What follows belongs to an exercise in optimizing a design on an open flow for small area, a short achievable clock period and few clock cycles per item; a production flow would make more cautious choices.
Only simulation tests tie the RTL to the original design; equivalence was not proved.
Not every run is shown, and edits may drop behaviour that the tests do not exercise.
No activity file was given, so power comes from the tool's default toggle rates.

### flow/config.mk
export PLATFORM = sky130hd
export DESIGN_NAME = alu
export DESIGN_NICKNAME = alu
export VERILOG_FILES = /design/flow/design.v
export SDC_FILE = /design/flow/constraint.sdc
export NUM_CORES = 4
export LEC_CHECK = 0
export CAP_MARGIN = 20
export CORE_MARGIN = 2
export CORE_UTILIZATION = 40
export PLACE_DENSITY = 0.6
export SLEW_MARGIN = 20
### flow/run.sh
#!/bin/bash
# synth_recipe.tcl (not shown) runs the flow's synth.tcl, then flattens the netlist and writes it again
# the make line also repeats each setting of config.mk as NAME=value (left out here)
make -C /OpenROAD-flow-scripts/flow DESIGN_CONFIG=/design/flow/config.mk WORK_HOME=/design/flow/orfs CLKGATE_MAP_FILE= SYNTH_SCRIPT=/design/flow/synth_recipe.tcl finish
### flow/design.v
`timescale 1ns/10ps
module alu(
    clk,
    reset,
    inA,
    inB,
    opcode,
    result,
    extra_result,
    PStart,
    PDone
    );
    input              clk, reset;
    input      [31:0]  inA, inB;
    input      [2:0]   opcode;
    output     [31:0]  result, extra_result;
    input              PStart;
    output reg         PDone;
    localparam ADD = 3'd0, SUB = 3'd1, OR = 3'd2, AND = 3'd3,
               NOT = 3'd4, MUL = 3'd5, SLL = 3'd6, SRL = 3'd7;
    reg  [2:0]  cnt;         
    reg  [33:0] acc;         
    reg  [31:0] lo;          
    assign result       = lo;
    assign extra_result = acc[31:0];
    wire first = (cnt == 3'd0);
    wire is_mul = (opcode == MUL);
    always @(posedge clk or posedge reset) begin
        if (reset) begin
            cnt   <= 3'd0;
            PDone <= 1'b0;
        end else begin
            cnt   <= PStart ? cnt + 3'd1 : 3'd0;
            PDone <= PStart & (~is_mul | (cnt == 3'd7));
        end
    end
    wire        sub = (opcode == SUB);
    wire [32:0] sum = {1'b0, inA} + {1'b0, inB ^ {32{sub}}} + {32'd0, sub};
    wire [4:0]  sh  = inB[4:0];
    wire        srl = opcode[0];
    wire [4:0]  rot_amt = srl ? (5'd0 - sh) : sh;
    wire [31:0] r0 = rot_amt[0] ? {inA[30:0], inA[31]}    : inA;
    wire [31:0] r1 = rot_amt[1] ? {r0[29:0], r0[31:30]}  : r0;
    wire [31:0] r2 = rot_amt[2] ? {r1[27:0], r1[31:28]}  : r1;
    wire [31:0] r3 = rot_amt[3] ? {r2[23:0], r2[31:24]}  : r2;
    wire [31:0] rot = rot_amt[4] ? {r3[15:0], r3[31:16]} : r3;
    wire [31:0] mask_l = 32'hffffffff << sh;
    wire [31:0] mask_r = 32'hffffffff >> sh;
    wire [32:0] bx = {1'b0, inB[31:1], 1'b0};
    wire [4:0]  w  = bx[{cnt, 2'b00} +: 5];
    wire        n0   = w[2];
    wire        one0 = w[1] ^ w[0];
    wire        two0 = (w[2] & ~w[1] & ~w[0]) | (~w[2] & w[1] & w[0]);
    wire        n1   = w[4];
    wire        one1 = w[3] ^ w[2];
    wire        two1 = (w[4] & ~w[3] & ~w[2]) | (~w[4] & w[3] & w[2]);
    wire [32:0] y0 = ({33{one0}} & {1'b0, inA}) | ({33{two0}} & {inA, 1'b0});
    wire [32:0] y1 = ({33{one1}} & {1'b0, inA}) | ({33{two1}} & {inA, 1'b0});
    wire [37:0] p0 = {5'd0, y0} ^ {38{n0}};
    wire [37:0] p1 = {5'd0, y1} ^ {38{n1}};
    wire [37:0] f  = first ? {6'd0, inA & {32{inB[0]}}} : {{4{acc[33]}}, acc};
    wire [37:0] q0 = {p0[36:0], n0};
    wire [37:0] q1 = {p1[34:0], {3{n1}}};
    wire [37:0] cs = f ^ q0 ^ q1;
    wire [37:0] cc = (f & q0) | (f & q1) | (q0 & q1);
    wire [38:0] tt = {cs, 1'b1} + {cc[36:0], n0, n1};
    wire [37:0] t  = tt[38:1];
    reg [31:0] nlo;
    reg [33:0] nacc;
    always @* begin
        case (opcode)
            ADD: begin nlo = sum[31:0];     nacc = {33'd0, sum[32]};   end
            SUB: begin nlo = sum[31:0];     nacc = {34{~sum[32]}};     end
            OR:  begin nlo = inA | inB;     nacc = 34'd0;              end
            AND: begin nlo = inA & inB;     nacc = 34'd0;              end
            NOT: begin nlo = ~inA;          nacc = {34{1'b1}};         end
            MUL: begin nlo = {t[3:0], lo[31:4]}; nacc = t[37:4];       end
            SLL: begin nlo = rot & mask_l;  nacc = {2'b00, rot & ~mask_l}; end
            default: begin nlo = rot & mask_r; nacc = 34'd0;           end
        endcase
    end
    always @(posedge clk) begin
        lo  <= nlo;
        acc <= nacc;
    end
endmodule
### flow/constraint.sdc
create_clock -name core_clock -period 16.0 [get_ports {clk}]
set_input_delay 3.2000 -clock core_clock [delete_from_list [all_inputs] [get_ports {clk}]]
set_output_delay 3.2000 -clock core_clock [all_outputs]
set_load 0.01 [all_outputs]
==> flow_summary_export.csv, run 1 <==
group,metric,value,unit
status,outcome,"no timing/DRC/antenna violations",
clocking,path_clk_slew,0.07,ns
setup_path,crit_path_top_delay_cell,"fa_1",
yosys,synthTopCellsByArea,"mux2i_1, dfxtp_1, a21oi_1, ha_1, nand2_1",
die,ios,135,
detailed_routing,route.detailed.drc,0,
pwr,p_seq_share,10.6,%
global_routing,grt_first_pass_wirelength,89860,µm
worst_hold_path,hold_class,"flip-flop to flip-flop",
yosys,synthCells,1992,
die,die_area,36670,µm²
sta,setup_viol,0,
sta,final.min_clock_period,9.822,ns
setup_path,end_kind,"flip-flop",
pwr,power_density,163.6,nW/µm²
final_layout,layout-drive-gt1-share,5.615,%
worst_hold_path,worstHoldStart,"lo[26]",
final_layout,nets,2159,
detailed_routing,dr_total_vias,15380,
sta,max_freq,0.1018,GHz
setup_path,reg2reg_slack,8.75,ns
setup_path,r2r_start,"cnt[0]",
yosys,synth.avg_cell_area,7.059,µm²
final_layout,stdcell_area,15720,µm²
die,coreArea,34540,µm²
yosys,synth_common_cells,"a21oi_1, nand2_1, mux2i_1, o21ai_0, clkbuf_1",
setup_path,cpPeakStageDelay,0.54,ns
pwr,netSwitchingPower,1.451,mW
yosys,synth_fp_nets,2179,
final_layout,fillCellCount,3548,
yosys,ys_ff_latch,70,
setup_path,critPathArrivalTime,10.05,ns
pwr,intPower,1.121,mW
pwr,swShare,56.41,%
setup_path,start_kind,"input port",
detailed_routing,antenna_left,0,
sta,slew_headroom,33.97,%
setup_path,path_class,"input port to flip-flop",
yosys,synth_cell_type_count,86,
detailed_routing,wl,60780,µm
clocking,cts_max_path_buffers,2,
yosys,ys_warn_count,1,
sta,finClkSkew,0.008794,ns
clocking,hold_buffers,0,
final_layout,syn2layout_area_growth,11.77,%
Testbench counts for the RTL of run 1, summed over its fixed seeds: cycles 18,703, ops 4,800.
run 1: routing by layer:
metal / part of all wire [%] / routed length (µm)
met2: 45 / 27370
met3: 8.0 / 4846
met4: 4.7 / 2883
met1: 42 / 25680
met5: 0 / 0
run 1: area by class of cell:
class | count | area, µm² | area share, %
multi-input cells | 1610 | 11380 | 72.43
repair buffers | 178 | 1654 | 10.52
flip-flops and latches | 70 | 1421 | 9.044
well taps | 455 | 569.3 | 3.622
inverters | 103 | 386.6 | 2.460
clock buffers | 11 | 242.7 | 1.544
clock inverters | 5 | 58.81 | 0.3742
run 1: kinds of logic (layout without fill, tap and decap cells):
kind of cell	after synthesis	after routing	share of synthesized area, %
xor gates and xnor gates	91	91	5.668
adders and majority gates	132	132	13.51
muxes	184	184	14.26
AOI/OAI and AO/OA	694	694	30.59
DFF	70	70	10.11
and+or+nand+nor	509	509	16.43
buffers and inverters	312	297	9.441
run 1: cell usage in the layout, fill, tap and decap left out, types with 63 or more instances in the layout:
master	netlist	routed
a21oi_1	238	238
clkdlybuf4s50_1	0	130
dfxtp_1	66	66
ha_1	79	79
inv_1	100	100
mux2i_1	167	166
nand2_1	235	234
nor2_1	111	109
o21ai_0	138	138
xnor2_1	65	63
run 1: power by group through the flow:
stage               registers, mW  logic, mW  clock network [mW]
floorplan                   0.254       1.39                   0
global placement            0.275       2.03                   0
detailed placement          0.274       2.02                   0
CTS                         0.271       2.04               0.219
global route                0.275       2.23               0.224
finish                      0.273       2.08               0.216
run 1: worst max-delay path by stage:
stage	startpoint	endpoint	slack, ns	cells after the start
global placement	inB[4]	acc[32]	6.09	24
floorplan	inB[4]	acc[32]	7.76	23
CTS	inB[4]	acc[32]	6.32	24
global route	inB[2]	acc[32]	5.77	25
finish	inB[4]	acc[32]	6.18	24
detailed placement	inB[4]	acc[32]	5.98	24
run 1: state kept, by name, indices dropped and copies added, names as in the netlist:
| signal | count |
|---|---|
| acc | 34 |
| PDone | 1 |
| lo | 32 |
| cnt | 3 |
run 1: metrics by stage:
stage / setup slack [ns] / total power [mW] / util (%)
final: 6.178 / 2.572 / 45.50
after global routing: 5.773 / 2.732 / 45.50
after CTS: 6.318 / 2.527 / 45.50
after detailed placement: 5.983 / 2.294 / 44.62
after global placement: 6.087 / 2.300 / 44.62
after floorplan: 7.759 / 1.647 / -
Run 1, routing congestion map:
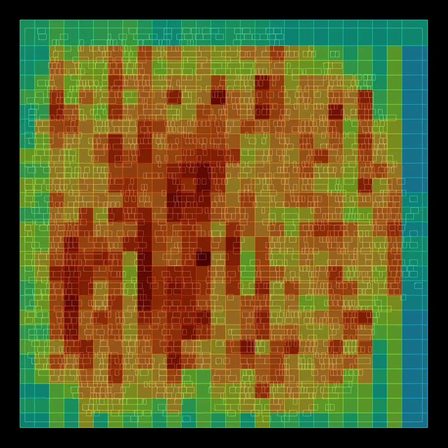
Avg WL per Cell: 24.99 µm
final core utilization: 45.50%
gr busiest metal: met2
grt met3 use: 4.149%
GRT Overall Usage: 32.59%

Run 1, placement by cell class:
Fill, decap, tap and diode cells in gray.
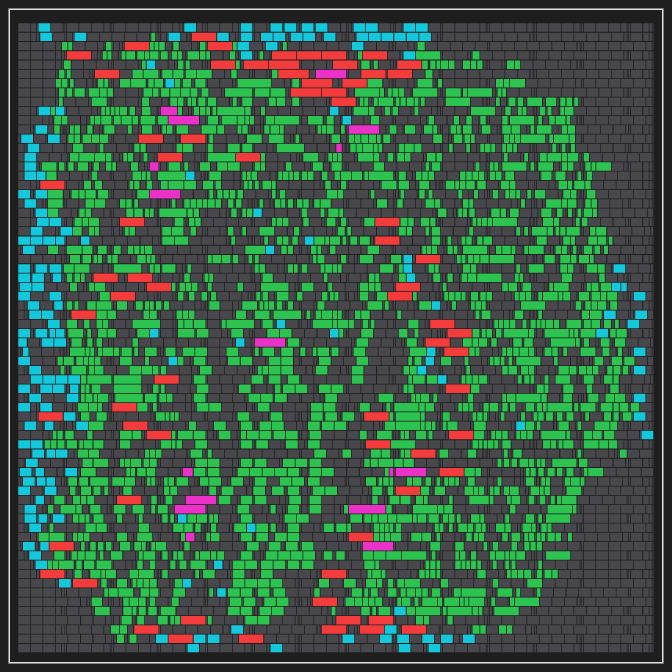
| color | class | cells | share of their area |
|---|---|---|---|
| cyan | other buffers and delay cells | 178 | 11% |
| red | flip-flops | 70 | 9.4% |
| magenta | clock drivers and dummy loads | 16 | 2.0% |
| green | all other logic | 1713 | 78% |

Run 1, ports around the boundary:
Scale bar: 50 µm. Pins as bars across the die edge, other pins in gray.
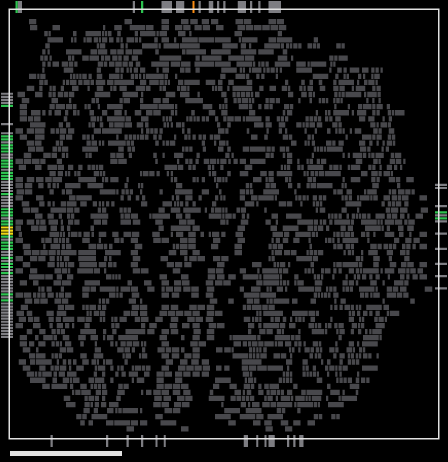
| color | port | pins | direction | edge |
|---|---|---|---|---|
| green | inB | 32 | input | 28 left, 2 right, 2 top |
| orange | PDone | 1 | output | top |
| yellow | opcode | 3 | input | left |
all pins by edge: 74 left, 32 top, 17 bottom, 12 right

Run 1, metal layers overlaid:
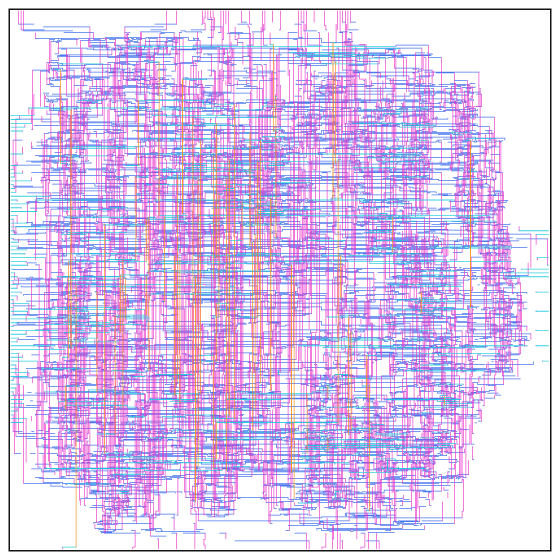

--- run 2 (diff from run 1) ---
==> flow/design.v (replaced) <==
`timescale 1ns/10ps
module alu(
    clk,
    reset,
    inA,
    inB,
    opcode,
    result,
    extra_result,
    PStart,
    PDone
    );
    input              clk, reset;
    input      [31:0]  inA, inB;
    input      [2:0]   opcode;
    output     [31:0]  result, extra_result;
    input              PStart;
    output reg         PDone;
    localparam ADD = 3'd0, SUB = 3'd1, OR = 3'd2, AND = 3'd3,
               NOT = 3'd4, MUL = 3'd5, SLL = 3'd6, SRL = 3'd7;
    reg  [2:0]  cnt;         
    reg  [5:0]  bctl;        
    reg  [33:0] acc;         
    reg  [31:0] lo;          
    assign result       = lo;
    assign extra_result = acc[31:0];
    wire first  = (cnt == 3'd0);
    wire is_mul = (opcode == MUL);
    wire sub    = (opcode == SUB);
    function [5:0] booth2;
        input [4:0] w;
        begin
            booth2[0] = w[1] ^ w[0];
            booth2[1] = (w[2] & ~w[1] & ~w[0]) | (~w[2] & w[1] & w[0]);
            booth2[2] = w[2];
            booth2[3] = w[3] ^ w[2];
            booth2[4] = (w[4] & ~w[3] & ~w[2]) | (~w[4] & w[3] & w[2]);
            booth2[5] = w[4];
        end
    endfunction
    wire [32:0] bx = {1'b0, inB[31:1], 1'b0};
    wire [2:0]  cnt_n = cnt + 3'd1;
    always @(posedge clk or posedge reset) begin
        if (reset) begin
            cnt   <= 3'd0;
            PDone <= 1'b0;
        end else begin
            cnt   <= PStart ? cnt_n : 3'd0;
            PDone <= PStart & (~is_mul | (cnt == 3'd7));
        end
    end
    always @(posedge clk)
        bctl <= booth2(bx[{cnt_n, 2'b00} +: 5]);
    wire [5:0] bc = ~is_mul ? 6'd0 : first ? booth2({inB[4:1], 1'b0}) : bctl;
    wire one0 = bc[0], two0 = bc[1], n0 = bc[2];
    wire one1 = bc[3], two1 = bc[4], n1 = bc[5];
    wire neg0 = is_mul ? n0 : sub;
    wire [37:0] a1 = {5'd0, inA, 1'b0};
    wire [37:0] a2 = {4'd0, inA, 2'b0};
    wire [37:0] bb = {6'd0, inB & {32{~is_mul}}};
    wire [37:0] q0 = (({38{one0}} & a1) | ({38{two0}} & a2) | bb) ^ {38{neg0}};
    wire [34:0] s1 = ({35{one1}} & {3'd0, inA}) | ({35{two1}} & {2'd0, inA, 1'b0});
    wire [37:0] q1 = {s1[34:0] ^ {35{n1}}, {3{n1}}};
    wire [37:0] f  = ~is_mul ? {6'd0, inA} :
                     first   ? {6'd0, inA & {32{inB[0]}}} : {{4{acc[33]}}, acc};
    wire [37:0] cs = f ^ q0 ^ q1;
    wire [37:0] cc = (f & q0) | (f & q1) | (q0 & q1);
    wire [38:0] tt = {cs, 1'b1} + {cc[36:0], neg0, n1};
    wire [37:0] t  = tt[38:1];
    wire [4:0]  sh  = inB[4:0];
    wire        srl = opcode[0];
    wire [4:0]  rot_amt = srl ? (5'd0 - sh) : sh;
    wire [31:0] r0 = rot_amt[0] ? {inA[30:0], inA[31]}    : inA;
    wire [31:0] r1 = rot_amt[1] ? {r0[29:0], r0[31:30]}  : r0;
    wire [31:0] r2 = rot_amt[2] ? {r1[27:0], r1[31:28]}  : r1;
    wire [31:0] r3 = rot_amt[3] ? {r2[23:0], r2[31:24]}  : r2;
    wire [31:0] rot = rot_amt[4] ? {r3[15:0], r3[31:16]} : r3;
    wire [31:0] mask_l = 32'hffffffff << sh;
    wire [31:0] mask_r = 32'hffffffff >> sh;
    reg [31:0] nlo;
    reg [33:0] nacc;
    always @* begin
        case (opcode)
            ADD: begin nlo = t[31:0];        nacc = {33'd0, t[32]};   end
            SUB: begin nlo = t[31:0];        nacc = {34{t[32]}};      end
            OR:  begin nlo = cs[31:0] | cc[31:0]; nacc = 34'd0;       end
            AND: begin nlo = cc[31:0];       nacc = 34'd0;            end
            NOT: begin nlo = ~inA;           nacc = {34{1'b1}};       end
            MUL: begin nlo = {t[3:0], lo[31:4]}; nacc = t[37:4];      end
            SLL: begin nlo = rot & mask_l;   nacc = {2'b00, rot & ~mask_l}; end
            default: begin nlo = rot & mask_r; nacc = 34'd0;          end
        endcase
    end
    always @(posedge clk) begin
        lo  <= nlo;
        acc <= nacc;
    end
endmodule
--- a/flow/config.mk
+++ b/flow/config.mk
@@ -5,6 +5,7 @@
 export SDC_FILE = /design/flow/constraint.sdc
 export NUM_CORES = 4
 export LEC_CHECK = 0
+export ABC_AREA = 1
 export CAP_MARGIN = 20
 export CORE_MARGIN = 2
 export CORE_UTILIZATION = 40
Run 2, metal layers overlaid:
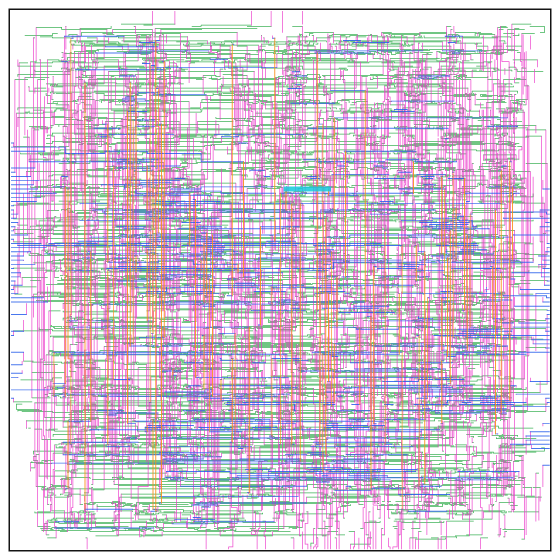
| color | layer | wire length |
|---|---|---|
| orange | met4 | 4080 µm |
| green | met1 | 25.8 mm |
| cyan | met5 | 13.8 µm |
| blue | met3 | 6790 µm |
| magenta | met2 | 27.2 mm |

Run 2, metal 2:
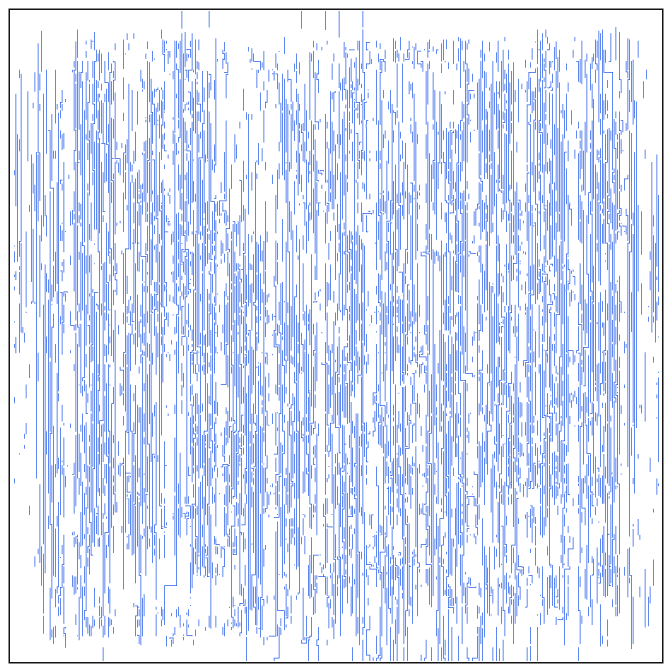
wire length on this layer: 27.2 mm
share of all routed wire: 43%
nets with wire on the layer: 1754

==> run 2 against run 1 <==
Still clean on timing, DRC and antenna; area after synthesis shrank 16%; die area shrank 16%; final area shrank 15%; critical endpoint is now acc[28]; largest power group unchanged.
==> flow_summary_export.csv, run 2 <==
group,metric,value,unit
status,outcome,"no timing/DRC/antenna violations",
sta,setup_viol,0,
detailed_routing,route.detailed.drc,0,
pwr,intPower,0.7164,mW
pwr,swShare,54.23,%
yosys,synth_cell_type_count,55,
sta,max_freq,0.1053,GHz
setup_path,crit_path_top_delay_cell,"nand2_1",
pwr,netSwitchingPower,0.8489,mW
detailed_routing,vias_per_cell,6.215,
die,ios,135,
yosys,synth_fp_nets,2091,
final_layout,fillCellCount,3188,
sta,slew_headroom,22.90,%
yosys,synth.most_common_cell,"nand2_1",
yosys,ys_warn_count,1,
yosys,synthTopCellsByArea,"nand2_1, dfxtp_1, o21ai_0, nand3_1, fa_1",
detailed_routing,first_pass_iters,8,
clocking,hold_buffers,0,
setup_path,rr_endpoint,"acc[28]",
sta,final.min_clock_period,9.496,ns
clocking,cts_max_path_buffers,2,
worst_hold_path,worstHoldStart,"lo[8]",
final_layout,nets,2121,
final_layout,layout_common_cells,"nand2_1, o21ai_0, inv_1",
pwr,vdd_drop_max,0.07602,mV
setup_path,start_kind,"input port",
final_layout,syn2layout_area_growth,13.88,%
pwr,power_density,116.9,nW/µm²
detailed_routing,dr_total_vias,14670,
die,rows,62,
yosys,ys_ff_latch,76,
clocking,cts_root_buffer,"clkbuf_16",
die,coreArea,28860,µm²
yosys,synth_common_cells,"nand2_1, o21ai_0, inv_1, nand3_1, a21oi_1",
yosys,synth.avg_cell_area,6.071,µm²
clocking,clk_latency,0.37,ns
final_layout,final_common_cell,"nand2_1",
final_layout,largest_reg_flops,34,
setup_path,critPathArrivalTime,9.69,ns
setup_path,end_kind,"flip-flop",
yosys,synthCells,1937,
worst_hold_path,hold_class,"flip-flop to flip-flop",
final_layout,layout-drive-gt1-share,4.006,%
pwr,power,1.565,mW
detailed_routing,wl,63920,µm
yosys,synth_top_area_cell,"nand2_1",
final_layout,largest-register,"acc",
sta,finClkSkew,0.01230,ns
detailed_routing,antenna_left,0,
worst_hold_path,hold_path_end,"lo[4]",
setup_path,reg2reg_slack,8.78,ns
pwr,p_seq_share,18.9,%
final_layout,reg_top3,"acc (34), lo (32), bctl (6)",
setup_path,cpPeakStageDelay,0.86,ns
die,die_area,30790,µm²
flow_run,maxCapViolations,0,
global_routing,grt_first_pass_wirelength,92870,µm
setup_path,r2r_start,"cnt[0]",
setup_path,path_class,"input port to flip-flop",
Testbench counts for the RTL of run 2, summed over its fixed seeds: cycles 18,703, ops 4,800.
Run 2, routing congestion map:
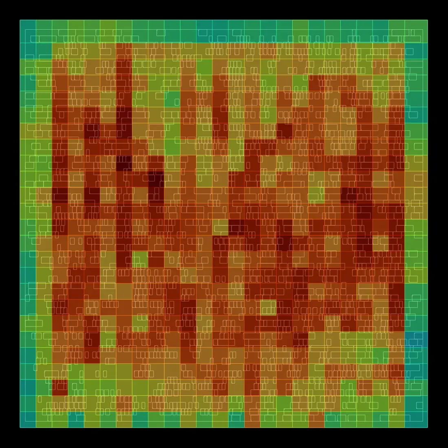
Avg WL per Cell: 27.08 µm
met2 Track Usage GR: 62.47%
grt met3 use: 9.394%
GRT Overall Usage: 40.96%

run 2: cell types whose count changed after synthesis, sizes merged, moves of 81 or more:
cell / delta
nand2: +186
a21oi: -94
nand3: +135
inv: +100
mux2i: -166
clkbuf: -81
run 2: cell families (layout without fill, tap and decap cells):
group | Yosys count | in the layout | synth area share [%]
simple gates | 788 | 788 | 28.72
xor+xnor | 86 | 86 | 6.405
flops | 76 | 76 | 13.11
buf+inv | 340 | 375 | 12.36
compound gates | 561 | 561 | 27.94
other cells | 0 | 4 | 0
fa+ha+maj | 84 | 84 | 11.30
mux | 2 | 2 | 0.1702
run 2: worst max path at each step:
stage	startpoint	endpoint	slack (ns)	depth (start not counted)
6_report	opcode[0]	acc[28]	6.50	20
5_1_grt	opcode[0]	acc[32]	6.10	23
4_1_cts	opcode[0]	acc[32]	6.73	18
3_5_place_dp	opcode[0]	acc[32]	6.36	18
3_3_place_gp	opcode[0]	acc[32]	6.43	18
2_1_floorplan	inB[3]	acc[13]	8.90	21
run 2: critical path, delay by kind of cell:
| kind | cells | cell delay [ns] |
|---|---|---|
| adder cells (fa/ha/maj) | 2 | 0.82 |
| AND/OR/NAND/NOR | 10 | 2.63 |
| AO/OA/AOI/OAI | 4 | 0.85 |
| buffers and inverters | 3 | 1.99 |
| XOR/XNOR | 1 | 0.13 |
run 2: stage by stage:
step,setup WS [ns],instance area (µm²),utilization (%),cells
2_1_floorplan,8.896,11760,-,1937
4_1_cts,6.733,13380,46.38,2356
5_1_grt,6.102,13380,46.38,2356
6_report,6.504,13390,46.41,2360
3_3_place_gp,6.431,13100,45.38,2340
3_5_place_dp,6.359,13100,45.38,2340
run 2: power groups by stage:
stage	Sequential [mW]	Clock, mW	Combinational (mW)
2_1_floorplan	0.285	0	0.632
3_3_place_gp	0.296	0	1.02
3_5_place_dp	0.295	0	1.02
4_1_cts	0.292	0.215	1.02
5_1_grt	0.297	0.222	1.13
6_report	0.296	0.215	1.05
run 2: cell type report:
class	count	area, µm²	share of cell area, %
tap	384	480.5	3.587
clock buffer	9	225.2	1.682
antenna	4	10.01	0.07474
timing repair buffer	155	1494	11.15
sequential	76	1541	11.51
clock inverter	7	62.56	0.4671
inverter	204	768.2	5.736
multi-input combinational	1521	8811	65.79
run 2: per-layer routing:
metal	share of wire (%)	global-route usage, %
met1	40	53.62
met2	43	62.47
met3	11	9.394
met4	6.4	22.04
met5	0.020	0
Run 2, placement by cell class:
Fill, decap, tap and diode cells in gray.
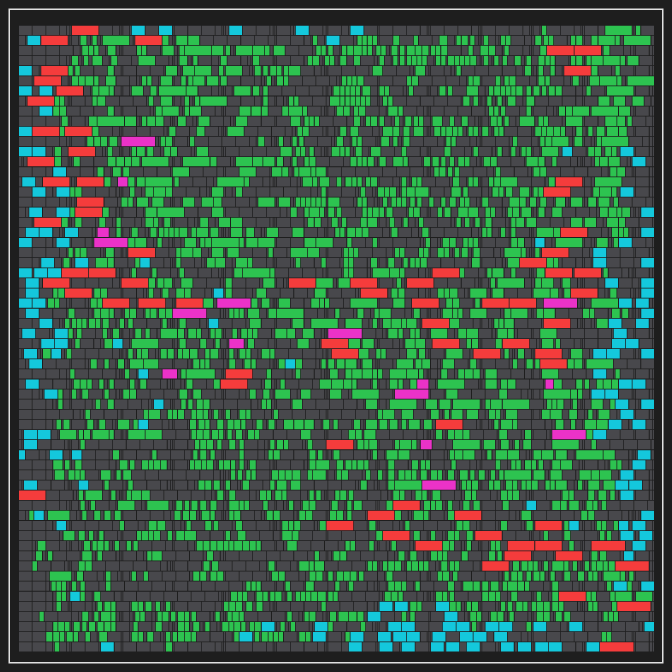

--- run 3 (diff from run 2) ---
==> flow/flow/run.sh (new file) <==
#!/bin/bash
# The standard layout, with timing repair asked to reach a setup slack of
# SETUP_SLACK_MARGIN ns (the clock period and constraints are unchanged).
set -euo pipefail
cd "$(dirname "$0")/.."
bash standard.sh SETUP_SLACK_MARGIN=8 finish > standard_flow.log 2>&1
==> flow/standard.sh (new file) <==
#!/bin/bash
# synth_recipe.tcl (not shown) runs the flow's synth.tcl, then flattens the netlist and writes it again
# the make line also repeats each setting of config.mk as NAME=value (left out here)
make -C /OpenROAD-flow-scripts/flow DESIGN_CONFIG=/design/flow/config.mk WORK_HOME=/design/flow/orfs CLKGATE_MAP_FILE= SYNTH_SCRIPT=/design/flow/synth_recipe.tcl "${@:-finish}"
removed: flow/run.sh
Run 3, placement by cell class:
Fill, decap, tap and diode cells in gray.
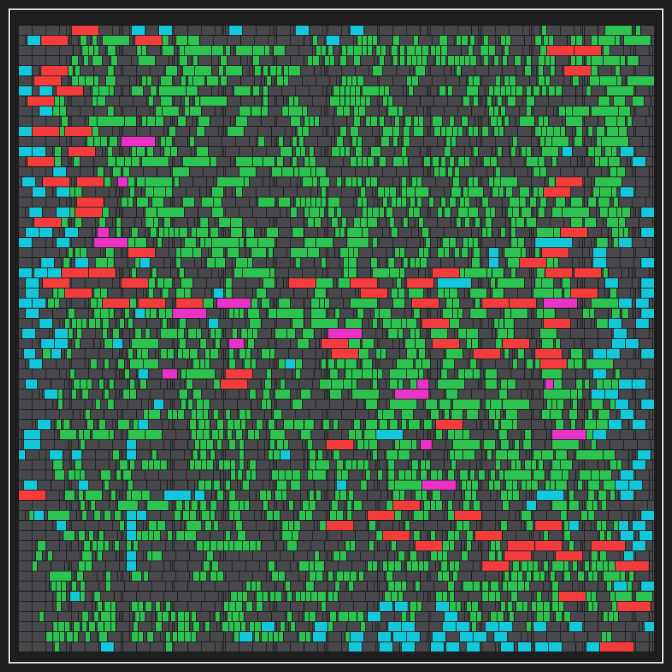
| color | class | cells | share of their area |
|---|---|---|---|
| magenta | clock drivers and dummy loads | 16 | 2.2% |
| red | flip-flops | 76 | 12% |
| green | all other logic | 1730 | 73% |
| cyan | other buffers and delay cells | 173 | 13% |

Run 3, metal 2:
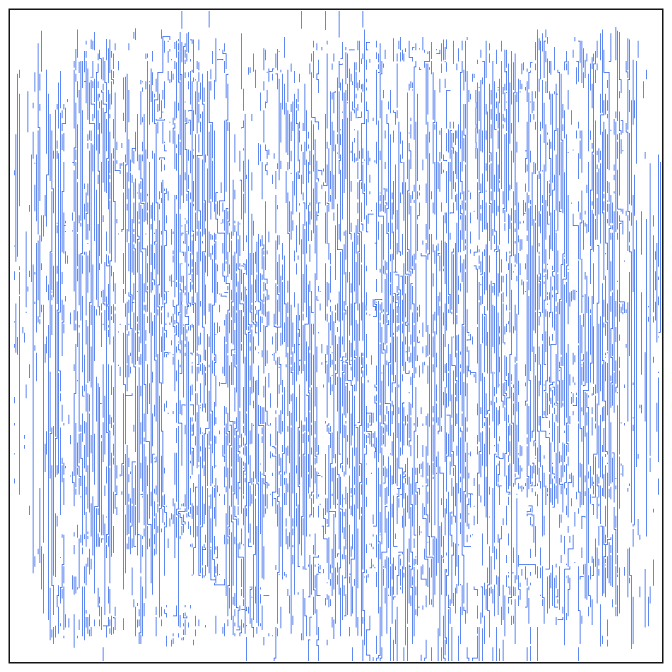
wire length on this layer: 27.6 mm
share of all routed wire: 42%
nets with wire on the layer: 1780
longest straight run: 87.9 µm

==> run 3 against run 2 <==
Synthesized cell count unchanged; critical path depth unchanged; clock-buffer cell count stayed put; first-iteration DRC count is 1.0% higher; die area unchanged; sequential share of layout area is 0.28 points lower; cell count is 0.85% higher; still clean on timing, DRC and antenna; worst hold slack worse by 0.0027 ns; largest cell class unchanged; power up 1.5%.
==> flow_summary_export.csv, run 3 <==
group,metric,value,unit
final_layout,layout_common_cells,"nand2_1, o21ai_0, inv_1",
setup_path,start_kind,"input port",
setup_path,crit_path_top_delay_cell,"clkdlybuf4s50_1",
detailed_routing,first_pass_iters,8,
status,outcome,"no timing/DRC/antenna violations",
worst_hold_path,hold_class,"flip-flop to flip-flop",
clocking,clk_latency,0.38,ns
sta,rsz0062_at_grt,"yes",
yosys,ys_ff_latch,76,
final_layout,largest-register,"acc",
yosys,ys_warn_count,1,
final_layout,nets,2144,
yosys,synthTopCellsByArea,"nand2_1, dfxtp_1, o21ai_0, nand3_1, fa_1",
detailed_routing,route.detailed.drc,0,
clocking,path_clk_slew,0.07,ns
setup_path,crit_family,"buffers and inverters",
place,dp_slack,6.359,ns
yosys,synth_top_area_cell,"nand2_1",
global_routing,grt_first_pass_wirelength,94940,µm
sta,slew_headroom,30.94,%
yosys,synth.most_common_cell,"nand2_1",
global_routing,antenna_found_initial,3,
detailed_routing,dr_total_vias,14930,
detailed_routing,vias_per_cell,6.275,
die,ios,135,
final_layout,reg_top3,"acc (34), lo (32), bctl (6)",
place,dpl.cell_count,2340,
final_layout,layout-drive-gt1-share,5.764,%
sta,final.min_clock_period,7.828,ns
detailed_routing,antenna_left,0,
clocking,cts_root_buffer,"clkbuf_16",
final_layout,syn2layout_area_growth,16.77,%
clocking,hold_buffers,0,
setup_path,cpPeakStageDelay,0.64,ns
sta,final.setup.worst_slack,8.172,ns
detailed_routing,avgRoutedWirePerCell,27.82,µm
sta,max_freq,0.1278,GHz
clocking,cts_max_path_buffers,2,
final_layout,final_common_cell,"nand2_1",
detailed_routing,wl,66220,µm
die,die_area,30790,µm²
yosys,synth_fp_nets,2091,
pwr,power_density,115.7,nW/µm²
final_layout,fin_cells,2380,
setup_path,crit_buf_inv,4,
Run 3, routing congestion map:
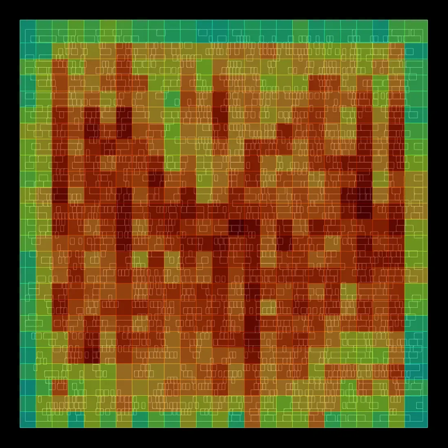
grt met3 use: 9.805%
final core utilization: 47.59%
met1 GRT Util: 55.35%

run 3: cell count changes in the layout (fill, tap and decap cells not counted), sizes merged:
cell	before	now
dlygate4sd2	0	2
clkbuf	9	10
buf	22	39
inv	206	205
clkinvlp	1	3
o21ai	220	221
clkdlybuf4s50	133	129
dlymetal6s2s	0	2
nor2	137	140
diode	4	1
run 3: final timing paths:
path,from,end,slack [ns],cells after the start
max in group asynchronous,reset,cnt[2],12.84,2
setup / recovery,inB[3],acc[23],8.17,20
setup reg to reg,cnt[0],acc[23],9.56,24
hold / removal,lo[8],lo[4],0.51,2
min in group asynchronous,reset,cnt[1],3.01,2
hold reg to reg,lo[8],lo[4],0.51,2
run 3: cells by family (layout without fill, tap and decap cells):
family / count (synthesis) / in the layout / synth area share [%]
buffers and inverters: 340 / 394 / 12.36
other: 0 / 1 / 0
AOI/OAI and AO/OA: 561 / 562 / 27.94
DFF: 76 / 76 / 13.11
muxes: 2 / 2 / 0.1702
xor gates and xnor gates: 86 / 86 / 6.405
adders and majority gates: 84 / 84 / 11.30
and+or+nand+nor: 788 / 791 / 28.72
run 3: layout make-up:
cell class              count  area (µm²)
fillers                  3167       15130
multi-input cells        1525        8906
repair buffers            173        1707
flip-flops and latches     76        1541
inverters                 204       795.8
well taps                 384       480.5
clock buffers               9       225.2
clock inverters             7       62.56
repair inverters            1       11.26
diodes                      1       2.502
run 3: routing by layer:
metal  GRT usage, %  up-vias  routed length [µm]
met5              0        -                  23
met4          23.38        4                4759
met3          9.805      247                7568
met2          63.37     1101               27580
met1          55.35     6891               26290
li1               -     6691                   -
run 3: repair_timing:
| action | 4_1_cts | 5_1_grt |
|---|---|---|
| setup buffers | 7 | 10 |
| endpoints found under the hold margin | 0 | 0 |
| setup endpoints to repair | 65 | 51 |
| pin swaps | 5 | 1 |
| resized for setup | 13 | 26 |
| gates cloned | 4 | 2 |
run 3: metrics by stage:
stage	power [mW]	utilization [%]	instance area, µm²
after detailed placement	1.311	45.38	13100
after floorplan	0.9177	-	11760
after global placement	1.316	45.38	13100
after CTS	1.540	46.90	13530
final	1.588	47.59	13730
after global routing	1.673	47.58	13730
run 3: report_power, final:
| part | switching (mW) | total, mW | internal (mW) | leakage, nW |
|---|---|---|---|---|
| logic | 0.708 | 1.08 | 0.369 | 5.38 |
| clock network | 0.106 | 0.215 | 0.109 | 0.141 |
| registers | 0.0499 | 0.296 | 0.247 | 0.654 |
Run 3, metal layers overlaid:
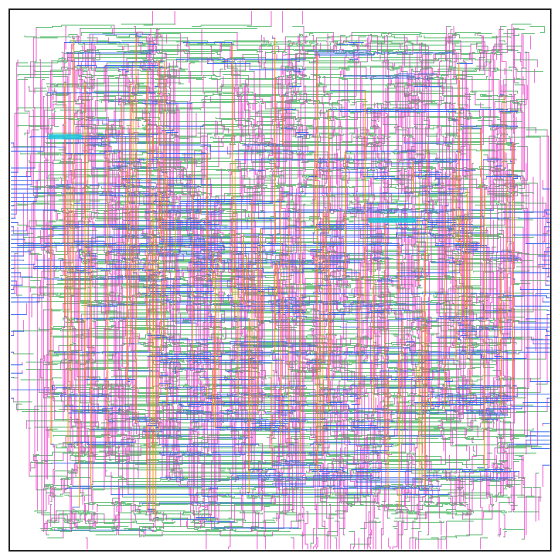

--- run 4 (diff from run 3) ---
--- a/flow/design.v
+++ b/flow/design.v
@@ -20,12 +20,19 @@
                NOT = 3'd4, MUL = 3'd5, SLL = 3'd6, SRL = 3'd7;
     reg  [2:0]  cnt;         
     reg  [5:0]  bctl;        
-    reg  [33:0] acc;         
-    reg  [31:0] lo;          
-    assign result       = lo;
-    assign extra_result = acc[31:0];
+    reg  [37:0] xr, yr;      
+    reg         cr;          
+    reg  [31:0] lor;         
+    reg         mul_r, sll_r, sx_r;
+    wire [38:0] zz = {xr, 1'b1} + {yr, cr};
+    wire [37:0] z  = zz[38:1];
+    assign result       = mul_r ? {z[3:0], lor[31:4]} : z[31:0];
+    assign extra_result = mul_r ? z[35:4] :
+                          sll_r ? lor :
+                          sx_r  ? {32{z[32]}} : {31'd0, z[32]};
     wire first  = (cnt == 3'd0);
     wire is_mul = (opcode == MUL);
+    wire is_add = (opcode == ADD) | (opcode == SUB);
     wire sub    = (opcode == SUB);
     function [5:0] booth2;
         input [4:0] w;
@@ -60,13 +67,11 @@
     wire [37:0] bb = {6'd0, inB & {32{~is_mul}}};
     wire [37:0] q0 = (({38{one0}} & a1) | ({38{two0}} & a2) | bb) ^ {38{neg0}};
     wire [34:0] s1 = ({35{one1}} & {3'd0, inA}) | ({35{two1}} & {2'd0, inA, 1'b0});
-    wire [37:0] q1 = {s1[34:0] ^ {35{n1}}, {3{n1}}};
+    wire [37:0] q1 = {s1 ^ {35{n1}}, {3{n1}}};
     wire [37:0] f  = ~is_mul ? {6'd0, inA} :
-                     first   ? {6'd0, inA & {32{inB[0]}}} : {{4{acc[33]}}, acc};
+                     first   ? {6'd0, inA & {32{inB[0]}}} : {{4{z[37]}}, z[37:4]};
     wire [37:0] cs = f ^ q0 ^ q1;
     wire [37:0] cc = (f & q0) | (f & q1) | (q0 & q1);
-    wire [38:0] tt = {cs, 1'b1} + {cc[36:0], neg0, n1};
-    wire [37:0] t  = tt[38:1];
     wire [4:0]  sh  = inB[4:0];
     wire        srl = opcode[0];
     wire [4:0]  rot_amt = srl ? (5'd0 - sh) : sh;
@@ -77,22 +82,24 @@
     wire [31:0] rot = rot_amt[4] ? {r3[15:0], r3[31:16]} : r3;
     wire [31:0] mask_l = 32'hffffffff << sh;
     wire [31:0] mask_r = 32'hffffffff >> sh;
-    reg [31:0] nlo;
-    reg [33:0] nacc;
+    reg [37:0] nx;
     always @* begin
         case (opcode)
-            ADD: begin nlo = t[31:0];        nacc = {33'd0, t[32]};   end
-            SUB: begin nlo = t[31:0];        nacc = {34{t[32]}};      end
-            OR:  begin nlo = cs[31:0] | cc[31:0]; nacc = 34'd0;       end
-            AND: begin nlo = cc[31:0];       nacc = 34'd0;            end
-            NOT: begin nlo = ~inA;           nacc = {34{1'b1}};       end
-            MUL: begin nlo = {t[3:0], lo[31:4]}; nacc = t[37:4];      end
-            SLL: begin nlo = rot & mask_l;   nacc = {2'b00, rot & ~mask_l}; end
-            default: begin nlo = rot & mask_r; nacc = 34'd0;          end
+            OR:      nx = {6'd0, inA | inB};
+            AND:     nx = {6'd0, inA & inB};
+            NOT:     nx = ~{6'd0, inA};
+            SLL:     nx = {6'd0, rot & mask_l};
+            SRL:     nx = {6'd0, rot & mask_r};
+            default: nx = cs;
         endcase
     end
     always @(posedge clk) begin
-        lo  <= nlo;
-        acc <= nacc;
+        xr    <= nx;
+        yr    <= (is_mul | is_add) ? {cc[36:0], neg0} : 38'd0;
+        cr    <= is_mul & n1;
+        lor   <= is_mul ? {z[3:0], lor[31:4]} : (rot & ~mask_l);
+        mul_r <= is_mul;
+        sll_r <= (opcode == SLL);
+        sx_r  <= sub | (opcode == NOT);
     end
 endmodule
==> flow/run.sh (new file) <==
#!/bin/bash
# synth_recipe.tcl (not shown) runs the flow's synth.tcl, then flattens the netlist and writes it again
# the make line also repeats each setting of config.mk as NAME=value (left out here)
make -C /OpenROAD-flow-scripts/flow DESIGN_CONFIG=/design/flow/config.mk WORK_HOME=/design/flow/orfs CLKGATE_MAP_FILE= SYNTH_SCRIPT=/design/flow/synth_recipe.tcl finish
removed: flow/flow/run.sh
removed: flow/standard.sh
Run 4, metal layers overlaid:
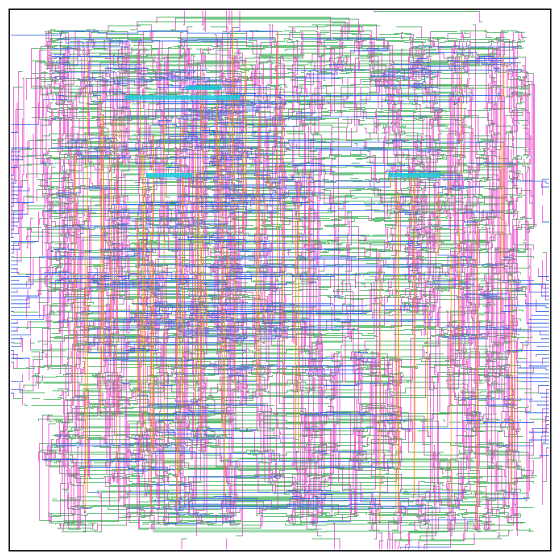
| color | layer | wire length |
|---|---|---|
| green | met1 | 29.7 mm |
| cyan | met5 | 81.0 µm |
| blue | met3 | 8370 µm |
| magenta | met2 | 27.3 mm |
| orange | met4 | 4110 µm |

Run 4, placement by cell class:
Fill, decap, tap and diode cells in gray.
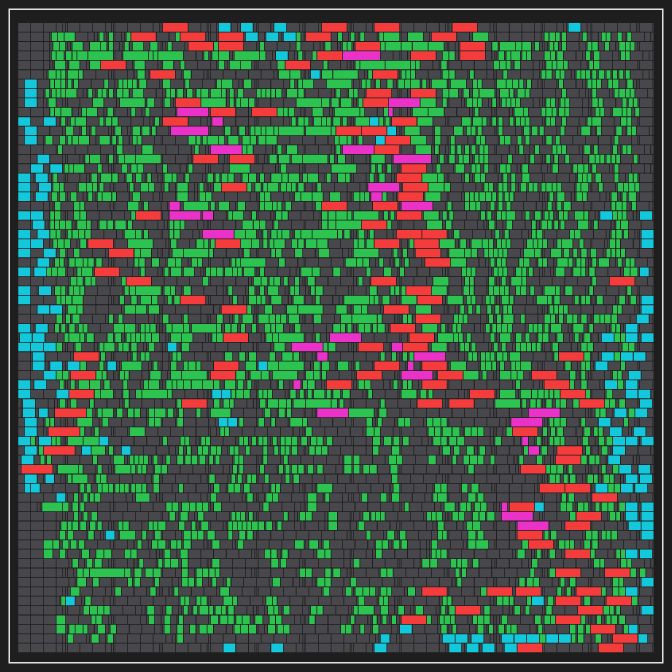
| color | class | cells | share of their area |
|---|---|---|---|
| red | flip-flops | 121 | 16% |
| magenta | clock drivers and dummy loads | 32 | 3.9% |
| cyan | other buffers and delay cells | 159 | 10% |
| green | all other logic | 1998 | 70% |

==> run 4 against run 3 <==
Still clean on timing, DRC and antenna; critical path type unchanged; utilization is 0.42 points lower; first-iteration DRC count shrank 17%; via count grew 12%; critical path depth fell by 9; sequential share of layout area increased by 4.2 points; power grew 1.1%; setup slack improved by 0.54 ns.
==> flow_summary_export.csv, run 4 <==
group,metric,value,unit
status,outcome,"no timing/DRC/antenna violations",
pwr,power.share.clock,25.3,%
clocking,cts_resized,0,
detailed_routing,vias_per_cell,6.050,
sta,rsz0062_at_grt,"no",
pwr,vdd_drop_max,0.09485,mV
setup_path,reg2reg_slack,10.87,ns
final_layout,fin_cells,2759,
yosys,synthTopCellsByArea,"dfxtp_1, nand2_1, a21oi_1, o21ai_0, nand3_1",
die,ios,135,
detailed_routing,dr_total_vias,16690,
final_layout,fin_util,47.16,%
final_layout,largest-register,"yr",
place,dp_slack,8.422,ns
global_routing,grt_util_met3,9.797,%
detailed_routing,wl,69550,µm
global_routing,grt_first_pass_wirelength,99880,µm
clocking,postCtsSetupBuffers,0,
sta,setup_viol,0,
clocking,clk_latency,0.43,ns
yosys,synth.avg_cell_area,6.077,µm²
global_routing,use_met2,52.84,%
pwr,netSwitchingPower,0.7410,mW
setup_path,critPathCapture,"xr[34]",
yosys,synth_top_area_cell,"dfxtp_1",
sta,final.setup.worst_slack,8.710,ns
setup_path,start_kind,"input port",
final_layout,fillCellCount,3593,
global_routing,grt.busiest_layer,"met1",
setup_path,rr_endpoint,"xr[5]",
pwr,power_density,101.5,nW/µm²
setup_path,critPathArrivalTime,7.63,ns
place,dpl.cell_count,2726,
yosys,synth_cell_type_count,51,
pwr,power_frac_comb,51.0,%
setup_path,end_kind,"flip-flop",
die,die_area,35590,µm²
global_routing,antenna_found_initial,6,
final_layout,final_common_cell,"nand2_1",
yosys,synth.most_common_cell,"nand2_1",
final_layout,largest_reg_flops,38,
sta,finClkSkew,0.01390,ns
Testbench counts for the RTL of run 4, summed over its fixed seeds: cycles 18,703, ops 4,800.
Run 4, ports around the boundary:
Scale bar: 50 µm. Pins as bars across the die edge, other pins in gray.
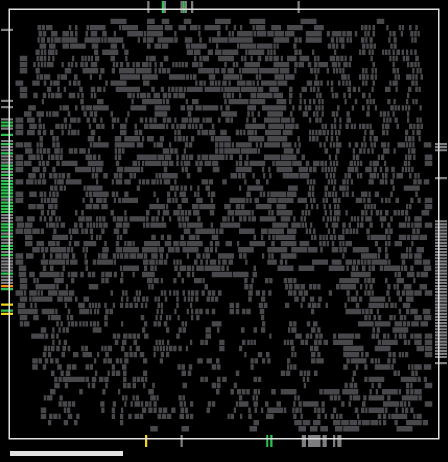
| color | port | pins | direction | edge |
|---|---|---|---|---|
| yellow | opcode | 3 | input | 2 left, 1 bottom |
| orange | PDone | 1 | output | left |
| green | inB | 32 | input | 28 left, 2 top, 2 bottom |
all pins by edge: 60 left, 50 right, 17 bottom, 8 top

run 4: cell count changes after synthesis, sizes merged, moves of 21 or more:
cell and delta:
a21oi +67, a31oi +21, buf -22, dfxtp +45
inv +29, nand2 +67, nand3 +31, nand4 +22
nor2 +72, o22ai -27, or2 +35
run 4: cell families (layout without fill, tap and decap cells):
family	Yosys count	in the layout	share of synthesized area, %
AO/OA/AOI/OAI	579	579	23.88
XOR/XNOR	90	90	5.835
adder cells (fa/ha/maj)	84	84	9.799
buffers and inverters	360	426	10.64
flip-flops	121	121	17.91
multiplexers	1	1	0.07340
other	0	1	0
AND/OR/NAND/NOR	1009	1009	31.86
run 4: final cells by class:
cell class              instances  area [µm²]  area share (%)
well taps                     448       560.5           3.545
clock buffers                  18       429.2           2.714
multi-input cells            1763        9801           61.97
flip-flops and latches        121        2442           15.44
diodes                          1       2.502         0.01582
inverters                     235       882.1           5.578
repair buffers                159        1524           9.637
clock inverters                14       172.7           1.092
run 4: worst min-delay path by stage:
stage / startpoint / endpoint / slack, ns / cells after the start
after floorplan: lor[25] / lor[21] / 0.45 / 2
after global placement: lor[12] / lor[8] / 0.47 / 2
after detailed placement: lor[12] / lor[8] / 0.47 / 2
after CTS: lor[6] / lor[2] / 0.47 / 2
after global routing: lor[6] / lor[2] / 0.48 / 2
final: lor[6] / lor[2] / 0.48 / 2
run 4: worst max-delay path: stages:
cell	delay (ns)
clkdlybuf4s50_1	1.03
nor3_4	0.10
buf_4	0.28
inv_2	0.56
buf_4	0.63
nor2_1	0.15
o21ai_4	0.40
o22ai_1	0.19
xor2_1	0.35
fa_1	0.48
a21oi_1	0.18
run 4: routing by layer:
metal / wire length, µm / vias up
li1: - / 7629
met1: 29670 / 7800
met2: 27320 / 1101
met3: 8369 / 155
met4: 4111 / 8
met5: 80 / -
run 4: power by group through the flow:
stage | Clock, mW | Combinational, mW | Sequential [mW]
after floorplan | 0 | 0.456 | 0.367
after global placement | 0 | 0.789 | 0.385
after detailed placement | 0 | 0.791 | 0.384
after CTS | 0.405 | 0.794 | 0.378
after global routing | 0.420 | 0.875 | 0.382
final | 0.407 | 0.819 | 0.380
Run 4, metal 2:
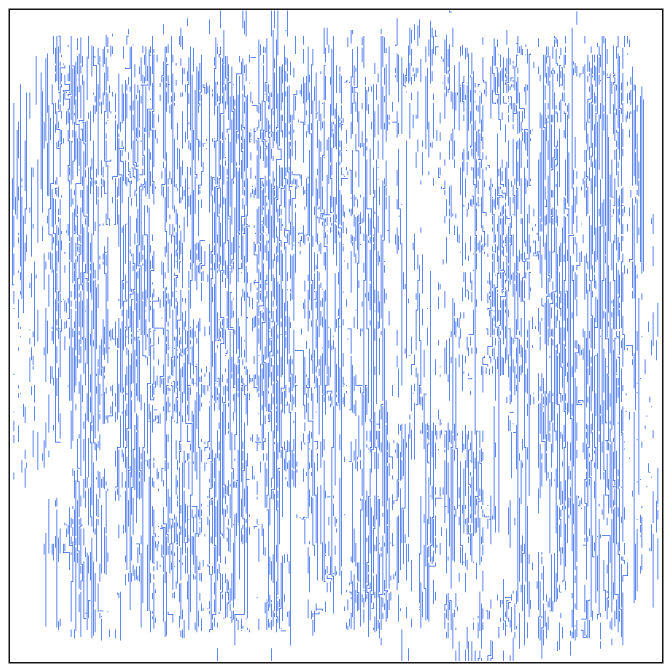

==> run 5: a larger rewrite; changed files in full <==
removed: flow/run.sh
==> flow/design.v <==
`timescale 1ns/10ps
module alu(
    clk,
    reset,
    inA,
    inB,
    opcode,
    result,
    extra_result,
    PStart,
    PDone
    );
    input              clk, reset;
    input      [31:0]  inA, inB;
    input      [2:0]   opcode;
    output     [31:0]  result, extra_result;
    input              PStart;
    output reg         PDone;
    localparam ADD = 3'd0, SUB = 3'd1, OR = 3'd2, AND = 3'd3,
               NOT = 3'd4, MUL = 3'd5, SLL = 3'd6, SRL = 3'd7;
    reg  [3:0]  cnt;         
    reg  [31:0] ar;          
    reg  [2:0]  opr;         
    reg  [5:0]  bctl;        
    reg  [33:0] acc;         
    reg  [31:0] lo;          
    assign result       = lo;
    assign extra_result = acc[31:0];
    wire c0     = (cnt == 4'd0);
    wire c1     = (cnt == 4'd1);
    wire c7     = (cnt == 4'd7);
    wire mulr   = (opr == MUL);
    wire subr   = (opr == SUB);
    always @(posedge clk or posedge reset) begin
        if (reset) begin
            cnt   <= 4'd0;
            PDone <= 1'b0;
        end else begin
            cnt   <= PStart ? cnt + 4'd1 : 4'd0;
            PDone <= PStart & (mulr ? (cnt == 4'd8) : c1);
        end
    end
    function [5:0] booth2;
        input [4:0] w;
        begin
            booth2[0] = w[1] ^ w[0];
            booth2[1] = (w[2] & ~w[1] & ~w[0]) | (~w[2] & w[1] & w[0]);
            booth2[2] = w[2];
            booth2[3] = w[3] ^ w[2];
            booth2[4] = (w[4] & ~w[3] & ~w[2]) | (~w[4] & w[3] & w[2]);
            booth2[5] = w[4];
        end
    endfunction
    always @(posedge clk) begin
        ar   <= inA;
        opr  <= opcode;
        bctl <= c0 ? booth2({inB[4:1], 1'b0}) : booth2({lo[8] & ~c7, lo[7:4]});
    end
    wire [5:0] bc = bctl & {6{mulr}};
    wire one0 = bc[0], two0 = bc[1], n0 = bc[2];
    wire one1 = bc[3], two1 = bc[4], n1 = bc[5];
    wire neg0 = mulr ? n0 : subr;
    wire [37:0] a1 = {5'd0, ar, 1'b0};
    wire [37:0] a2 = {4'd0, ar, 2'b0};
    wire [37:0] bb = {6'd0, lo & {32{~mulr}}};
    wire [37:0] q0 = (({38{one0}} & a1) | ({38{two0}} & a2) | bb) ^ {38{neg0}};
    wire [34:0] s1 = ({35{one1}} & {3'd0, ar}) | ({35{two1}} & {2'd0, ar, 1'b0});
    wire [37:0] q1 = {s1 ^ {35{n1}}, {3{n1}}};
    wire [37:0] f  = ~mulr ? {6'd0, ar} :
                     c1    ? {6'd0, ar & {32{lo[0]}}} : {{4{acc[33]}}, acc};
    wire [37:0] cs = f ^ q0 ^ q1;
    wire [37:0] cc = (f & q0) | (f & q1) | (q0 & q1);
    wire [38:0] tt = {cs, 1'b1} + {cc[36:0], neg0, n1};
    wire [37:0] t  = tt[38:1];
    wire [4:0]  sh  = lo[4:0];
    wire        srl = opr[0];
    wire [4:0]  rot_amt = srl ? (5'd0 - sh) : sh;
    wire [31:0] r0 = rot_amt[0] ? {ar[30:0], ar[31]}     : ar;
    wire [31:0] r1 = rot_amt[1] ? {r0[29:0], r0[31:30]}  : r0;
    wire [31:0] r2 = rot_amt[2] ? {r1[27:0], r1[31:28]}  : r1;
    wire [31:0] r3 = rot_amt[3] ? {r2[23:0], r2[31:24]}  : r2;
    wire [31:0] rot = rot_amt[4] ? {r3[15:0], r3[31:16]} : r3;
    wire [31:0] mask_l = 32'hffffffff << sh;
    wire [31:0] mask_r = 32'hffffffff >> sh;
    reg [31:0] nlo;
    reg [33:0] nacc;
    always @* begin
        case (opr)
            ADD: begin nlo = t[31:0];        nacc = {33'd0, t[32]};   end
            SUB: begin nlo = t[31:0];        nacc = {34{t[32]}};      end
            OR:  begin nlo = ar | lo;        nacc = 34'd0;            end
            AND: begin nlo = ar & lo;        nacc = 34'd0;            end
            NOT: begin nlo = ~ar;            nacc = {34{1'b1}};       end
            MUL: begin nlo = {t[3:0], lo[31:4]}; nacc = t[37:4];      end
            SLL: begin nlo = rot & mask_l;   nacc = {2'b00, rot & ~mask_l}; end
            default: begin nlo = rot & mask_r; nacc = 34'd0;          end
        endcase
    end
    always @(posedge clk) begin
        lo  <= c0 ? inB : nlo;
        acc <= nacc;
    end
endmodule
==> flow/flow/run.sh <==
#!/bin/bash
# The standard layout, with two changes to how it is made (the clock period and
# the constraints are unchanged):
# - timing repair is asked to reach a setup slack of SETUP_SLACK_MARGIN ns;
# - the port buffers are buf_4 cells (the default pick is a slow delay buffer).
set -euo pipefail
cd "$(dirname "$0")/.."
bash standard.sh SETUP_SLACK_MARGIN=11.5 \
  "BUFFER_PORTS_ARGS=-buffer_cell sky130_fd_sc_hd__buf_4" finish > standard_flow.log 2>&1
==> flow/standard.sh <==
#!/bin/bash
# synth_recipe.tcl (not shown) runs the flow's synth.tcl, then flattens the netlist and writes it again
# the make line also repeats each setting of config.mk as NAME=value (left out here)
make -C /OpenROAD-flow-scripts/flow DESIGN_CONFIG=/design/flow/config.mk WORK_HOME=/design/flow/orfs CLKGATE_MAP_FILE= SYNTH_SCRIPT=/design/flow/synth_recipe.tcl "${@:-finish}"
Run 5, metal 2:
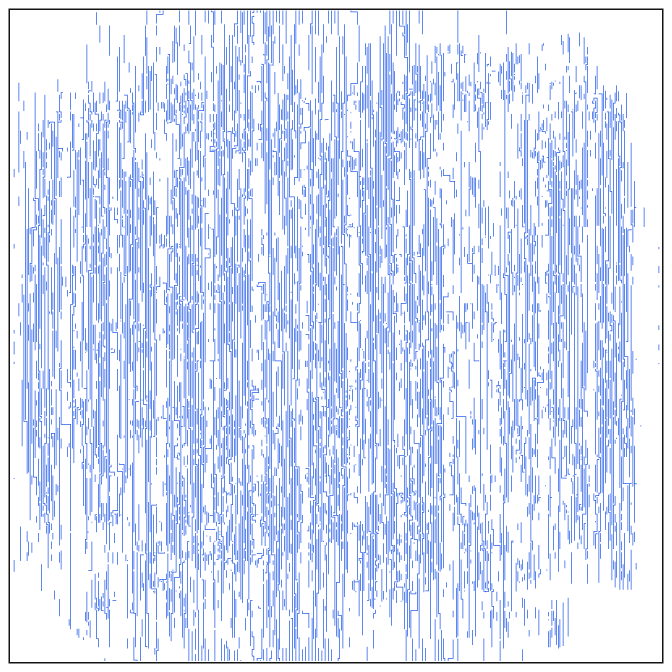
wire length on this layer: 29.2 mm
share of all routed wire: 44%
nets with wire on the layer: 1953
main direction: vertical

Run 5, placement by cell class:
Fill, decap, tap and diode cells in gray.
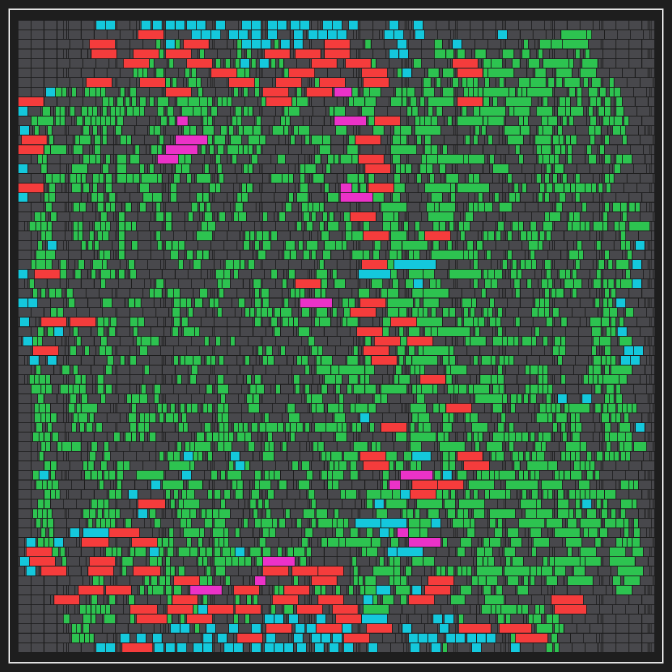
| color | class | cells | share of their area |
|---|---|---|---|
| green | all other logic | 1880 | 73% |
| red | flip-flops | 112 | 16% |
| cyan | other buffers and delay cells | 167 | 9.4% |
| magenta | clock drivers and dummy loads | 16 | 2.1% |

==> run 5 against run 4 <==
Still clean on timing, DRC and antenna; synthesized cell count fell by 5.6%; sequential share of layout area fell by 0.30 points; first-iteration DRC count rose by 8.5%; worst hold slack improved by 0.063 ns; die area fell by 3.7%; power rose by 73%; largest cell class unchanged.
==> flow_summary_export.csv, run 5 <==
group,metric,value,unit
sta,max_freq,0.2223,GHz
sta,slew_headroom,36.40,%
setup_path,path_class,"flip-flop to flip-flop",
setup_path,start_kind,"flip-flop",
final_layout,layout_common_cells,"nand2_1, nand3_1, inv_1",
setup_path,end_kind,"flip-flop",
die,die_area,34280,µm²
clocking,cts_max_path_buffers,2,
setup_path,crit_buf_inv,7,
final_layout,largest_reg_flops,34,
pwr,vdd_drop_max,0.1202,mV
yosys,synth.most_common_cell,"nand2_1",
clocking,clk_latency,0.38,ns
setup_path,cpPeakStageDelay,0.43,ns
die,ios,135,
sta,setup_viol,0,
clocking,hold_buffers,0,
yosys,synth_fp_nets,2271,
global_routing,grt_first_pass_wirelength,95740,µm
clocking,cts_root_buffer,"clkbuf_16",
detailed_routing,first_pass_iters,6,
final_layout,fin_util,46.45,%
setup_path,cp_common_cell,"buf_12",
final_layout,final_common_cell,"nand2_1",
setup_path,rr_endpoint,"acc[3]",
setup_path,r2r_start,"opr[0]",
yosys,synth_common_cells,"nand2_1, nand3_1, inv_1, nor2_1, o21ai_0",
status,outcome,"no timing/DRC/antenna violations",
worst_hold_path,hold_depth,1,
detailed_routing,antenna_left,0,
detailed_routing,vias_per_cell,6.079,
yosys,ys_warn_count,1,
final_layout,layout-drive-gt1-share,13.98,%
setup_path,crit_path_top_delay_cell,"fa_1",
final_layout,nets,2322,
yosys,ys_ff_latch,112,
yosys,synthCells,2119,
sta,final.min_clock_period,4.499,ns
clocking,path_clk_slew,0.08,ns
setup_path,crit_family,"compound AO/OA/AOI/OAI gates",
yosys,synth_cell_type_count,54,
die,rows,66,
detailed_routing,wl,66800,µm
Testbench counts for the RTL of run 5, summed over its fixed seeds: cycles 23,503, ops 4,800.
Run 5, routing congestion map:
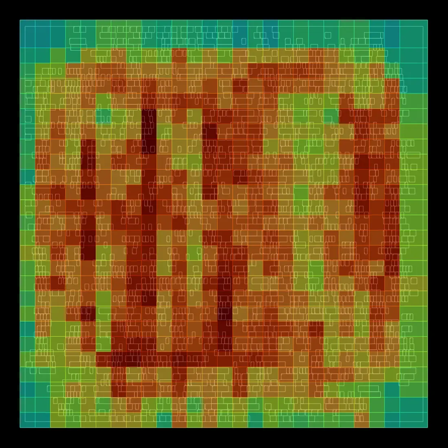
grt met3 use: 9.103%
met2 Track Usage GR: 59.31%
Avg WL per Cell: 25.53 µm
GRT Overall Usage: 38.37%

==> run 5: cell types whose count changed after synthesis, sizes merged, moves of 26 or more <==
cell | previous run | this run
a21oi | 212 | 95
buf | 58 | 96
clkbuf | 67 | 36
inv | 230 | 263
nand2 | 489 | 515
nand3 | 186 | 267
nor2 | 209 | 140
o21ai | 217 | 167
or2 | 53 | 15
==> run 5: worst max-delay path by stage <==
| stage | cells after the start | start | endpoint | slack [ns] |
|---|---|---|---|---|
| after detailed placement | 19 | opr[0] | acc[31] | 9.76 |
| after CTS | 26 | opr[0] | lo[31] | 11.51 |
| after global routing | 24 | opr[0] | acc[8] | 11.37 |
| final | 22 | opr[0] | acc[3] | 11.50 |
| after global placement | 19 | opr[0] | acc[33] | 9.87 |
| after floorplan | 22 | opr[1] | acc[21] | 12.16 |
==> run 5: cell type report <==
class                      instances  area (µm²)  share of cell area [%]
sequential                       112        2283                   15.15
inverter                         265        1047                   6.948
timing repair inverter             4       32.53                  0.2158
multi-input combinational       1611        9488                   62.95
clock buffer                      10       239.0                   1.585
timing repair buffer             167        1370                   9.089
tap                              442       553.0                   3.669
clock inverter                     6       60.06                  0.3984
==> run 5: what timing repair did <==
item                       in CTS  in global routing
setup endpoints to repair      68                 66
pin swaps                       3                  9
setup buffers                   8                  6
gates cloned                    6                  1
resized for setup              47                 87
==> run 5: per-layer routing <==
metal	routed length [µm]	vias up
met2	29190	932
met1	27650	7598
met4	2969	2
met3	6977	168
met5	13	-
li1	-	7209
==> run 5: cells by family after synthesis <==
logic type,synth area share (%)
flip-flops,17.27
buffers and inverters,13.36
XOR/XNOR,5.529
AO/OA/AOI/OAI,20.87
AND/OR/NAND/NOR,33.04
adder cells (fa/ha/maj),9.932
==> run 5: report_power, final <==
part / total [mW] / internal, mW / switching [mW]
sequential: 0.456 / 0.349 / 0.107
clock: 0.234 / 0.114 / 0.120
combinational: 2.09 / 0.630 / 1.46
total: 2.78 / 1.09 / 1.68
==> run 5: stage by stage <==
| step | cells | setup WS [ns] | cell area, µm² | hold slack [ns] |
|---|---|---|---|---|
| after floorplan | 2119 | 12.16 | 13130 | 0.4730 |
| after global placement | 2579 | 9.869 | 14060 | 0.4948 |
| after detailed placement | 2580 | 9.757 | 14080 | 0.5161 |
| after CTS | 2610 | 11.51 | 14660 | 0.5242 |
| after global routing | 2617 | 11.37 | 15070 | 0.5613 |
| final | 2617 | 11.50 | 15070 | 0.5382 |
Run 5, metal layers overlaid:
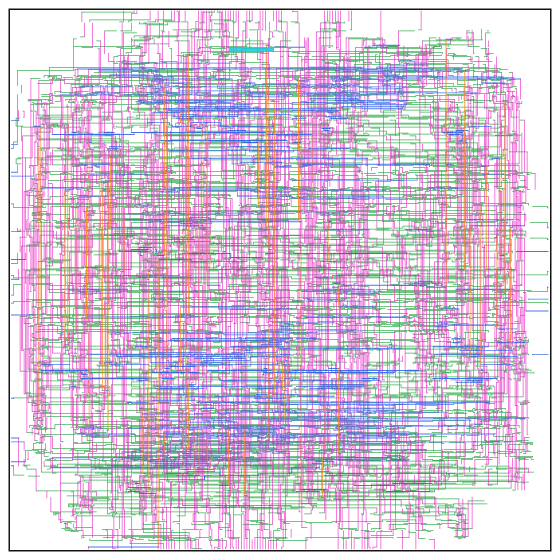

--- run 6 (changed files replaced; the others as in run 5) ---
==> flow/design.v <==
`timescale 1ns/10ps
module alu(
    clk,
    reset,
    inA,
    inB,
    opcode,
    result,
    extra_result,
    PStart,
    PDone
    );
    input              clk, reset;
    input      [31:0]  inA, inB;
    input      [2:0]   opcode;
    output     [31:0]  result, extra_result;
    input              PStart;
    output reg         PDone;
    localparam ADD = 3'd0, SUB = 3'd1, OR = 3'd2, AND = 3'd3,
               NOT = 3'd4, MUL = 3'd5, SLL = 3'd6, SRL = 3'd7;
    reg  [3:0]  cnt;         
    reg  [31:0] ar;          
    reg  [4:0]  shr;         
    reg  [2:0]  opr;         
    reg         mulf, subf;
    reg  [5:0]  bctl;        
    reg         neg0;        
    reg  [33:0] acc;         
    reg  [31:0] lo;          
    assign result       = lo;
    assign extra_result = acc[31:0];
    wire c0 = (cnt == 4'd0);
    wire c7 = (cnt == 4'd7);
    wire in_mul   = (opcode == MUL);
    wire in_sub   = (opcode == SUB);
    wire in_not   = (opcode == NOT);
    wire in_logic = (opcode == OR) | (opcode == AND) | in_not;
    always @(posedge clk or posedge reset) begin
        if (reset) begin
            cnt   <= 4'd0;
            PDone <= 1'b0;
        end else begin
            cnt   <= PStart ? cnt + 4'd1 : 4'd0;
            PDone <= PStart & (c0 ? in_logic : mulf ? (cnt == 4'd8) : (cnt == 4'd1));
        end
    end
    function [5:0] booth2;
        input [4:0] w;
        begin
            booth2[0] = w[1] ^ w[0];
            booth2[1] = (w[2] & ~w[1] & ~w[0]) | (~w[2] & w[1] & w[0]);
            booth2[2] = w[2];
            booth2[3] = w[3] ^ w[2];
            booth2[4] = (w[4] & ~w[3] & ~w[2]) | (~w[4] & w[3] & w[2]);
            booth2[5] = w[4];
        end
    endfunction
    always @(posedge clk) begin
        ar   <= inA;
        shr  <= inB[4:0];
        opr  <= opcode;
        mulf <= in_mul;
        subf <= in_sub;
        if (c0) begin
            bctl <= in_mul ? booth2({inB[4:1], 1'b0}) : 6'd0;
            neg0 <= in_mul ? inB[2] : in_sub;
        end else begin
            bctl <= mulf ? booth2({lo[8] & ~c7, lo[7:4]}) : 6'd0;
            neg0 <= mulf ? lo[6] : subf;
        end
    end
    wire one0 = bctl[0], two0 = bctl[1];
    wire one1 = bctl[3], two1 = bctl[4], n1 = bctl[5];
    wire [37:0] a1 = {5'd0, ar, 1'b0};
    wire [37:0] a2 = {4'd0, ar, 2'b0};
    wire [37:0] bb = {6'd0, lo & {32{~mulf}}};
    wire [37:0] q0 = (({38{one0}} & a1) | ({38{two0}} & a2) | bb) ^ {38{neg0}};
    wire [34:0] s1 = ({35{one1}} & {3'd0, ar}) | ({35{two1}} & {2'd0, ar, 1'b0});
    wire [37:0] q1 = {s1 ^ {35{n1}}, {3{n1}}};
    wire [37:0] f  = {{4{acc[33]}}, acc};
    wire [37:0] cs = f ^ q0 ^ q1;
    wire [37:0] cc = (f & q0) | (f & q1) | (q0 & q1);
    wire [38:0] tt = {cs, 1'b1} + {cc[36:0], neg0, n1};
    wire [37:0] t  = tt[38:1];
    wire [4:0]  sh  = shr;
    wire [4:0]  rot_amt = opr[0] ? (5'd0 - sh) : sh;
    wire [31:0] r0 = rot_amt[0] ? {ar[30:0], ar[31]}     : ar;
    wire [31:0] r1 = rot_amt[1] ? {r0[29:0], r0[31:30]}  : r0;
    wire [31:0] r2 = rot_amt[2] ? {r1[27:0], r1[31:28]}  : r1;
    wire [31:0] r3 = rot_amt[3] ? {r2[23:0], r2[31:24]}  : r2;
    wire [31:0] rot = rot_amt[4] ? {r3[15:0], r3[31:16]} : r3;
    wire [31:0] mask_l = 32'hffffffff << sh;
    wire [31:0] mask_r = 32'hffffffff >> sh;
    reg [31:0] lo0;
    always @* begin
        case (opcode)
            OR:      lo0 = inA | inB;
            AND:     lo0 = inA & inB;
            NOT:     lo0 = ~inA;
            default: lo0 = inB;
        endcase
    end
    wire [33:0] acc0 = in_not ? {34{1'b1}} :
                       in_logic ? 34'd0 : {2'b00, inA & {32{~in_mul | inB[0]}}};
    reg [31:0] nlo;
    reg [33:0] nacc;
    always @* begin
        case (opr)
            MUL: begin nlo = {t[3:0], lo[31:4]}; nacc = t[37:4];      end
            SLL: begin nlo = rot & mask_l;   nacc = {2'b00, rot & ~mask_l}; end
            SRL: begin nlo = rot & mask_r;   nacc = 34'd0;            end
            SUB: begin nlo = t[31:0];        nacc = {34{t[32]}};      end
            default: begin nlo = t[31:0];    nacc = {33'd0, t[32]};   end
        endcase
    end
    always @(posedge clk) begin
        lo  <= c0 ? lo0 : nlo;
        acc <= c0 ? acc0 : nacc;
    end
endmodule
==> flow/flow/run.sh <==
#!/bin/bash
# The standard layout, with two changes to how it is made (the clock period and
# the constraints are unchanged):
# - timing repair is asked to reach a setup slack of SETUP_SLACK_MARGIN ns;
# - the port buffers are buf_2 cells (the default pick is a slow delay buffer).
set -euo pipefail
cd "$(dirname "$0")/.."
bash standard.sh SETUP_SLACK_MARGIN=11.8 \
  "BUFFER_PORTS_ARGS=-buffer_cell sky130_fd_sc_hd__buf_2" finish > standard_flow.log 2>&1
Run 6, metal layers overlaid:
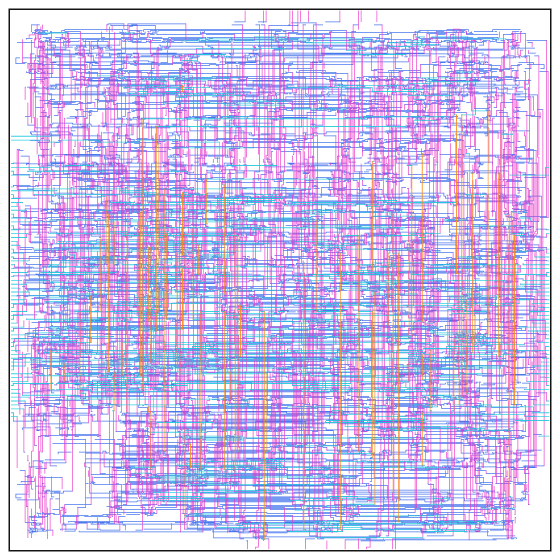
| color | layer | wire length |
|---|---|---|
| orange | met4 | 3680 µm |
| cyan | met3 | 9300 µm |
| blue | met1 | 30.3 mm |
| magenta | met2 | 29.6 mm |

Run 6, placement by cell class:
Fill, decap, tap and diode cells in gray.
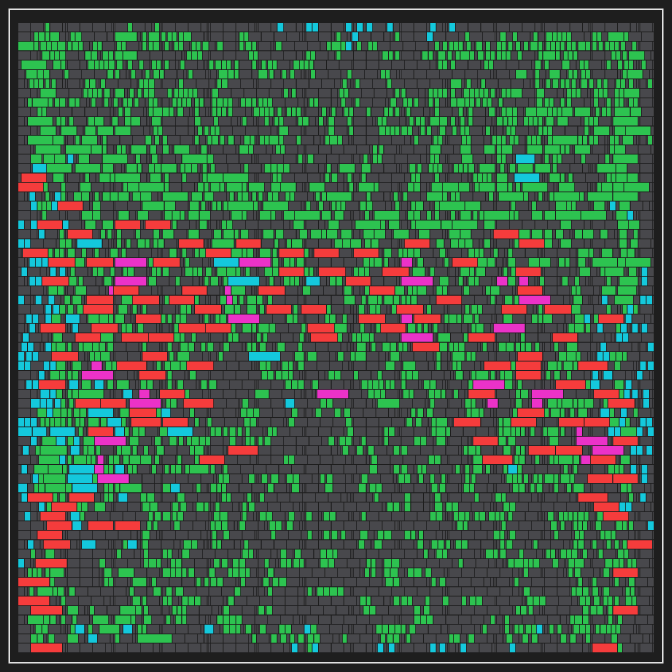
| color | class | cells | share of their area |
|---|---|---|---|
| green | all other logic | 2002 | 72% |
| cyan | other buffers and delay cells | 175 | 7.8% |
| red | flip-flops | 119 | 17% |
| magenta | clock drivers and dummy loads | 32 | 3.6% |

==> run 6 against run 5 <==
Largest power group unchanged; critical path depth down 13; synthesized cell count up 6.4%; clock power up 53%; clock skew up 0.0045 ns; combinational power up 11%; clock-buffer cell count up 8.
==> flow_summary_export.csv, run 6 <==
group,metric,value,unit
status,outcome,"no timing/DRC/antenna violations",
yosys,synth_common_cells,"nand2_1, nand3_1, inv_1, nor2_1, dfxtp_1",
final_layout,stdcell_area,15480,µm²
clocking,path_clk_slew,0.06,ns
final_layout,nets,2466,
detailed_routing,first_pass_iters,6,
sta,whs,0.4935,ns
setup_path,end_kind,"flip-flop",
die,die_area,35570,µm²
setup_path,reg2reg_slack,11.87,ns
pwr,power_density,207.1,nW/µm²
pwr,vdd_drop_max,0.1338,mV
setup_path,critPathArrivalTime,4.61,ns
yosys,synthTopCellsByArea,"nand2_1, dfxtp_1, nand3_1, inv_1, fa_1",
setup_path,rr_endpoint,"acc[4]",
setup_path,r2r_cells,15,
die,rows,67,
setup_path,start_kind,"input port",
yosys,synth_cell_type_count,57,
worst_hold_path,hold_depth,1,
setup_path,path_class,"input port to flip-flop",
detailed_routing,dr_total_vias,16610,
final_layout,layout_common_cells,"nand2_1, nand3_1, inv_1",
yosys,synth_top_area_cell,"nand2_1",
detailed_routing,wl_met3,9301,µm
sta,rsz0062_at_grt,"yes",
detailed_routing,wl,72860,µm
worst_hold_path,hold_class,"flip-flop to flip-flop",
global_routing,antenna_found_initial,0,
yosys,synth.most_common_cell,"nand2_1",
detailed_routing,avgRoutedWirePerCell,26.24,µm
die,coreArea,33530,µm²
die,ios,135,
global_routing,grt_first_pass_wirelength,102400,µm
clocking,hold_buffers,0,
pwr,power,3.206,mW
final_layout,syn2layout_area_growth,13.59,%
global_routing,grt_usage,39.51,%
final_layout,largest_reg_flops,34,
detailed_routing,wl_met2,29590,µm
sta,final.min_clock_period,4.229,ns
detailed_routing,route.detailed.drc,0,
setup_path,r2r_start,"shr[0]",
final_layout,reg_top3,"acc (34), ar (32), lo (32)",
place,dpl_cell_area,14260,µm²
yosys,synth.avg_cell_area,6.047,µm²
final_layout,fillCellCount,3642,
final_layout,largest-register,"acc",
detailed_routing,antenna_left,0,
yosys,ys_ff_latch,119,
yosys,synth_fp_nets,2405,
final_layout,layout-drive-gt1-share,13.66,%
final_layout,final_common_cell,"nand2_1",
flow_run,maxCapViolations,0,
detailed_routing,wl_met1,30290,µm
sta,setup_viol,0,
Testbench counts for the RTL of run 6, summed over its fixed seeds: cycles 21,722, ops 4,800.
Run 6, ports around the boundary:
Scale bar: 50 µm. Pins as bars across the die edge, other pins in gray.
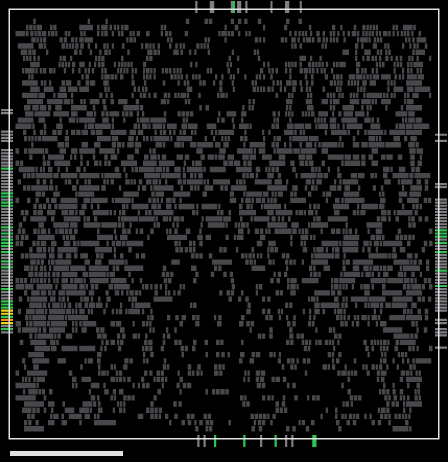
| color | port | pins | direction | edge |
|---|---|---|---|---|
| green | inB | 32 | input | 19 left, 7 right, 5 bottom, 1 top |
| orange | PDone | 1 | output | left |
| yellow | opcode | 3 | input | left |
all pins by edge: 66 left, 47 right, 12 top, 10 bottom

-- run 6: how the worst min path moves through the flow --
stage	startpoint	endpoint
2_1_floorplan	cnt[0]	cnt[0]
3_3_place_gp	cnt[0]	cnt[0]
3_5_place_dp	cnt[0]	cnt[0]
4_1_cts	cnt[0]	cnt[0]
5_1_grt	cnt[0]	cnt[0]
6_report	cnt[0]	cnt[0]
-- run 6: layout make-up --
class | instances | area, µm² | share of cell area (%)
Antenna cell | 1 | 2.502 | 0.01616
Clock buffer | 18 | 429.2 | 2.772
Clock inverter | 14 | 103.9 | 0.6708
Inverter | 308 | 1195 | 7.718
Multi-Input combinational cell | 1692 | 9524 | 61.52
Sequential cell | 119 | 2484 | 16.04
Tap cell | 448 | 560.5 | 3.621
Timing Repair Buffer | 175 | 1167 | 7.541
Timing Repair inverter | 2 | 15.01 | 0.09699
-- run 6: through the flow --
step	cells	setup WS (ns)	utilization [%]
finish	2777	11.77	46.17
global route	2776	11.74	46.16
CTS	2760	11.77	44.98
detailed placement	2713	10.93	42.51
global placement	2713	10.87	42.51
floorplan	2254	11.75	-
-- run 6: cell families (layout without fill, tap and decap cells) --
kind of cell	Yosys count	in the layout	synth area share [%]
and+or+nand+nor	1168	1174	36.86
buffers and inverters	449	517	14.31
xor gates and xnor gates	85	85	5.517
adders and majority gates	81	81	9.474
DFF	119	119	17.66
AOI/OAI and AO/OA	352	352	16.18
other	0	1	0
-- run 6: per-layer routing --
layer  global-route usage [%]  vias up
li1                         -     7545
met1                    54.99     7714
met2                    58.51     1155
met3                    9.350      199
met4                    15.99        0
met5                        0        -
-- run 6: report_power, final --
group	leakage, nW	total [mW]	switching, mW	internal, mW
logic	6.67	2.33	1.63	0.705
registers	1.03	0.514	0.120	0.394
clock network	0.256	0.357	0.159	0.198
total	7.95	3.21	1.91	1.30
-- run 6: timing repair --
action,CTS,global route
resized for setup,63,58
cloned,5,6
endpoints found under the setup margin,100,68
setup buffers,10,10
pin swaps,5,8
endpoints found under the hold margin,0,0
-- run 6: critical path, stage by stage --
cell and delay (ns):
clkbuf_4 0.20, nand3_4 0.11, buf_12 0.12, inv_1 0.06, nor4_4 0.28, buf_4 0.25, buf_6 0.19, a31oi_1 0.11
nand2_1 0.09
Run 6, metal 2:
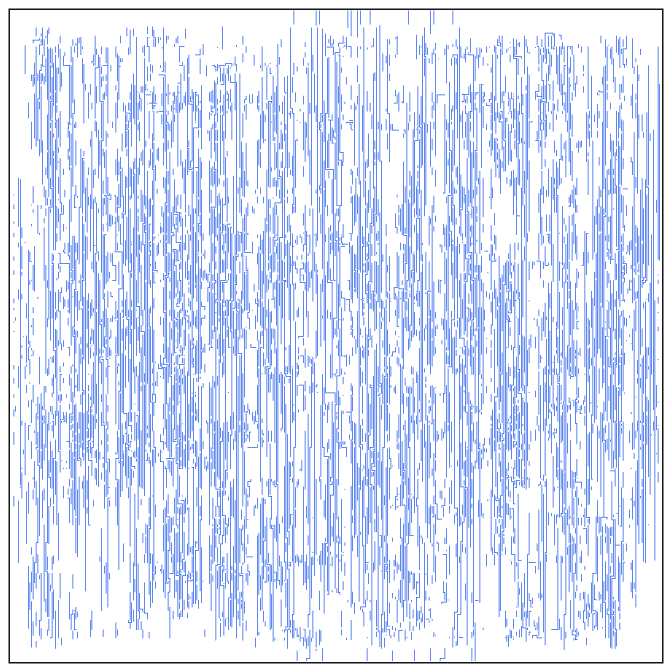

--- run 7 (diff from run 6) ---
==> flow/flow/run.sh (replaced) <==
#!/bin/bash
# The standard layout, with three changes to how it is made (the clock period
# and the constraints are unchanged):
# - timing repair is asked to reach a setup slack of SETUP_SLACK_MARGIN ns;
# - the port buffers are buf_2 cells (the default pick is a slow delay buffer);
# - clock tree synthesis inserts no dummy loads.
set -euo pipefail
cd "$(dirname "$0")/.."
bash standard.sh SETUP_SLACK_MARGIN=11.8 \
  "BUFFER_PORTS_ARGS=-buffer_cell sky130_fd_sc_hd__buf_2" \
  "CTS_ARGS=-sink_clustering_enable -repair_clock_nets -dont_use_dummy_load" \
  finish > standard_flow.log 2>&1
Run 7, metal 2:
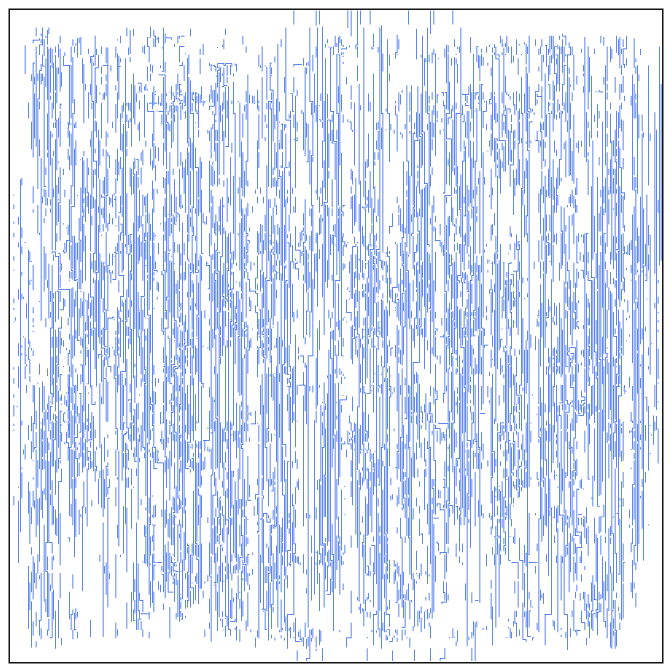
main direction: vertical
wire length on this layer: 29.7 mm
longest straight run: 102 µm
nets with wire on the layer: 2039
share of all routed wire: 41%

Run 7, placement by cell class:
Fill, decap, tap and diode cells in gray.
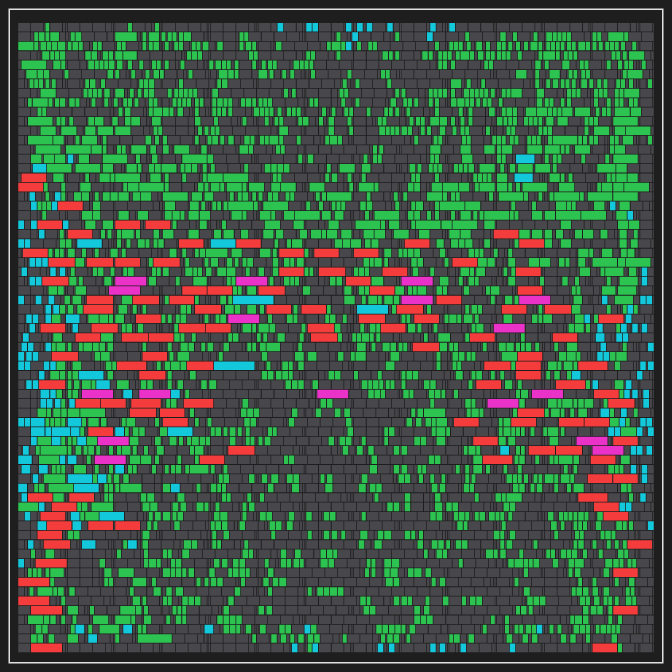
| color | class | cells | share of their area |
|---|---|---|---|
| red | flip-flops | 119 | 17% |
| magenta | cells driving clock nets | 17 | 2.9% |
| green | all other logic | 2002 | 72% |
| cyan | other buffers and delay cells | 176 | 8.1% |

Run 7, metal layers overlaid:
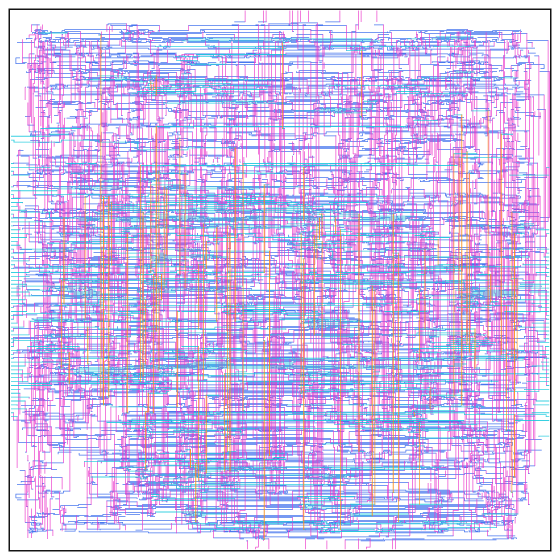
| color | layer | wire length |
|---|---|---|
| blue | met1 | 30.2 mm |
| magenta | met2 | 29.7 mm |
| cyan | met3 | 9120 µm |
| orange | met4 | 3530 µm |

==> run 7 against run 6 <==
Still clean; critical path type is now flip-flop to primary output; sequential share of layout area about the same; critical endpoint is now result[3]; global-route usage up 0.059 points; largest cell class unchanged; sequential power up 1%.
==> flow_summary_export.csv, run 7 <==
group,metric,value,unit
yosys,ys_ff_latch,119,
yosys,synth.most_common_cell,"nand2_1",
clocking,cts_max_path_buffers,2,
sta,final.min_clock_period,4.229,ns
global_routing,grt_usage,39.57,%
detailed_routing,route.detailed.drc,0,
die,ios,135,
yosys,synthTopCellsByArea,"nand2_1, dfxtp_1, nand3_1, inv_1, fa_1",
setup_path,worstPathCellList,"buf_2",
final_layout,layout_common_cells,"nand2_1, nand3_1, inv_1",
setup_path,crit_path_top_delay_cell,"dfxtp_1",
pwr,vdd_drop_max,0.1360,mV
die,rows,67,
worst_hold_path,hold_class,"flip-flop to flip-flop",
yosys,synth_top_area_cell,"nand2_1",
final_layout,reg_top3,"acc (34), ar (32), lo (32)",
final_layout,layout-drive-gt1-share,12.96,%
clocking,cts_root_buffer,"clkbuf_16",
sta,slew_headroom,7.688,%
status,outcome,"no timing/DRC/antenna violations",
detailed_routing,wl,72560,µm
setup_path,start_kind,"flip-flop",
detailed_routing,dr_total_vias,16540,
clocking,clk_latency,0.44,ns
setup_path,end_kind,"primary output",
setup_path,critPathArrivalTime,1.03,ns
==> run 7: stage by stage <==
stage | instance area (µm²) | utilization (%) | hold slack, ns | setup slack, ns
after floorplan | 13650 | - | 0.4492 | 11.75
after global placement | 14250 | 42.51 | 0.4781 | 10.87
after detailed placement | 14260 | 42.51 | 0.4915 | 10.93
after CTS | 15050 | 44.88 | 0.4990 | 11.77
after global routing | 15420 | 45.99 | 0.5072 | 11.76
final | 15420 | 45.99 | 0.4918 | 11.77
==> run 7: path summary, 6_finish.rpt <==
kind	start	to	slack, ns	depth (start not counted)
min in group asynchronous	reset	cnt[1]	2.66	2
min reg2reg	cnt[0]	cnt[0]	0.49	1
max	lo[3]	result[3]	11.77	1
max reg2reg	shr[0]	acc[4]	11.95	15
max in group asynchronous	reset	cnt[3]	13.17	2
min	cnt[0]	cnt[0]	0.49	1
==> run 7: final cells by class <==
cell class | count | area [µm²]
Clock buffer | 17 | 425.4
Fill cell | 3649 | 18110
Timing Repair Buffer | 176 | 1206
Inverter | 308 | 1209
Multi-Input combinational cell | 1692 | 9530
Timing Repair inverter | 2 | 15.01
Tap cell | 448 | 560.5
Sequential cell | 119 | 2475
==> run 7: what timing repair did <==
| item | CTS | global route |
|---|---|---|
| gates resized for setup | 59 | 63 |
| buffers inserted | 10 | 11 |
| endpoints found under the setup margin | 90 | 63 |
| cloned | 7 | 4 |
| pin swaps | 5 | 5 |
==> run 7: report_power, final <==
part	switching (mW)	leakage [nW]	internal (mW)
combinational	1.61	6.68	0.705
sequential	0.126	1.03	0.393
clock	0.127	0.209	0.183
total	1.86	7.92	1.28
==> run 7: per-layer routing <==
| layer | vias to the layer above | share of wire [%] | GRT usage (%) |
|---|---|---|---|
| met5 | - | 0 | 0 |
| met4 | 0 | 4.9 | 14.96 |
| met3 | 178 | 13 | 9.164 |
| met2 | 1136 | 41 | 58.94 |
| met1 | 7701 | 42 | 55.32 |
| li1 | 7528 | - | - |
==> run 7: logic make-up after synthesis <==
| family | count (synthesis) | synth area share [%] |
|---|---|---|
| adders and majority gates | 81 | 9.474 |
| AOI/OAI and AO/OA | 352 | 16.18 |
| xor gates and xnor gates | 85 | 5.517 |
| buffers and inverters | 449 | 14.31 |
| and+or+nand+nor | 1168 | 36.86 |
| DFF | 119 | 17.66 |
Run 7, ports around the boundary:
Scale bar: 50 µm. Pins as bars across the die edge, other pins in gray.
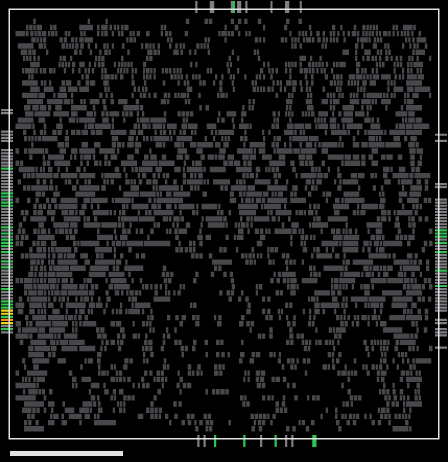

--- run 8 (diff from run 7) ---
--- a/flow/config.mk
+++ b/flow/config.mk
@@ -8,6 +8,6 @@
 export ABC_AREA = 1
 export CAP_MARGIN = 20
 export CORE_MARGIN = 2
-export CORE_UTILIZATION = 40
-export PLACE_DENSITY = 0.6
+export CORE_UTILIZATION = 50
+export PLACE_DENSITY = 0.7
 export SLEW_MARGIN = 20
Run 8, ports around the boundary:
Scale bar: 50 µm. Pins as bars across the die edge, other pins in gray.
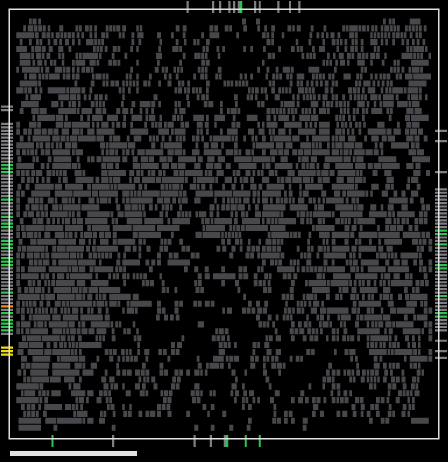
| color | port | pins | direction | edge |
|---|---|---|---|---|
| orange | PDone | 1 | output | left |
| green | inB | 32 | input | 19 left, 8 right, 4 bottom, 1 top |
| yellow | opcode | 3 | input | left |
all pins by edge: 67 left, 48 right, 12 top, 8 bottom

Run 8, routing congestion map:
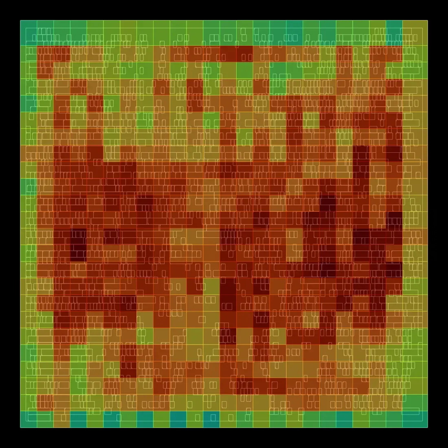
grt met3 use: 12.95%
final core utilization: 56.49%
met1 GRT Util: 60.45%
met2 Track Usage GR: 65.22%

==> run 8 against run 7 <==
Still clean on timing, DRC and antenna; area after synthesis stayed put; setup slack worse by 0.0079 ns; via count is 2.2% higher; power is 1.8% lower; fmax is 0.19% lower; register-to-register slack worse by 0.08 ns; critical endpoint is now result[18].
==> flow_summary_export.csv, run 8 <==
group,metric,value,unit
detailed_routing,antenna_left,0,
setup_path,crit_buf_inv,1,
die,die_x,169.1,µm
setup_path,crit_family,"flip-flops",
final_layout,reg_top3,"acc (34), ar (32), lo (32)",
pwr,power_density,203.4,nW/µm²
place,dp_slack,10.90,ns
setup_path,cpPeakStageDelay,0.44,ns
final_layout,layout_common_cells,"nand2_1, nand3_1, inv_1",
yosys,synth_fp_nets,2405,
sta,final.setup.worst_slack,11.76,ns
setup_path,rr_endpoint,"acc[11]",
worst_hold_path,worstHoldStart,"cnt[0]",
yosys,synth_common_cells,"nand2_1, nand3_1, inv_1, nor2_1, dfxtp_1",
flow_run,maxCapViolations,0,
yosys,ys_warn_count,1,
die,rows,60,
worst_hold_path,hold_depth,1,
final_layout,n_antenna_cell,0,
global_routing,antenna_found_initial,2,
sta,rsz0062_at_grt,"yes",
die,coreArea,26880,µm²
global_routing,grt_first_pass_wirelength,95120,µm
setup_path,r2r_cells,22,
final_layout,largest_reg_flops,34,
setup_path,critPathLaunch,"lo[18]",
detailed_routing,dr_total_vias,16900,
yosys,ys_ff_latch,119,
final_layout,final_common_cell,"nand2_1",
setup_path,reg2reg_slack,11.87,ns
setup_path,start_kind,"flip-flop",
yosys,synth.avg_cell_area,6.047,µm²
clocking,clk_latency,0.43,ns
detailed_routing,route.detailed.drc,0,
place,dpl.cell_count,2608,
sta,max_freq,0.2360,GHz
die,ios,135,
detailed_routing,first_pass_iters,9,
yosys,synthCells,2254,
clocking,cts_max_path_buffers,2,
yosys,synth.most_common_cell,"nand2_1",
final_layout,largest-register,"acc",
setup_path,crit_cells,1,
setup_path,r2r_start,"bctl[5]",
sta,final.min_clock_period,4.237,ns
final_layout,fin_cells,2653,
detailed_routing,vias_per_cell,6.372,
die,die_area,28590,µm²
clocking,cts_root_buffer,"clkbuf_16",
pwr,vdd_drop_max,0.1054,mV
detailed_routing,avgRoutedWirePerCell,25.36,µm
final_layout,syn2layout_area_growth,11.39,%
setup_path,path_class,"flip-flop to primary output",
worst_hold_path,hold_path_end,"cnt[0]",
sta,setup_viol,0,
status,outcome,"no timing/DRC/antenna violations",
sta,slew_headroom,35.76,%
sta,finClkSkew,0.02766,ns
Run 8, metal layers overlaid:
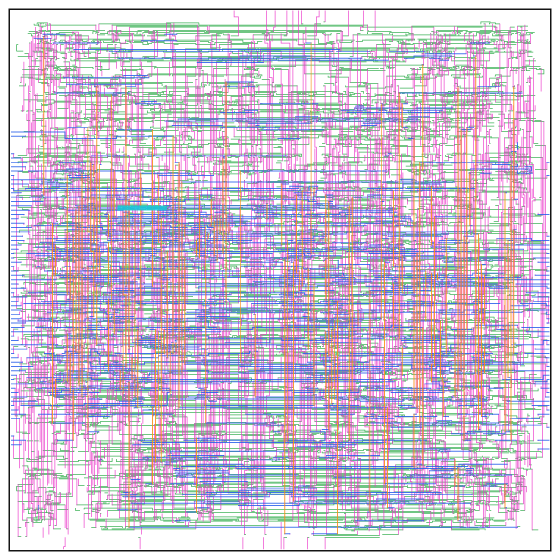
| color | layer | wire length |
|---|---|---|
| blue | met3 | 10200 µm |
| magenta | met2 | 26.7 mm |
| cyan | met5 | 13.8 µm |
| orange | met4 | 4580 µm |
| green | met1 | 25.8 mm |

-- run 8: cell counts after synthesis --
Identical to the previous run, type by type.
-- run 8: metrics by stage --
step	hold WS (ns)	area, µm²	power (mW)
finish	0.4875	15180	3.089
global route	0.5000	15180	3.280
CTS	0.4855	14760	2.942
detailed placement	0.4800	14140	2.605
global placement	0.4775	14130	2.589
floorplan	0.4492	13650	1.884
-- run 8: worst max-delay path by stage --
| stage | endpoint | slack [ns] |
|---|---|---|
| finish | result[18] | 11.76 |
| detailed placement | acc[28] | 10.90 |
| floorplan | acc[28] | 11.75 |
| CTS | extra_result[0] | 11.80 |
| global placement | acc[18] | 10.96 |
| global route | result[27] | 11.79 |
-- run 8: per-layer routing --
metal | vias up | routed length [µm] | GRT usage [%] | part of all wire (%)
li1 | 7519 | - | - | -
met5 | - | 13 | 0 | 0.019
met3 | 301 | 10220 | 12.95 | 15
met2 | 1397 | 26660 | 65.22 | 40
met1 | 7685 | 25800 | 60.45 | 38
met4 | 2 | 4583 | 24.01 | 6.8
-- run 8: power breakdown --
group / internal, mW / total (mW) / switching, mW
registers: 0.390 / 0.521 / 0.131
logic: 0.691 / 2.26 / 1.57
clock network: 0.183 / 0.310 / 0.127
total: 1.26 / 3.09 / 1.82
-- run 8: cells by family (layout without fill, tap and decap cells) --
| group | count (synthesis) | count (layout) | share of synthesized area, % |
|---|---|---|---|
| simple gates | 1168 | 1170 | 36.86 |
| xor+xnor | 85 | 85 | 5.517 |
| buf+inv | 449 | 505 | 14.31 |
| fa+ha+maj | 81 | 81 | 9.474 |
| compound gates | 352 | 352 | 16.18 |
| flops | 119 | 119 | 17.66 |
-- run 8: final cells by class --
class	instances	area, µm²
Multi-Input combinational cell	1688	9464
Tap cell	341	426.7
Clock buffer	17	425.4
Fill cell	2736	11690
Inverter	308	1204
Timing Repair Buffer	178	1189
Timing Repair inverter	2	15.01
Sequential cell	119	2459
-- run 8: what timing repair did --
item,4_1_cts,5_1_grt
hold buffers,0,0
setup endpoints to repair,83,53
buffers inserted,7,13
gates cloned,3,5
gates resized for setup,42,48
pin swaps,2,4
Run 8, metal 2:
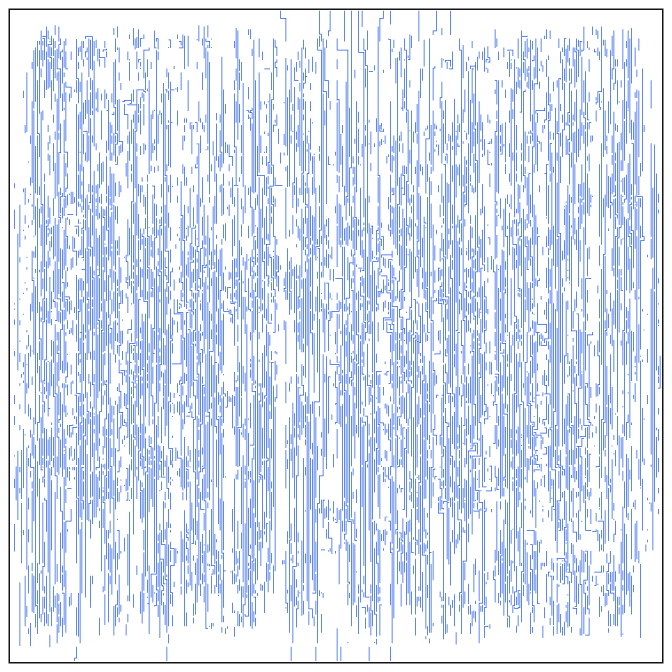

--- run 9 (diff from run 8) ---
--- a/flow/design.v
+++ b/flow/design.v
@@ -102,6 +102,17 @@
     end
     wire [33:0] acc0 = in_not ? {34{1'b1}} :
                        in_logic ? 34'd0 : {2'b00, inA & {32{~in_mul | inB[0]}}};
+    wire [31:0] tsx;
+    genvar gi;
+    generate
+        for (gi = 0; gi < 32; gi = gi + 1) begin : g_sx
+            if (gi == 0) begin : g0
+                assign tsx[gi] = t[32];
+            end else begin : gn
+                assign tsx[gi] = t[33 + (gi - 1) % 5];
+            end
+        end
+    endgenerate
     reg [31:0] nlo;
     reg [33:0] nacc;
     always @* begin
@@ -109,8 +120,7 @@
             MUL: begin nlo = {t[3:0], lo[31:4]}; nacc = t[37:4];      end
             SLL: begin nlo = rot & mask_l;   nacc = {2'b00, rot & ~mask_l}; end
             SRL: begin nlo = rot & mask_r;   nacc = 34'd0;            end
-            SUB: begin nlo = t[31:0];        nacc = {34{t[32]}};      end
-            default: begin nlo = t[31:0];    nacc = {33'd0, t[32]};   end
+            default: begin nlo = t[31:0];    nacc = {2'b00, tsx};     end
         endcase
     end
     always @(posedge clk) begin
Run 9, metal 2:
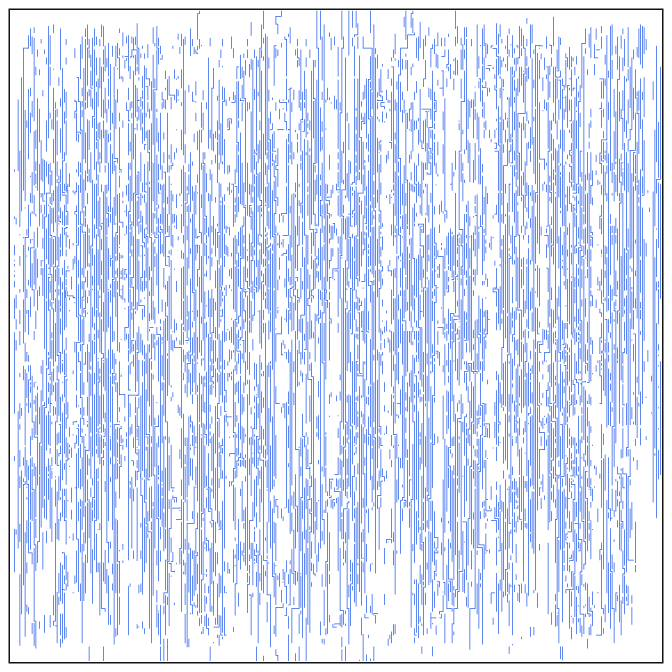
longest straight run: 80.2 µm
main direction: vertical
share of all routed wire: 40%
wire length on this layer: 27.9 mm
nets with wire on the layer: 2080

Run 9, metal layers overlaid:
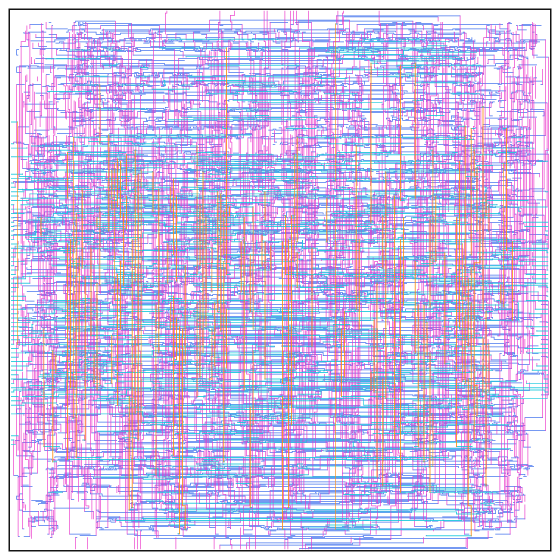
| color | layer | wire length |
|---|---|---|
| blue | met1 | 26.6 mm |
| cyan | met3 | 10400 µm |
| orange | met4 | 4660 µm |
| magenta | met2 | 27.9 mm |

==> run 9 against run 8 <==
Fmax increased by 0.30%; power decreased by 1.5%; final area decreased by 0.36%; worst hold slack improved by 0.031 ns; critical path type unchanged; largest power group unchanged.
==> flow_summary_export.csv, run 9 <==
group,metric,value,unit
status,outcome,"no timing/DRC/antenna violations",
global_routing,antenna_found_initial,2,
yosys,synth.most_common_cell,"nand2_1",
setup_path,path_class,"flip-flop to primary output",
yosys,synth.mux.area_fraction,0,%
die,ios,135,
final_layout,reg_top3,"acc (34), ar (32), lo (32)",
setup_path,crit_family,"flip-flops",
pwr,power_density,201.2,nW/µm²
yosys,synth-compound-area-share,16.36,%
detailed_routing,vias_per_cell,6.450,
setup_path,crit_buf_inv,1,
detailed_routing,antenna_left,0,
detailed_routing,route.detailed.drc,0,
flow_run,maxCapViolations,0,
place,dp_slack,10.45,ns
yosys,synth_adder_area_share,9.534,%
die,rows,60,
clocking,cts_max_path_buffers,2,
setup_path,crit_path_top_delay_cell,"dfxtp_1",
sta,finClkSkew,0.03151,ns
detailed_routing,wl_met3,10360,µm
yosys,synthSimpleGateAreaFrac,36.61,%
final_layout,largest-register,"acc",
clocking,hold_buffers,0,
yosys,synth_common_cells,"nand2_1, nand3_1, inv_1, nor2_1, o21ai_0",
detailed_routing,wl_met1,26630,µm
setup_path,cpPeakStageDelay,0.42,ns
clocking,cts_root_buffer,"clkbuf_16",
yosys,synth.avg_cell_area,5.979,µm²
sta,final.setup.worst_slack,11.78,ns
die,die_x,168.6,µm
sta,max_freq,0.2367,GHz
pwr,vdd_drop_max,0.1276,mV
die,coreArea,26800,µm²
setup_path,worstPathCellList,"buf_2",
sta,final.min_clock_period,4.224,ns
Testbench counts for the RTL of run 9, summed over its fixed seeds: cycles 21,722, ops 4,800.
Run 9, routing congestion map:
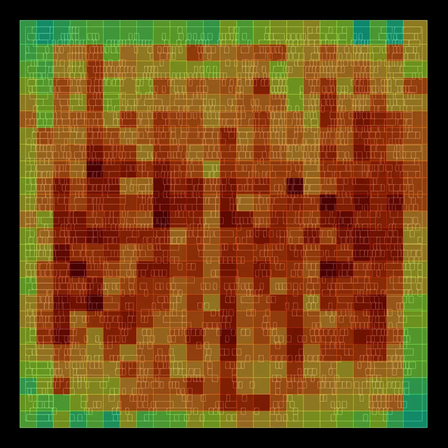
Avg WL per Cell: 26.09 µm
met1 GRT Util: 64.40%

## run 9: cell count changes after synthesis, sizes merged, moves of 3 or more
cell    before  now
nand2      651  598
o21ai       88  128
nand3      325  356
inv        305  332
nand4       31   14
a31oi       37   24
nor3         8   21
nand3b      14   24
o22ai       43   35
clkbuf      60   55
a41oi        4    0
xor2        84   80
a21o         3    0
buf         81   78
## run 9: cell type report
type	instances	area (µm²)
Antenna cell	1	2.502
Tap cell	341	426.7
Sequential cell	119	2454
Timing Repair Buffer	170	1042
Inverter	335	1295
Timing Repair inverter	2	15.01
Fill cell	2684	11670
Multi-Input combinational cell	1679	9467
Clock buffer	17	425.4
## run 9: path summary, 6_finish.rpt
check | end | start | slack, ns | cells past startpoint
worst min-delay path | cnt[0] | cnt[0] | 0.52 | 1
max in group asynchronous | PDone | reset | 13.13 | 2
worst min register to register | cnt[0] | cnt[0] | 0.52 | 1
worst max register to register | acc[25] | bctl[4] | 11.89 | 18
worst max-delay path | extra_result[4] | acc[4] | 11.78 | 1
min in group asynchronous | cnt[0] | reset | 2.67 | 2
## run 9: what timing repair did
item	CTS	global route
setup endpoints to repair	69	55
gates cloned	3	1
gates resized for setup	49	51
setup buffers	14	5
pin swaps	3	9
## run 9: layer usage
metal  track usage (%)  vias up
met3             12.70      310
met1             64.40     7902
met4             23.73        0
li1                  -     7496
met2             69.06     1474
met5                 0        -
## run 9: where the power goes
part	internal (mW)	total (mW)	switching (mW)
combinational	0.679	2.21	1.53
clock	0.183	0.319	0.136
sequential	0.388	0.511	0.123
total	1.25	3.04	1.79
## run 9: cell families (layout without fill, tap and decap cells)
logic type               Yosys count  after routing
buffers and inverters            468            524
flip-flops                       119            119
XOR/XNOR                          82             82
AND/OR/NAND/NOR                 1149           1150
other                              0              1
adder cells (fa/ha/maj)           81             81
AO/OA/AOI/OAI                    366            366
## run 9: metrics by stage
stage / area (µm²) / power, mW / util (%) / std cells
2_1_floorplan: 13580 / 1.862 / - / 2265
3_3_place_gp: 14150 / 2.549 / 52.79 / 2623
3_5_place_dp: 14150 / 2.565 / 52.79 / 2623
4_1_cts: 14840 / 2.901 / 55.39 / 2657
5_1_grt: 15120 / 3.227 / 56.43 / 2663
6_report: 15130 / 3.043 / 56.44 / 2664
Run 9, placement by cell class:
Fill, decap, tap and diode cells in gray.
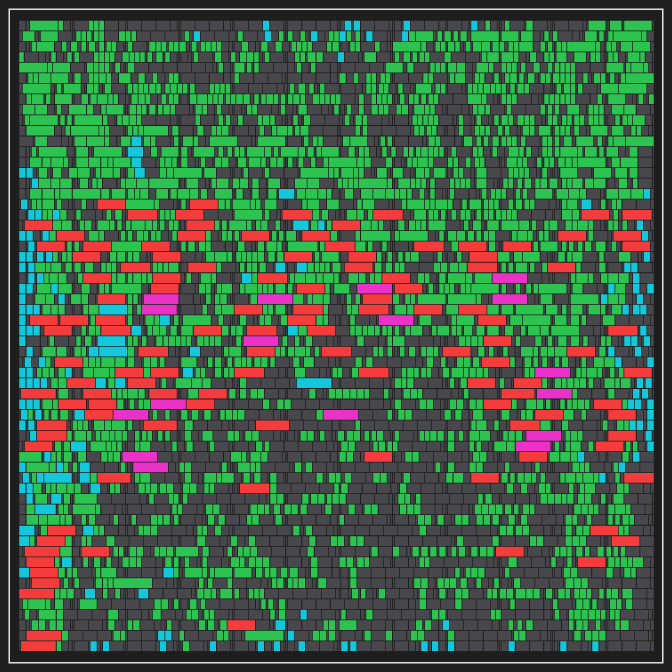

--- run 10 (diff from run 9) ---
--- a/flow/config.mk
+++ b/flow/config.mk
@@ -8,6 +8,6 @@
 export ABC_AREA = 1
 export CAP_MARGIN = 20
 export CORE_MARGIN = 2
-export CORE_UTILIZATION = 50
-export PLACE_DENSITY = 0.7
+export CORE_UTILIZATION = 40
+export PLACE_DENSITY = 0.6
 export SLEW_MARGIN = 20
Run 10, placement by cell class:
Fill, decap, tap and diode cells in gray.
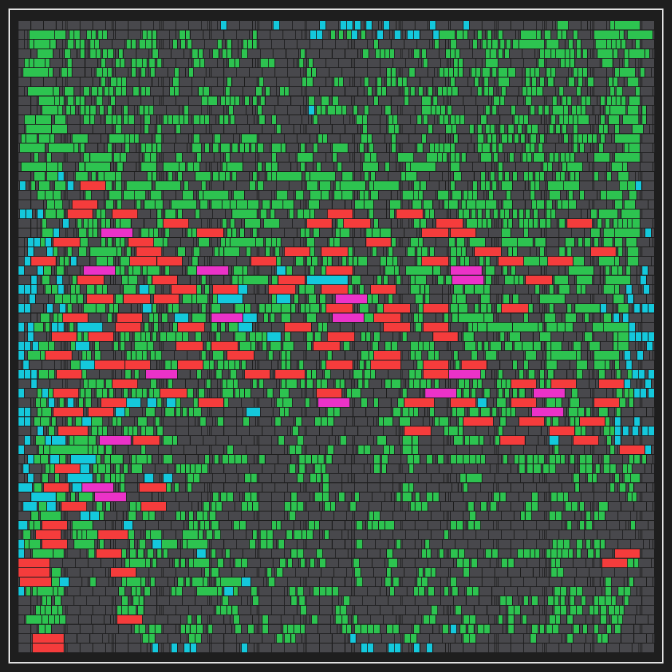
| color | class | cells | share of their area |
|---|---|---|---|
| red | flip-flops | 119 | 17% |
| green | all other logic | 2017 | 73% |
| cyan | other buffers and delay cells | 174 | 7.5% |
| magenta | cells driving clock nets | 17 | 2.9% |

Run 10, metal layers overlaid:
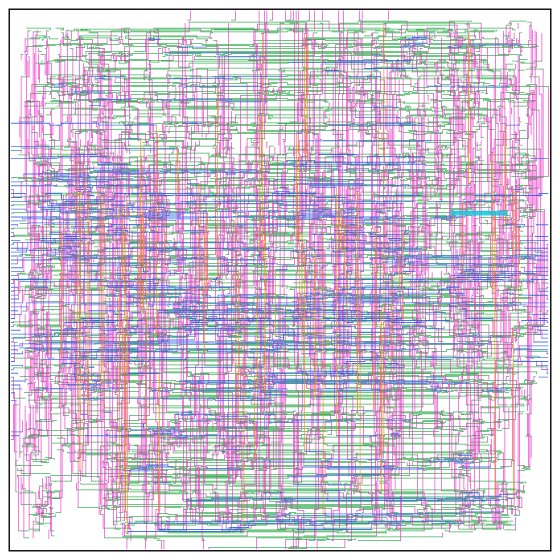
| color | layer | wire length |
|---|---|---|
| orange | met4 | 3190 µm |
| blue | met3 | 8410 µm |
| magenta | met2 | 29.7 mm |
| cyan | met5 | 18.4 µm |
| green | met1 | 30.9 mm |

Run 10, ports around the boundary:
Scale bar: 50 µm. Pins as bars across the die edge, other pins in gray.
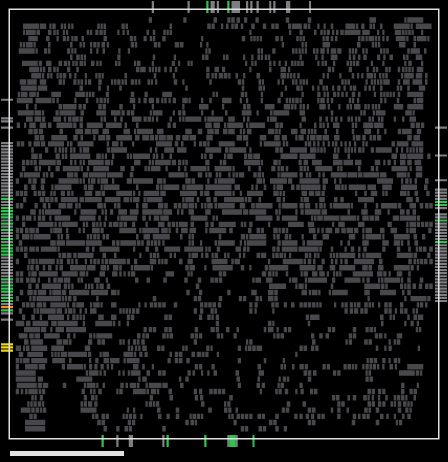
| color | port | pins | direction | edge |
|---|---|---|---|---|
| green | inB | 32 | input | 19 left, 7 bottom, 4 right, 2 top |
| yellow | opcode | 3 | input | left |
| orange | PDone | 1 | output | left |

==> run 10 against run 9 <==
Still clean on timing, DRC and antenna; cell count is 4.2% higher; utilization down 11 points; routed wire length is 3.9% higher; combinational power increased by 2%; flip-flop and latch count stayed put; global-route usage down 7.5 points; sequential share of layout area hardly changed; clock skew decreased by 0.0040 ns; clock power fell by 2%; critical path type unchanged.
==> flow_summary_export.csv, run 10 <==
group,metric,value,unit
yosys,synth-xor-area-share,5.414,%
yosys,synth_fp_nets,2416,
final_layout,largest-register,"acc",
die,die_x,188.0,µm
yosys,synth_adder_area_share,9.534,%
yosys,synthTopCellsByArea,"dfxtp_1, nand2_1, nand3_1, inv_1, fa_1",
sta,slew_headroom,27.08,%
flow_run,maxCapViolations,0,
yosys,synth_top_area_cell,"dfxtp_1",
yosys,synth.avg_cell_area,5.979,µm²
place,dp_slack,10.85,ns
die,ios,135,
setup_path,worstPathCellList,"buf_2",
detailed_routing,route.detailed.drc,0,
final_layout,stdcell_area,15280,µm²
worst_hold_path,worstHoldStart,"cnt[0]",
final_layout,reg_top3,"acc (34), ar (32), lo (32)",
status,outcome,"no timing/DRC/antenna violations",
yosys,ys_warn_count,1,
detailed_routing,vias_per_cell,5.951,
final_layout,syn2layout_area_growth,12.85,%
setup_path,critPathLaunch,"lo[2]",
setup_path,crit_family,"flip-flops",
setup_path,start_kind,"flip-flop",
setup_path,crit_path_top_delay_cell,"dfxtp_2",
setup_path,path_class,"flip-flop to primary output",
detailed_routing,antenna_left,0,
yosys,synth-compound-area-share,16.36,%
setup_path,critPathArrivalTime,1.01,ns
yosys,synth.most_common_cell,"nand2_1",
die,rows,67,
==> run 10: changes by cell type in the layout (fill, tap and decap cells not counted), moves of 4 or more <==
| cell | previous run | this run |
|---|---|---|
| buf_6 | 5 | 12 |
| dfxtp_1 | 85 | 69 |
| buf_4 | 28 | 24 |
| dfxtp_2 | 25 | 37 |
| a31oi_1 | 17 | 22 |
| dfxtp_4 | 4 | 8 |
==> run 10: cell families after synthesis <==
logic type | Yosys count
and+or+nand+nor | 1149
buffers and inverters | 468
AOI/OAI and AO/OA | 366
DFF | 119
xor gates and xnor gates | 82
adders and majority gates | 81
==> run 10: per-layer routing <==
layer / routed length [µm] / global-route usage [%] / up-vias
li1: - / - / 7507
met1: 30900 / 56.93 / 7717
met2: 29700 / 57.71 / 1127
met3: 8409 / 8.666 / 168
met4: 3194 / 16.47 / 2
met5: 18 / 0 / -
==> run 10: per-stage QoR <==
stage | total power, mW | utilization (%) | instances | hold slack (ns)
detailed placement | 2.656 | 42.64 | 2731 | 0.4937
floorplan | 1.862 | - | 2265 | 0.4492
CTS | 3.003 | 45.00 | 2767 | 0.4991
global placement | 2.656 | 42.64 | 2731 | 0.4728
finish | 3.093 | 45.69 | 2776 | 0.4924
global route | 3.294 | 45.69 | 2775 | 0.5119
==> run 10: worst paths after layout <==
check	end	depth (start not counted)	slack [ns]
setup / recovery	result[2]	1	11.79
hold / removal	cnt[0]	1	0.49
setup reg to reg	acc[29]	19	11.96
hold reg to reg	cnt[0]	1	0.49
max in group asynchronous	cnt[3]	2	13.17
min in group asynchronous	PDone	2	2.65
==> run 10: repair_timing <==
item	4_1_cts	5_1_grt
hold buffers	0	0
endpoints found under the setup margin	102	68
setup buffers	14	8
gates cloned	5	0
pin swaps	3	9
gates resized for setup	72	47
==> run 10: power breakdown <==
part           internal (mW)  total, mW  switching, mW
Sequential             0.393      0.521          0.128
Clock                  0.183      0.312          0.129
Combinational          0.687       2.26           1.57
==> run 10: area by class of cell <==
class | instances | area [µm²]
diodes | 1 | 2.502
clock buffers | 17 | 425.4
repair buffers | 174 | 1111
well taps | 448 | 560.5
flip-flops and latches | 119 | 2484
inverters | 335 | 1311
fillers | 3634 | 18160
multi-input cells | 1678 | 9356
repair inverters | 4 | 32.53

separate check: timing with driven ports:
The flow's constraints put no driver on any port. The routed layouts listed below were extracted and timed again, unchanged, in two steps.
Step 1 assumes that a clkbuf_16 drives the clock port and a buf_2 every other input.
Step 2 adds t to the input delays and takes it off the output delays; t is the mean of the earliest and latest rising clock arrival at the registers after step 1. Input paths then give back, and output paths get back, about the clock's delay inside the block.
Slacks: ideal / step 1 / step 2; pairs: ideal / step 1.
| run | t (ns) | setup WS [ns] | worst setup path at the end | pins driven straight from the clock port |
|---|---|---|---|---|
| run 1 | 0.411 | 6.178 / 6.205 / 5.794 | input to register | 1 |
| run 2 | 0.409 | 6.504 / 6.526 / 6.117 | input to register | 1 |
| run 3 | 0.418 | 8.172 / 8.197 / 7.779 | input to register | 1 |
| run 4 | 0.481 | 8.710 / 8.742 / 8.261 | input to register | 1 |
| run 5 | 0.426 | 11.501 / 11.501 / 11.501 | register to register | 1 |
| run 6 | 0.487 | 11.771 / 11.740 / 11.312 | input to register | 1 |
| run 7 | 0.475 | 11.771 / 11.719 / 11.353 | input to register | 1 |
| run 8 | 0.470 | 11.763 / 11.712 / 11.346 | input to register | 1 |
| run 9 | 0.476 | 11.776 / 11.722 / 11.335 | input to register | 1 |
| run 10 | 0.471 | 11.786 / 11.732 / 11.367 | input to register | 1 |
After both steps setup and hold are still met in every run listed. For run 6, which loses most, drivers alone change the setup slack by -0.031 ns; drivers and shift together by -0.459 ns.
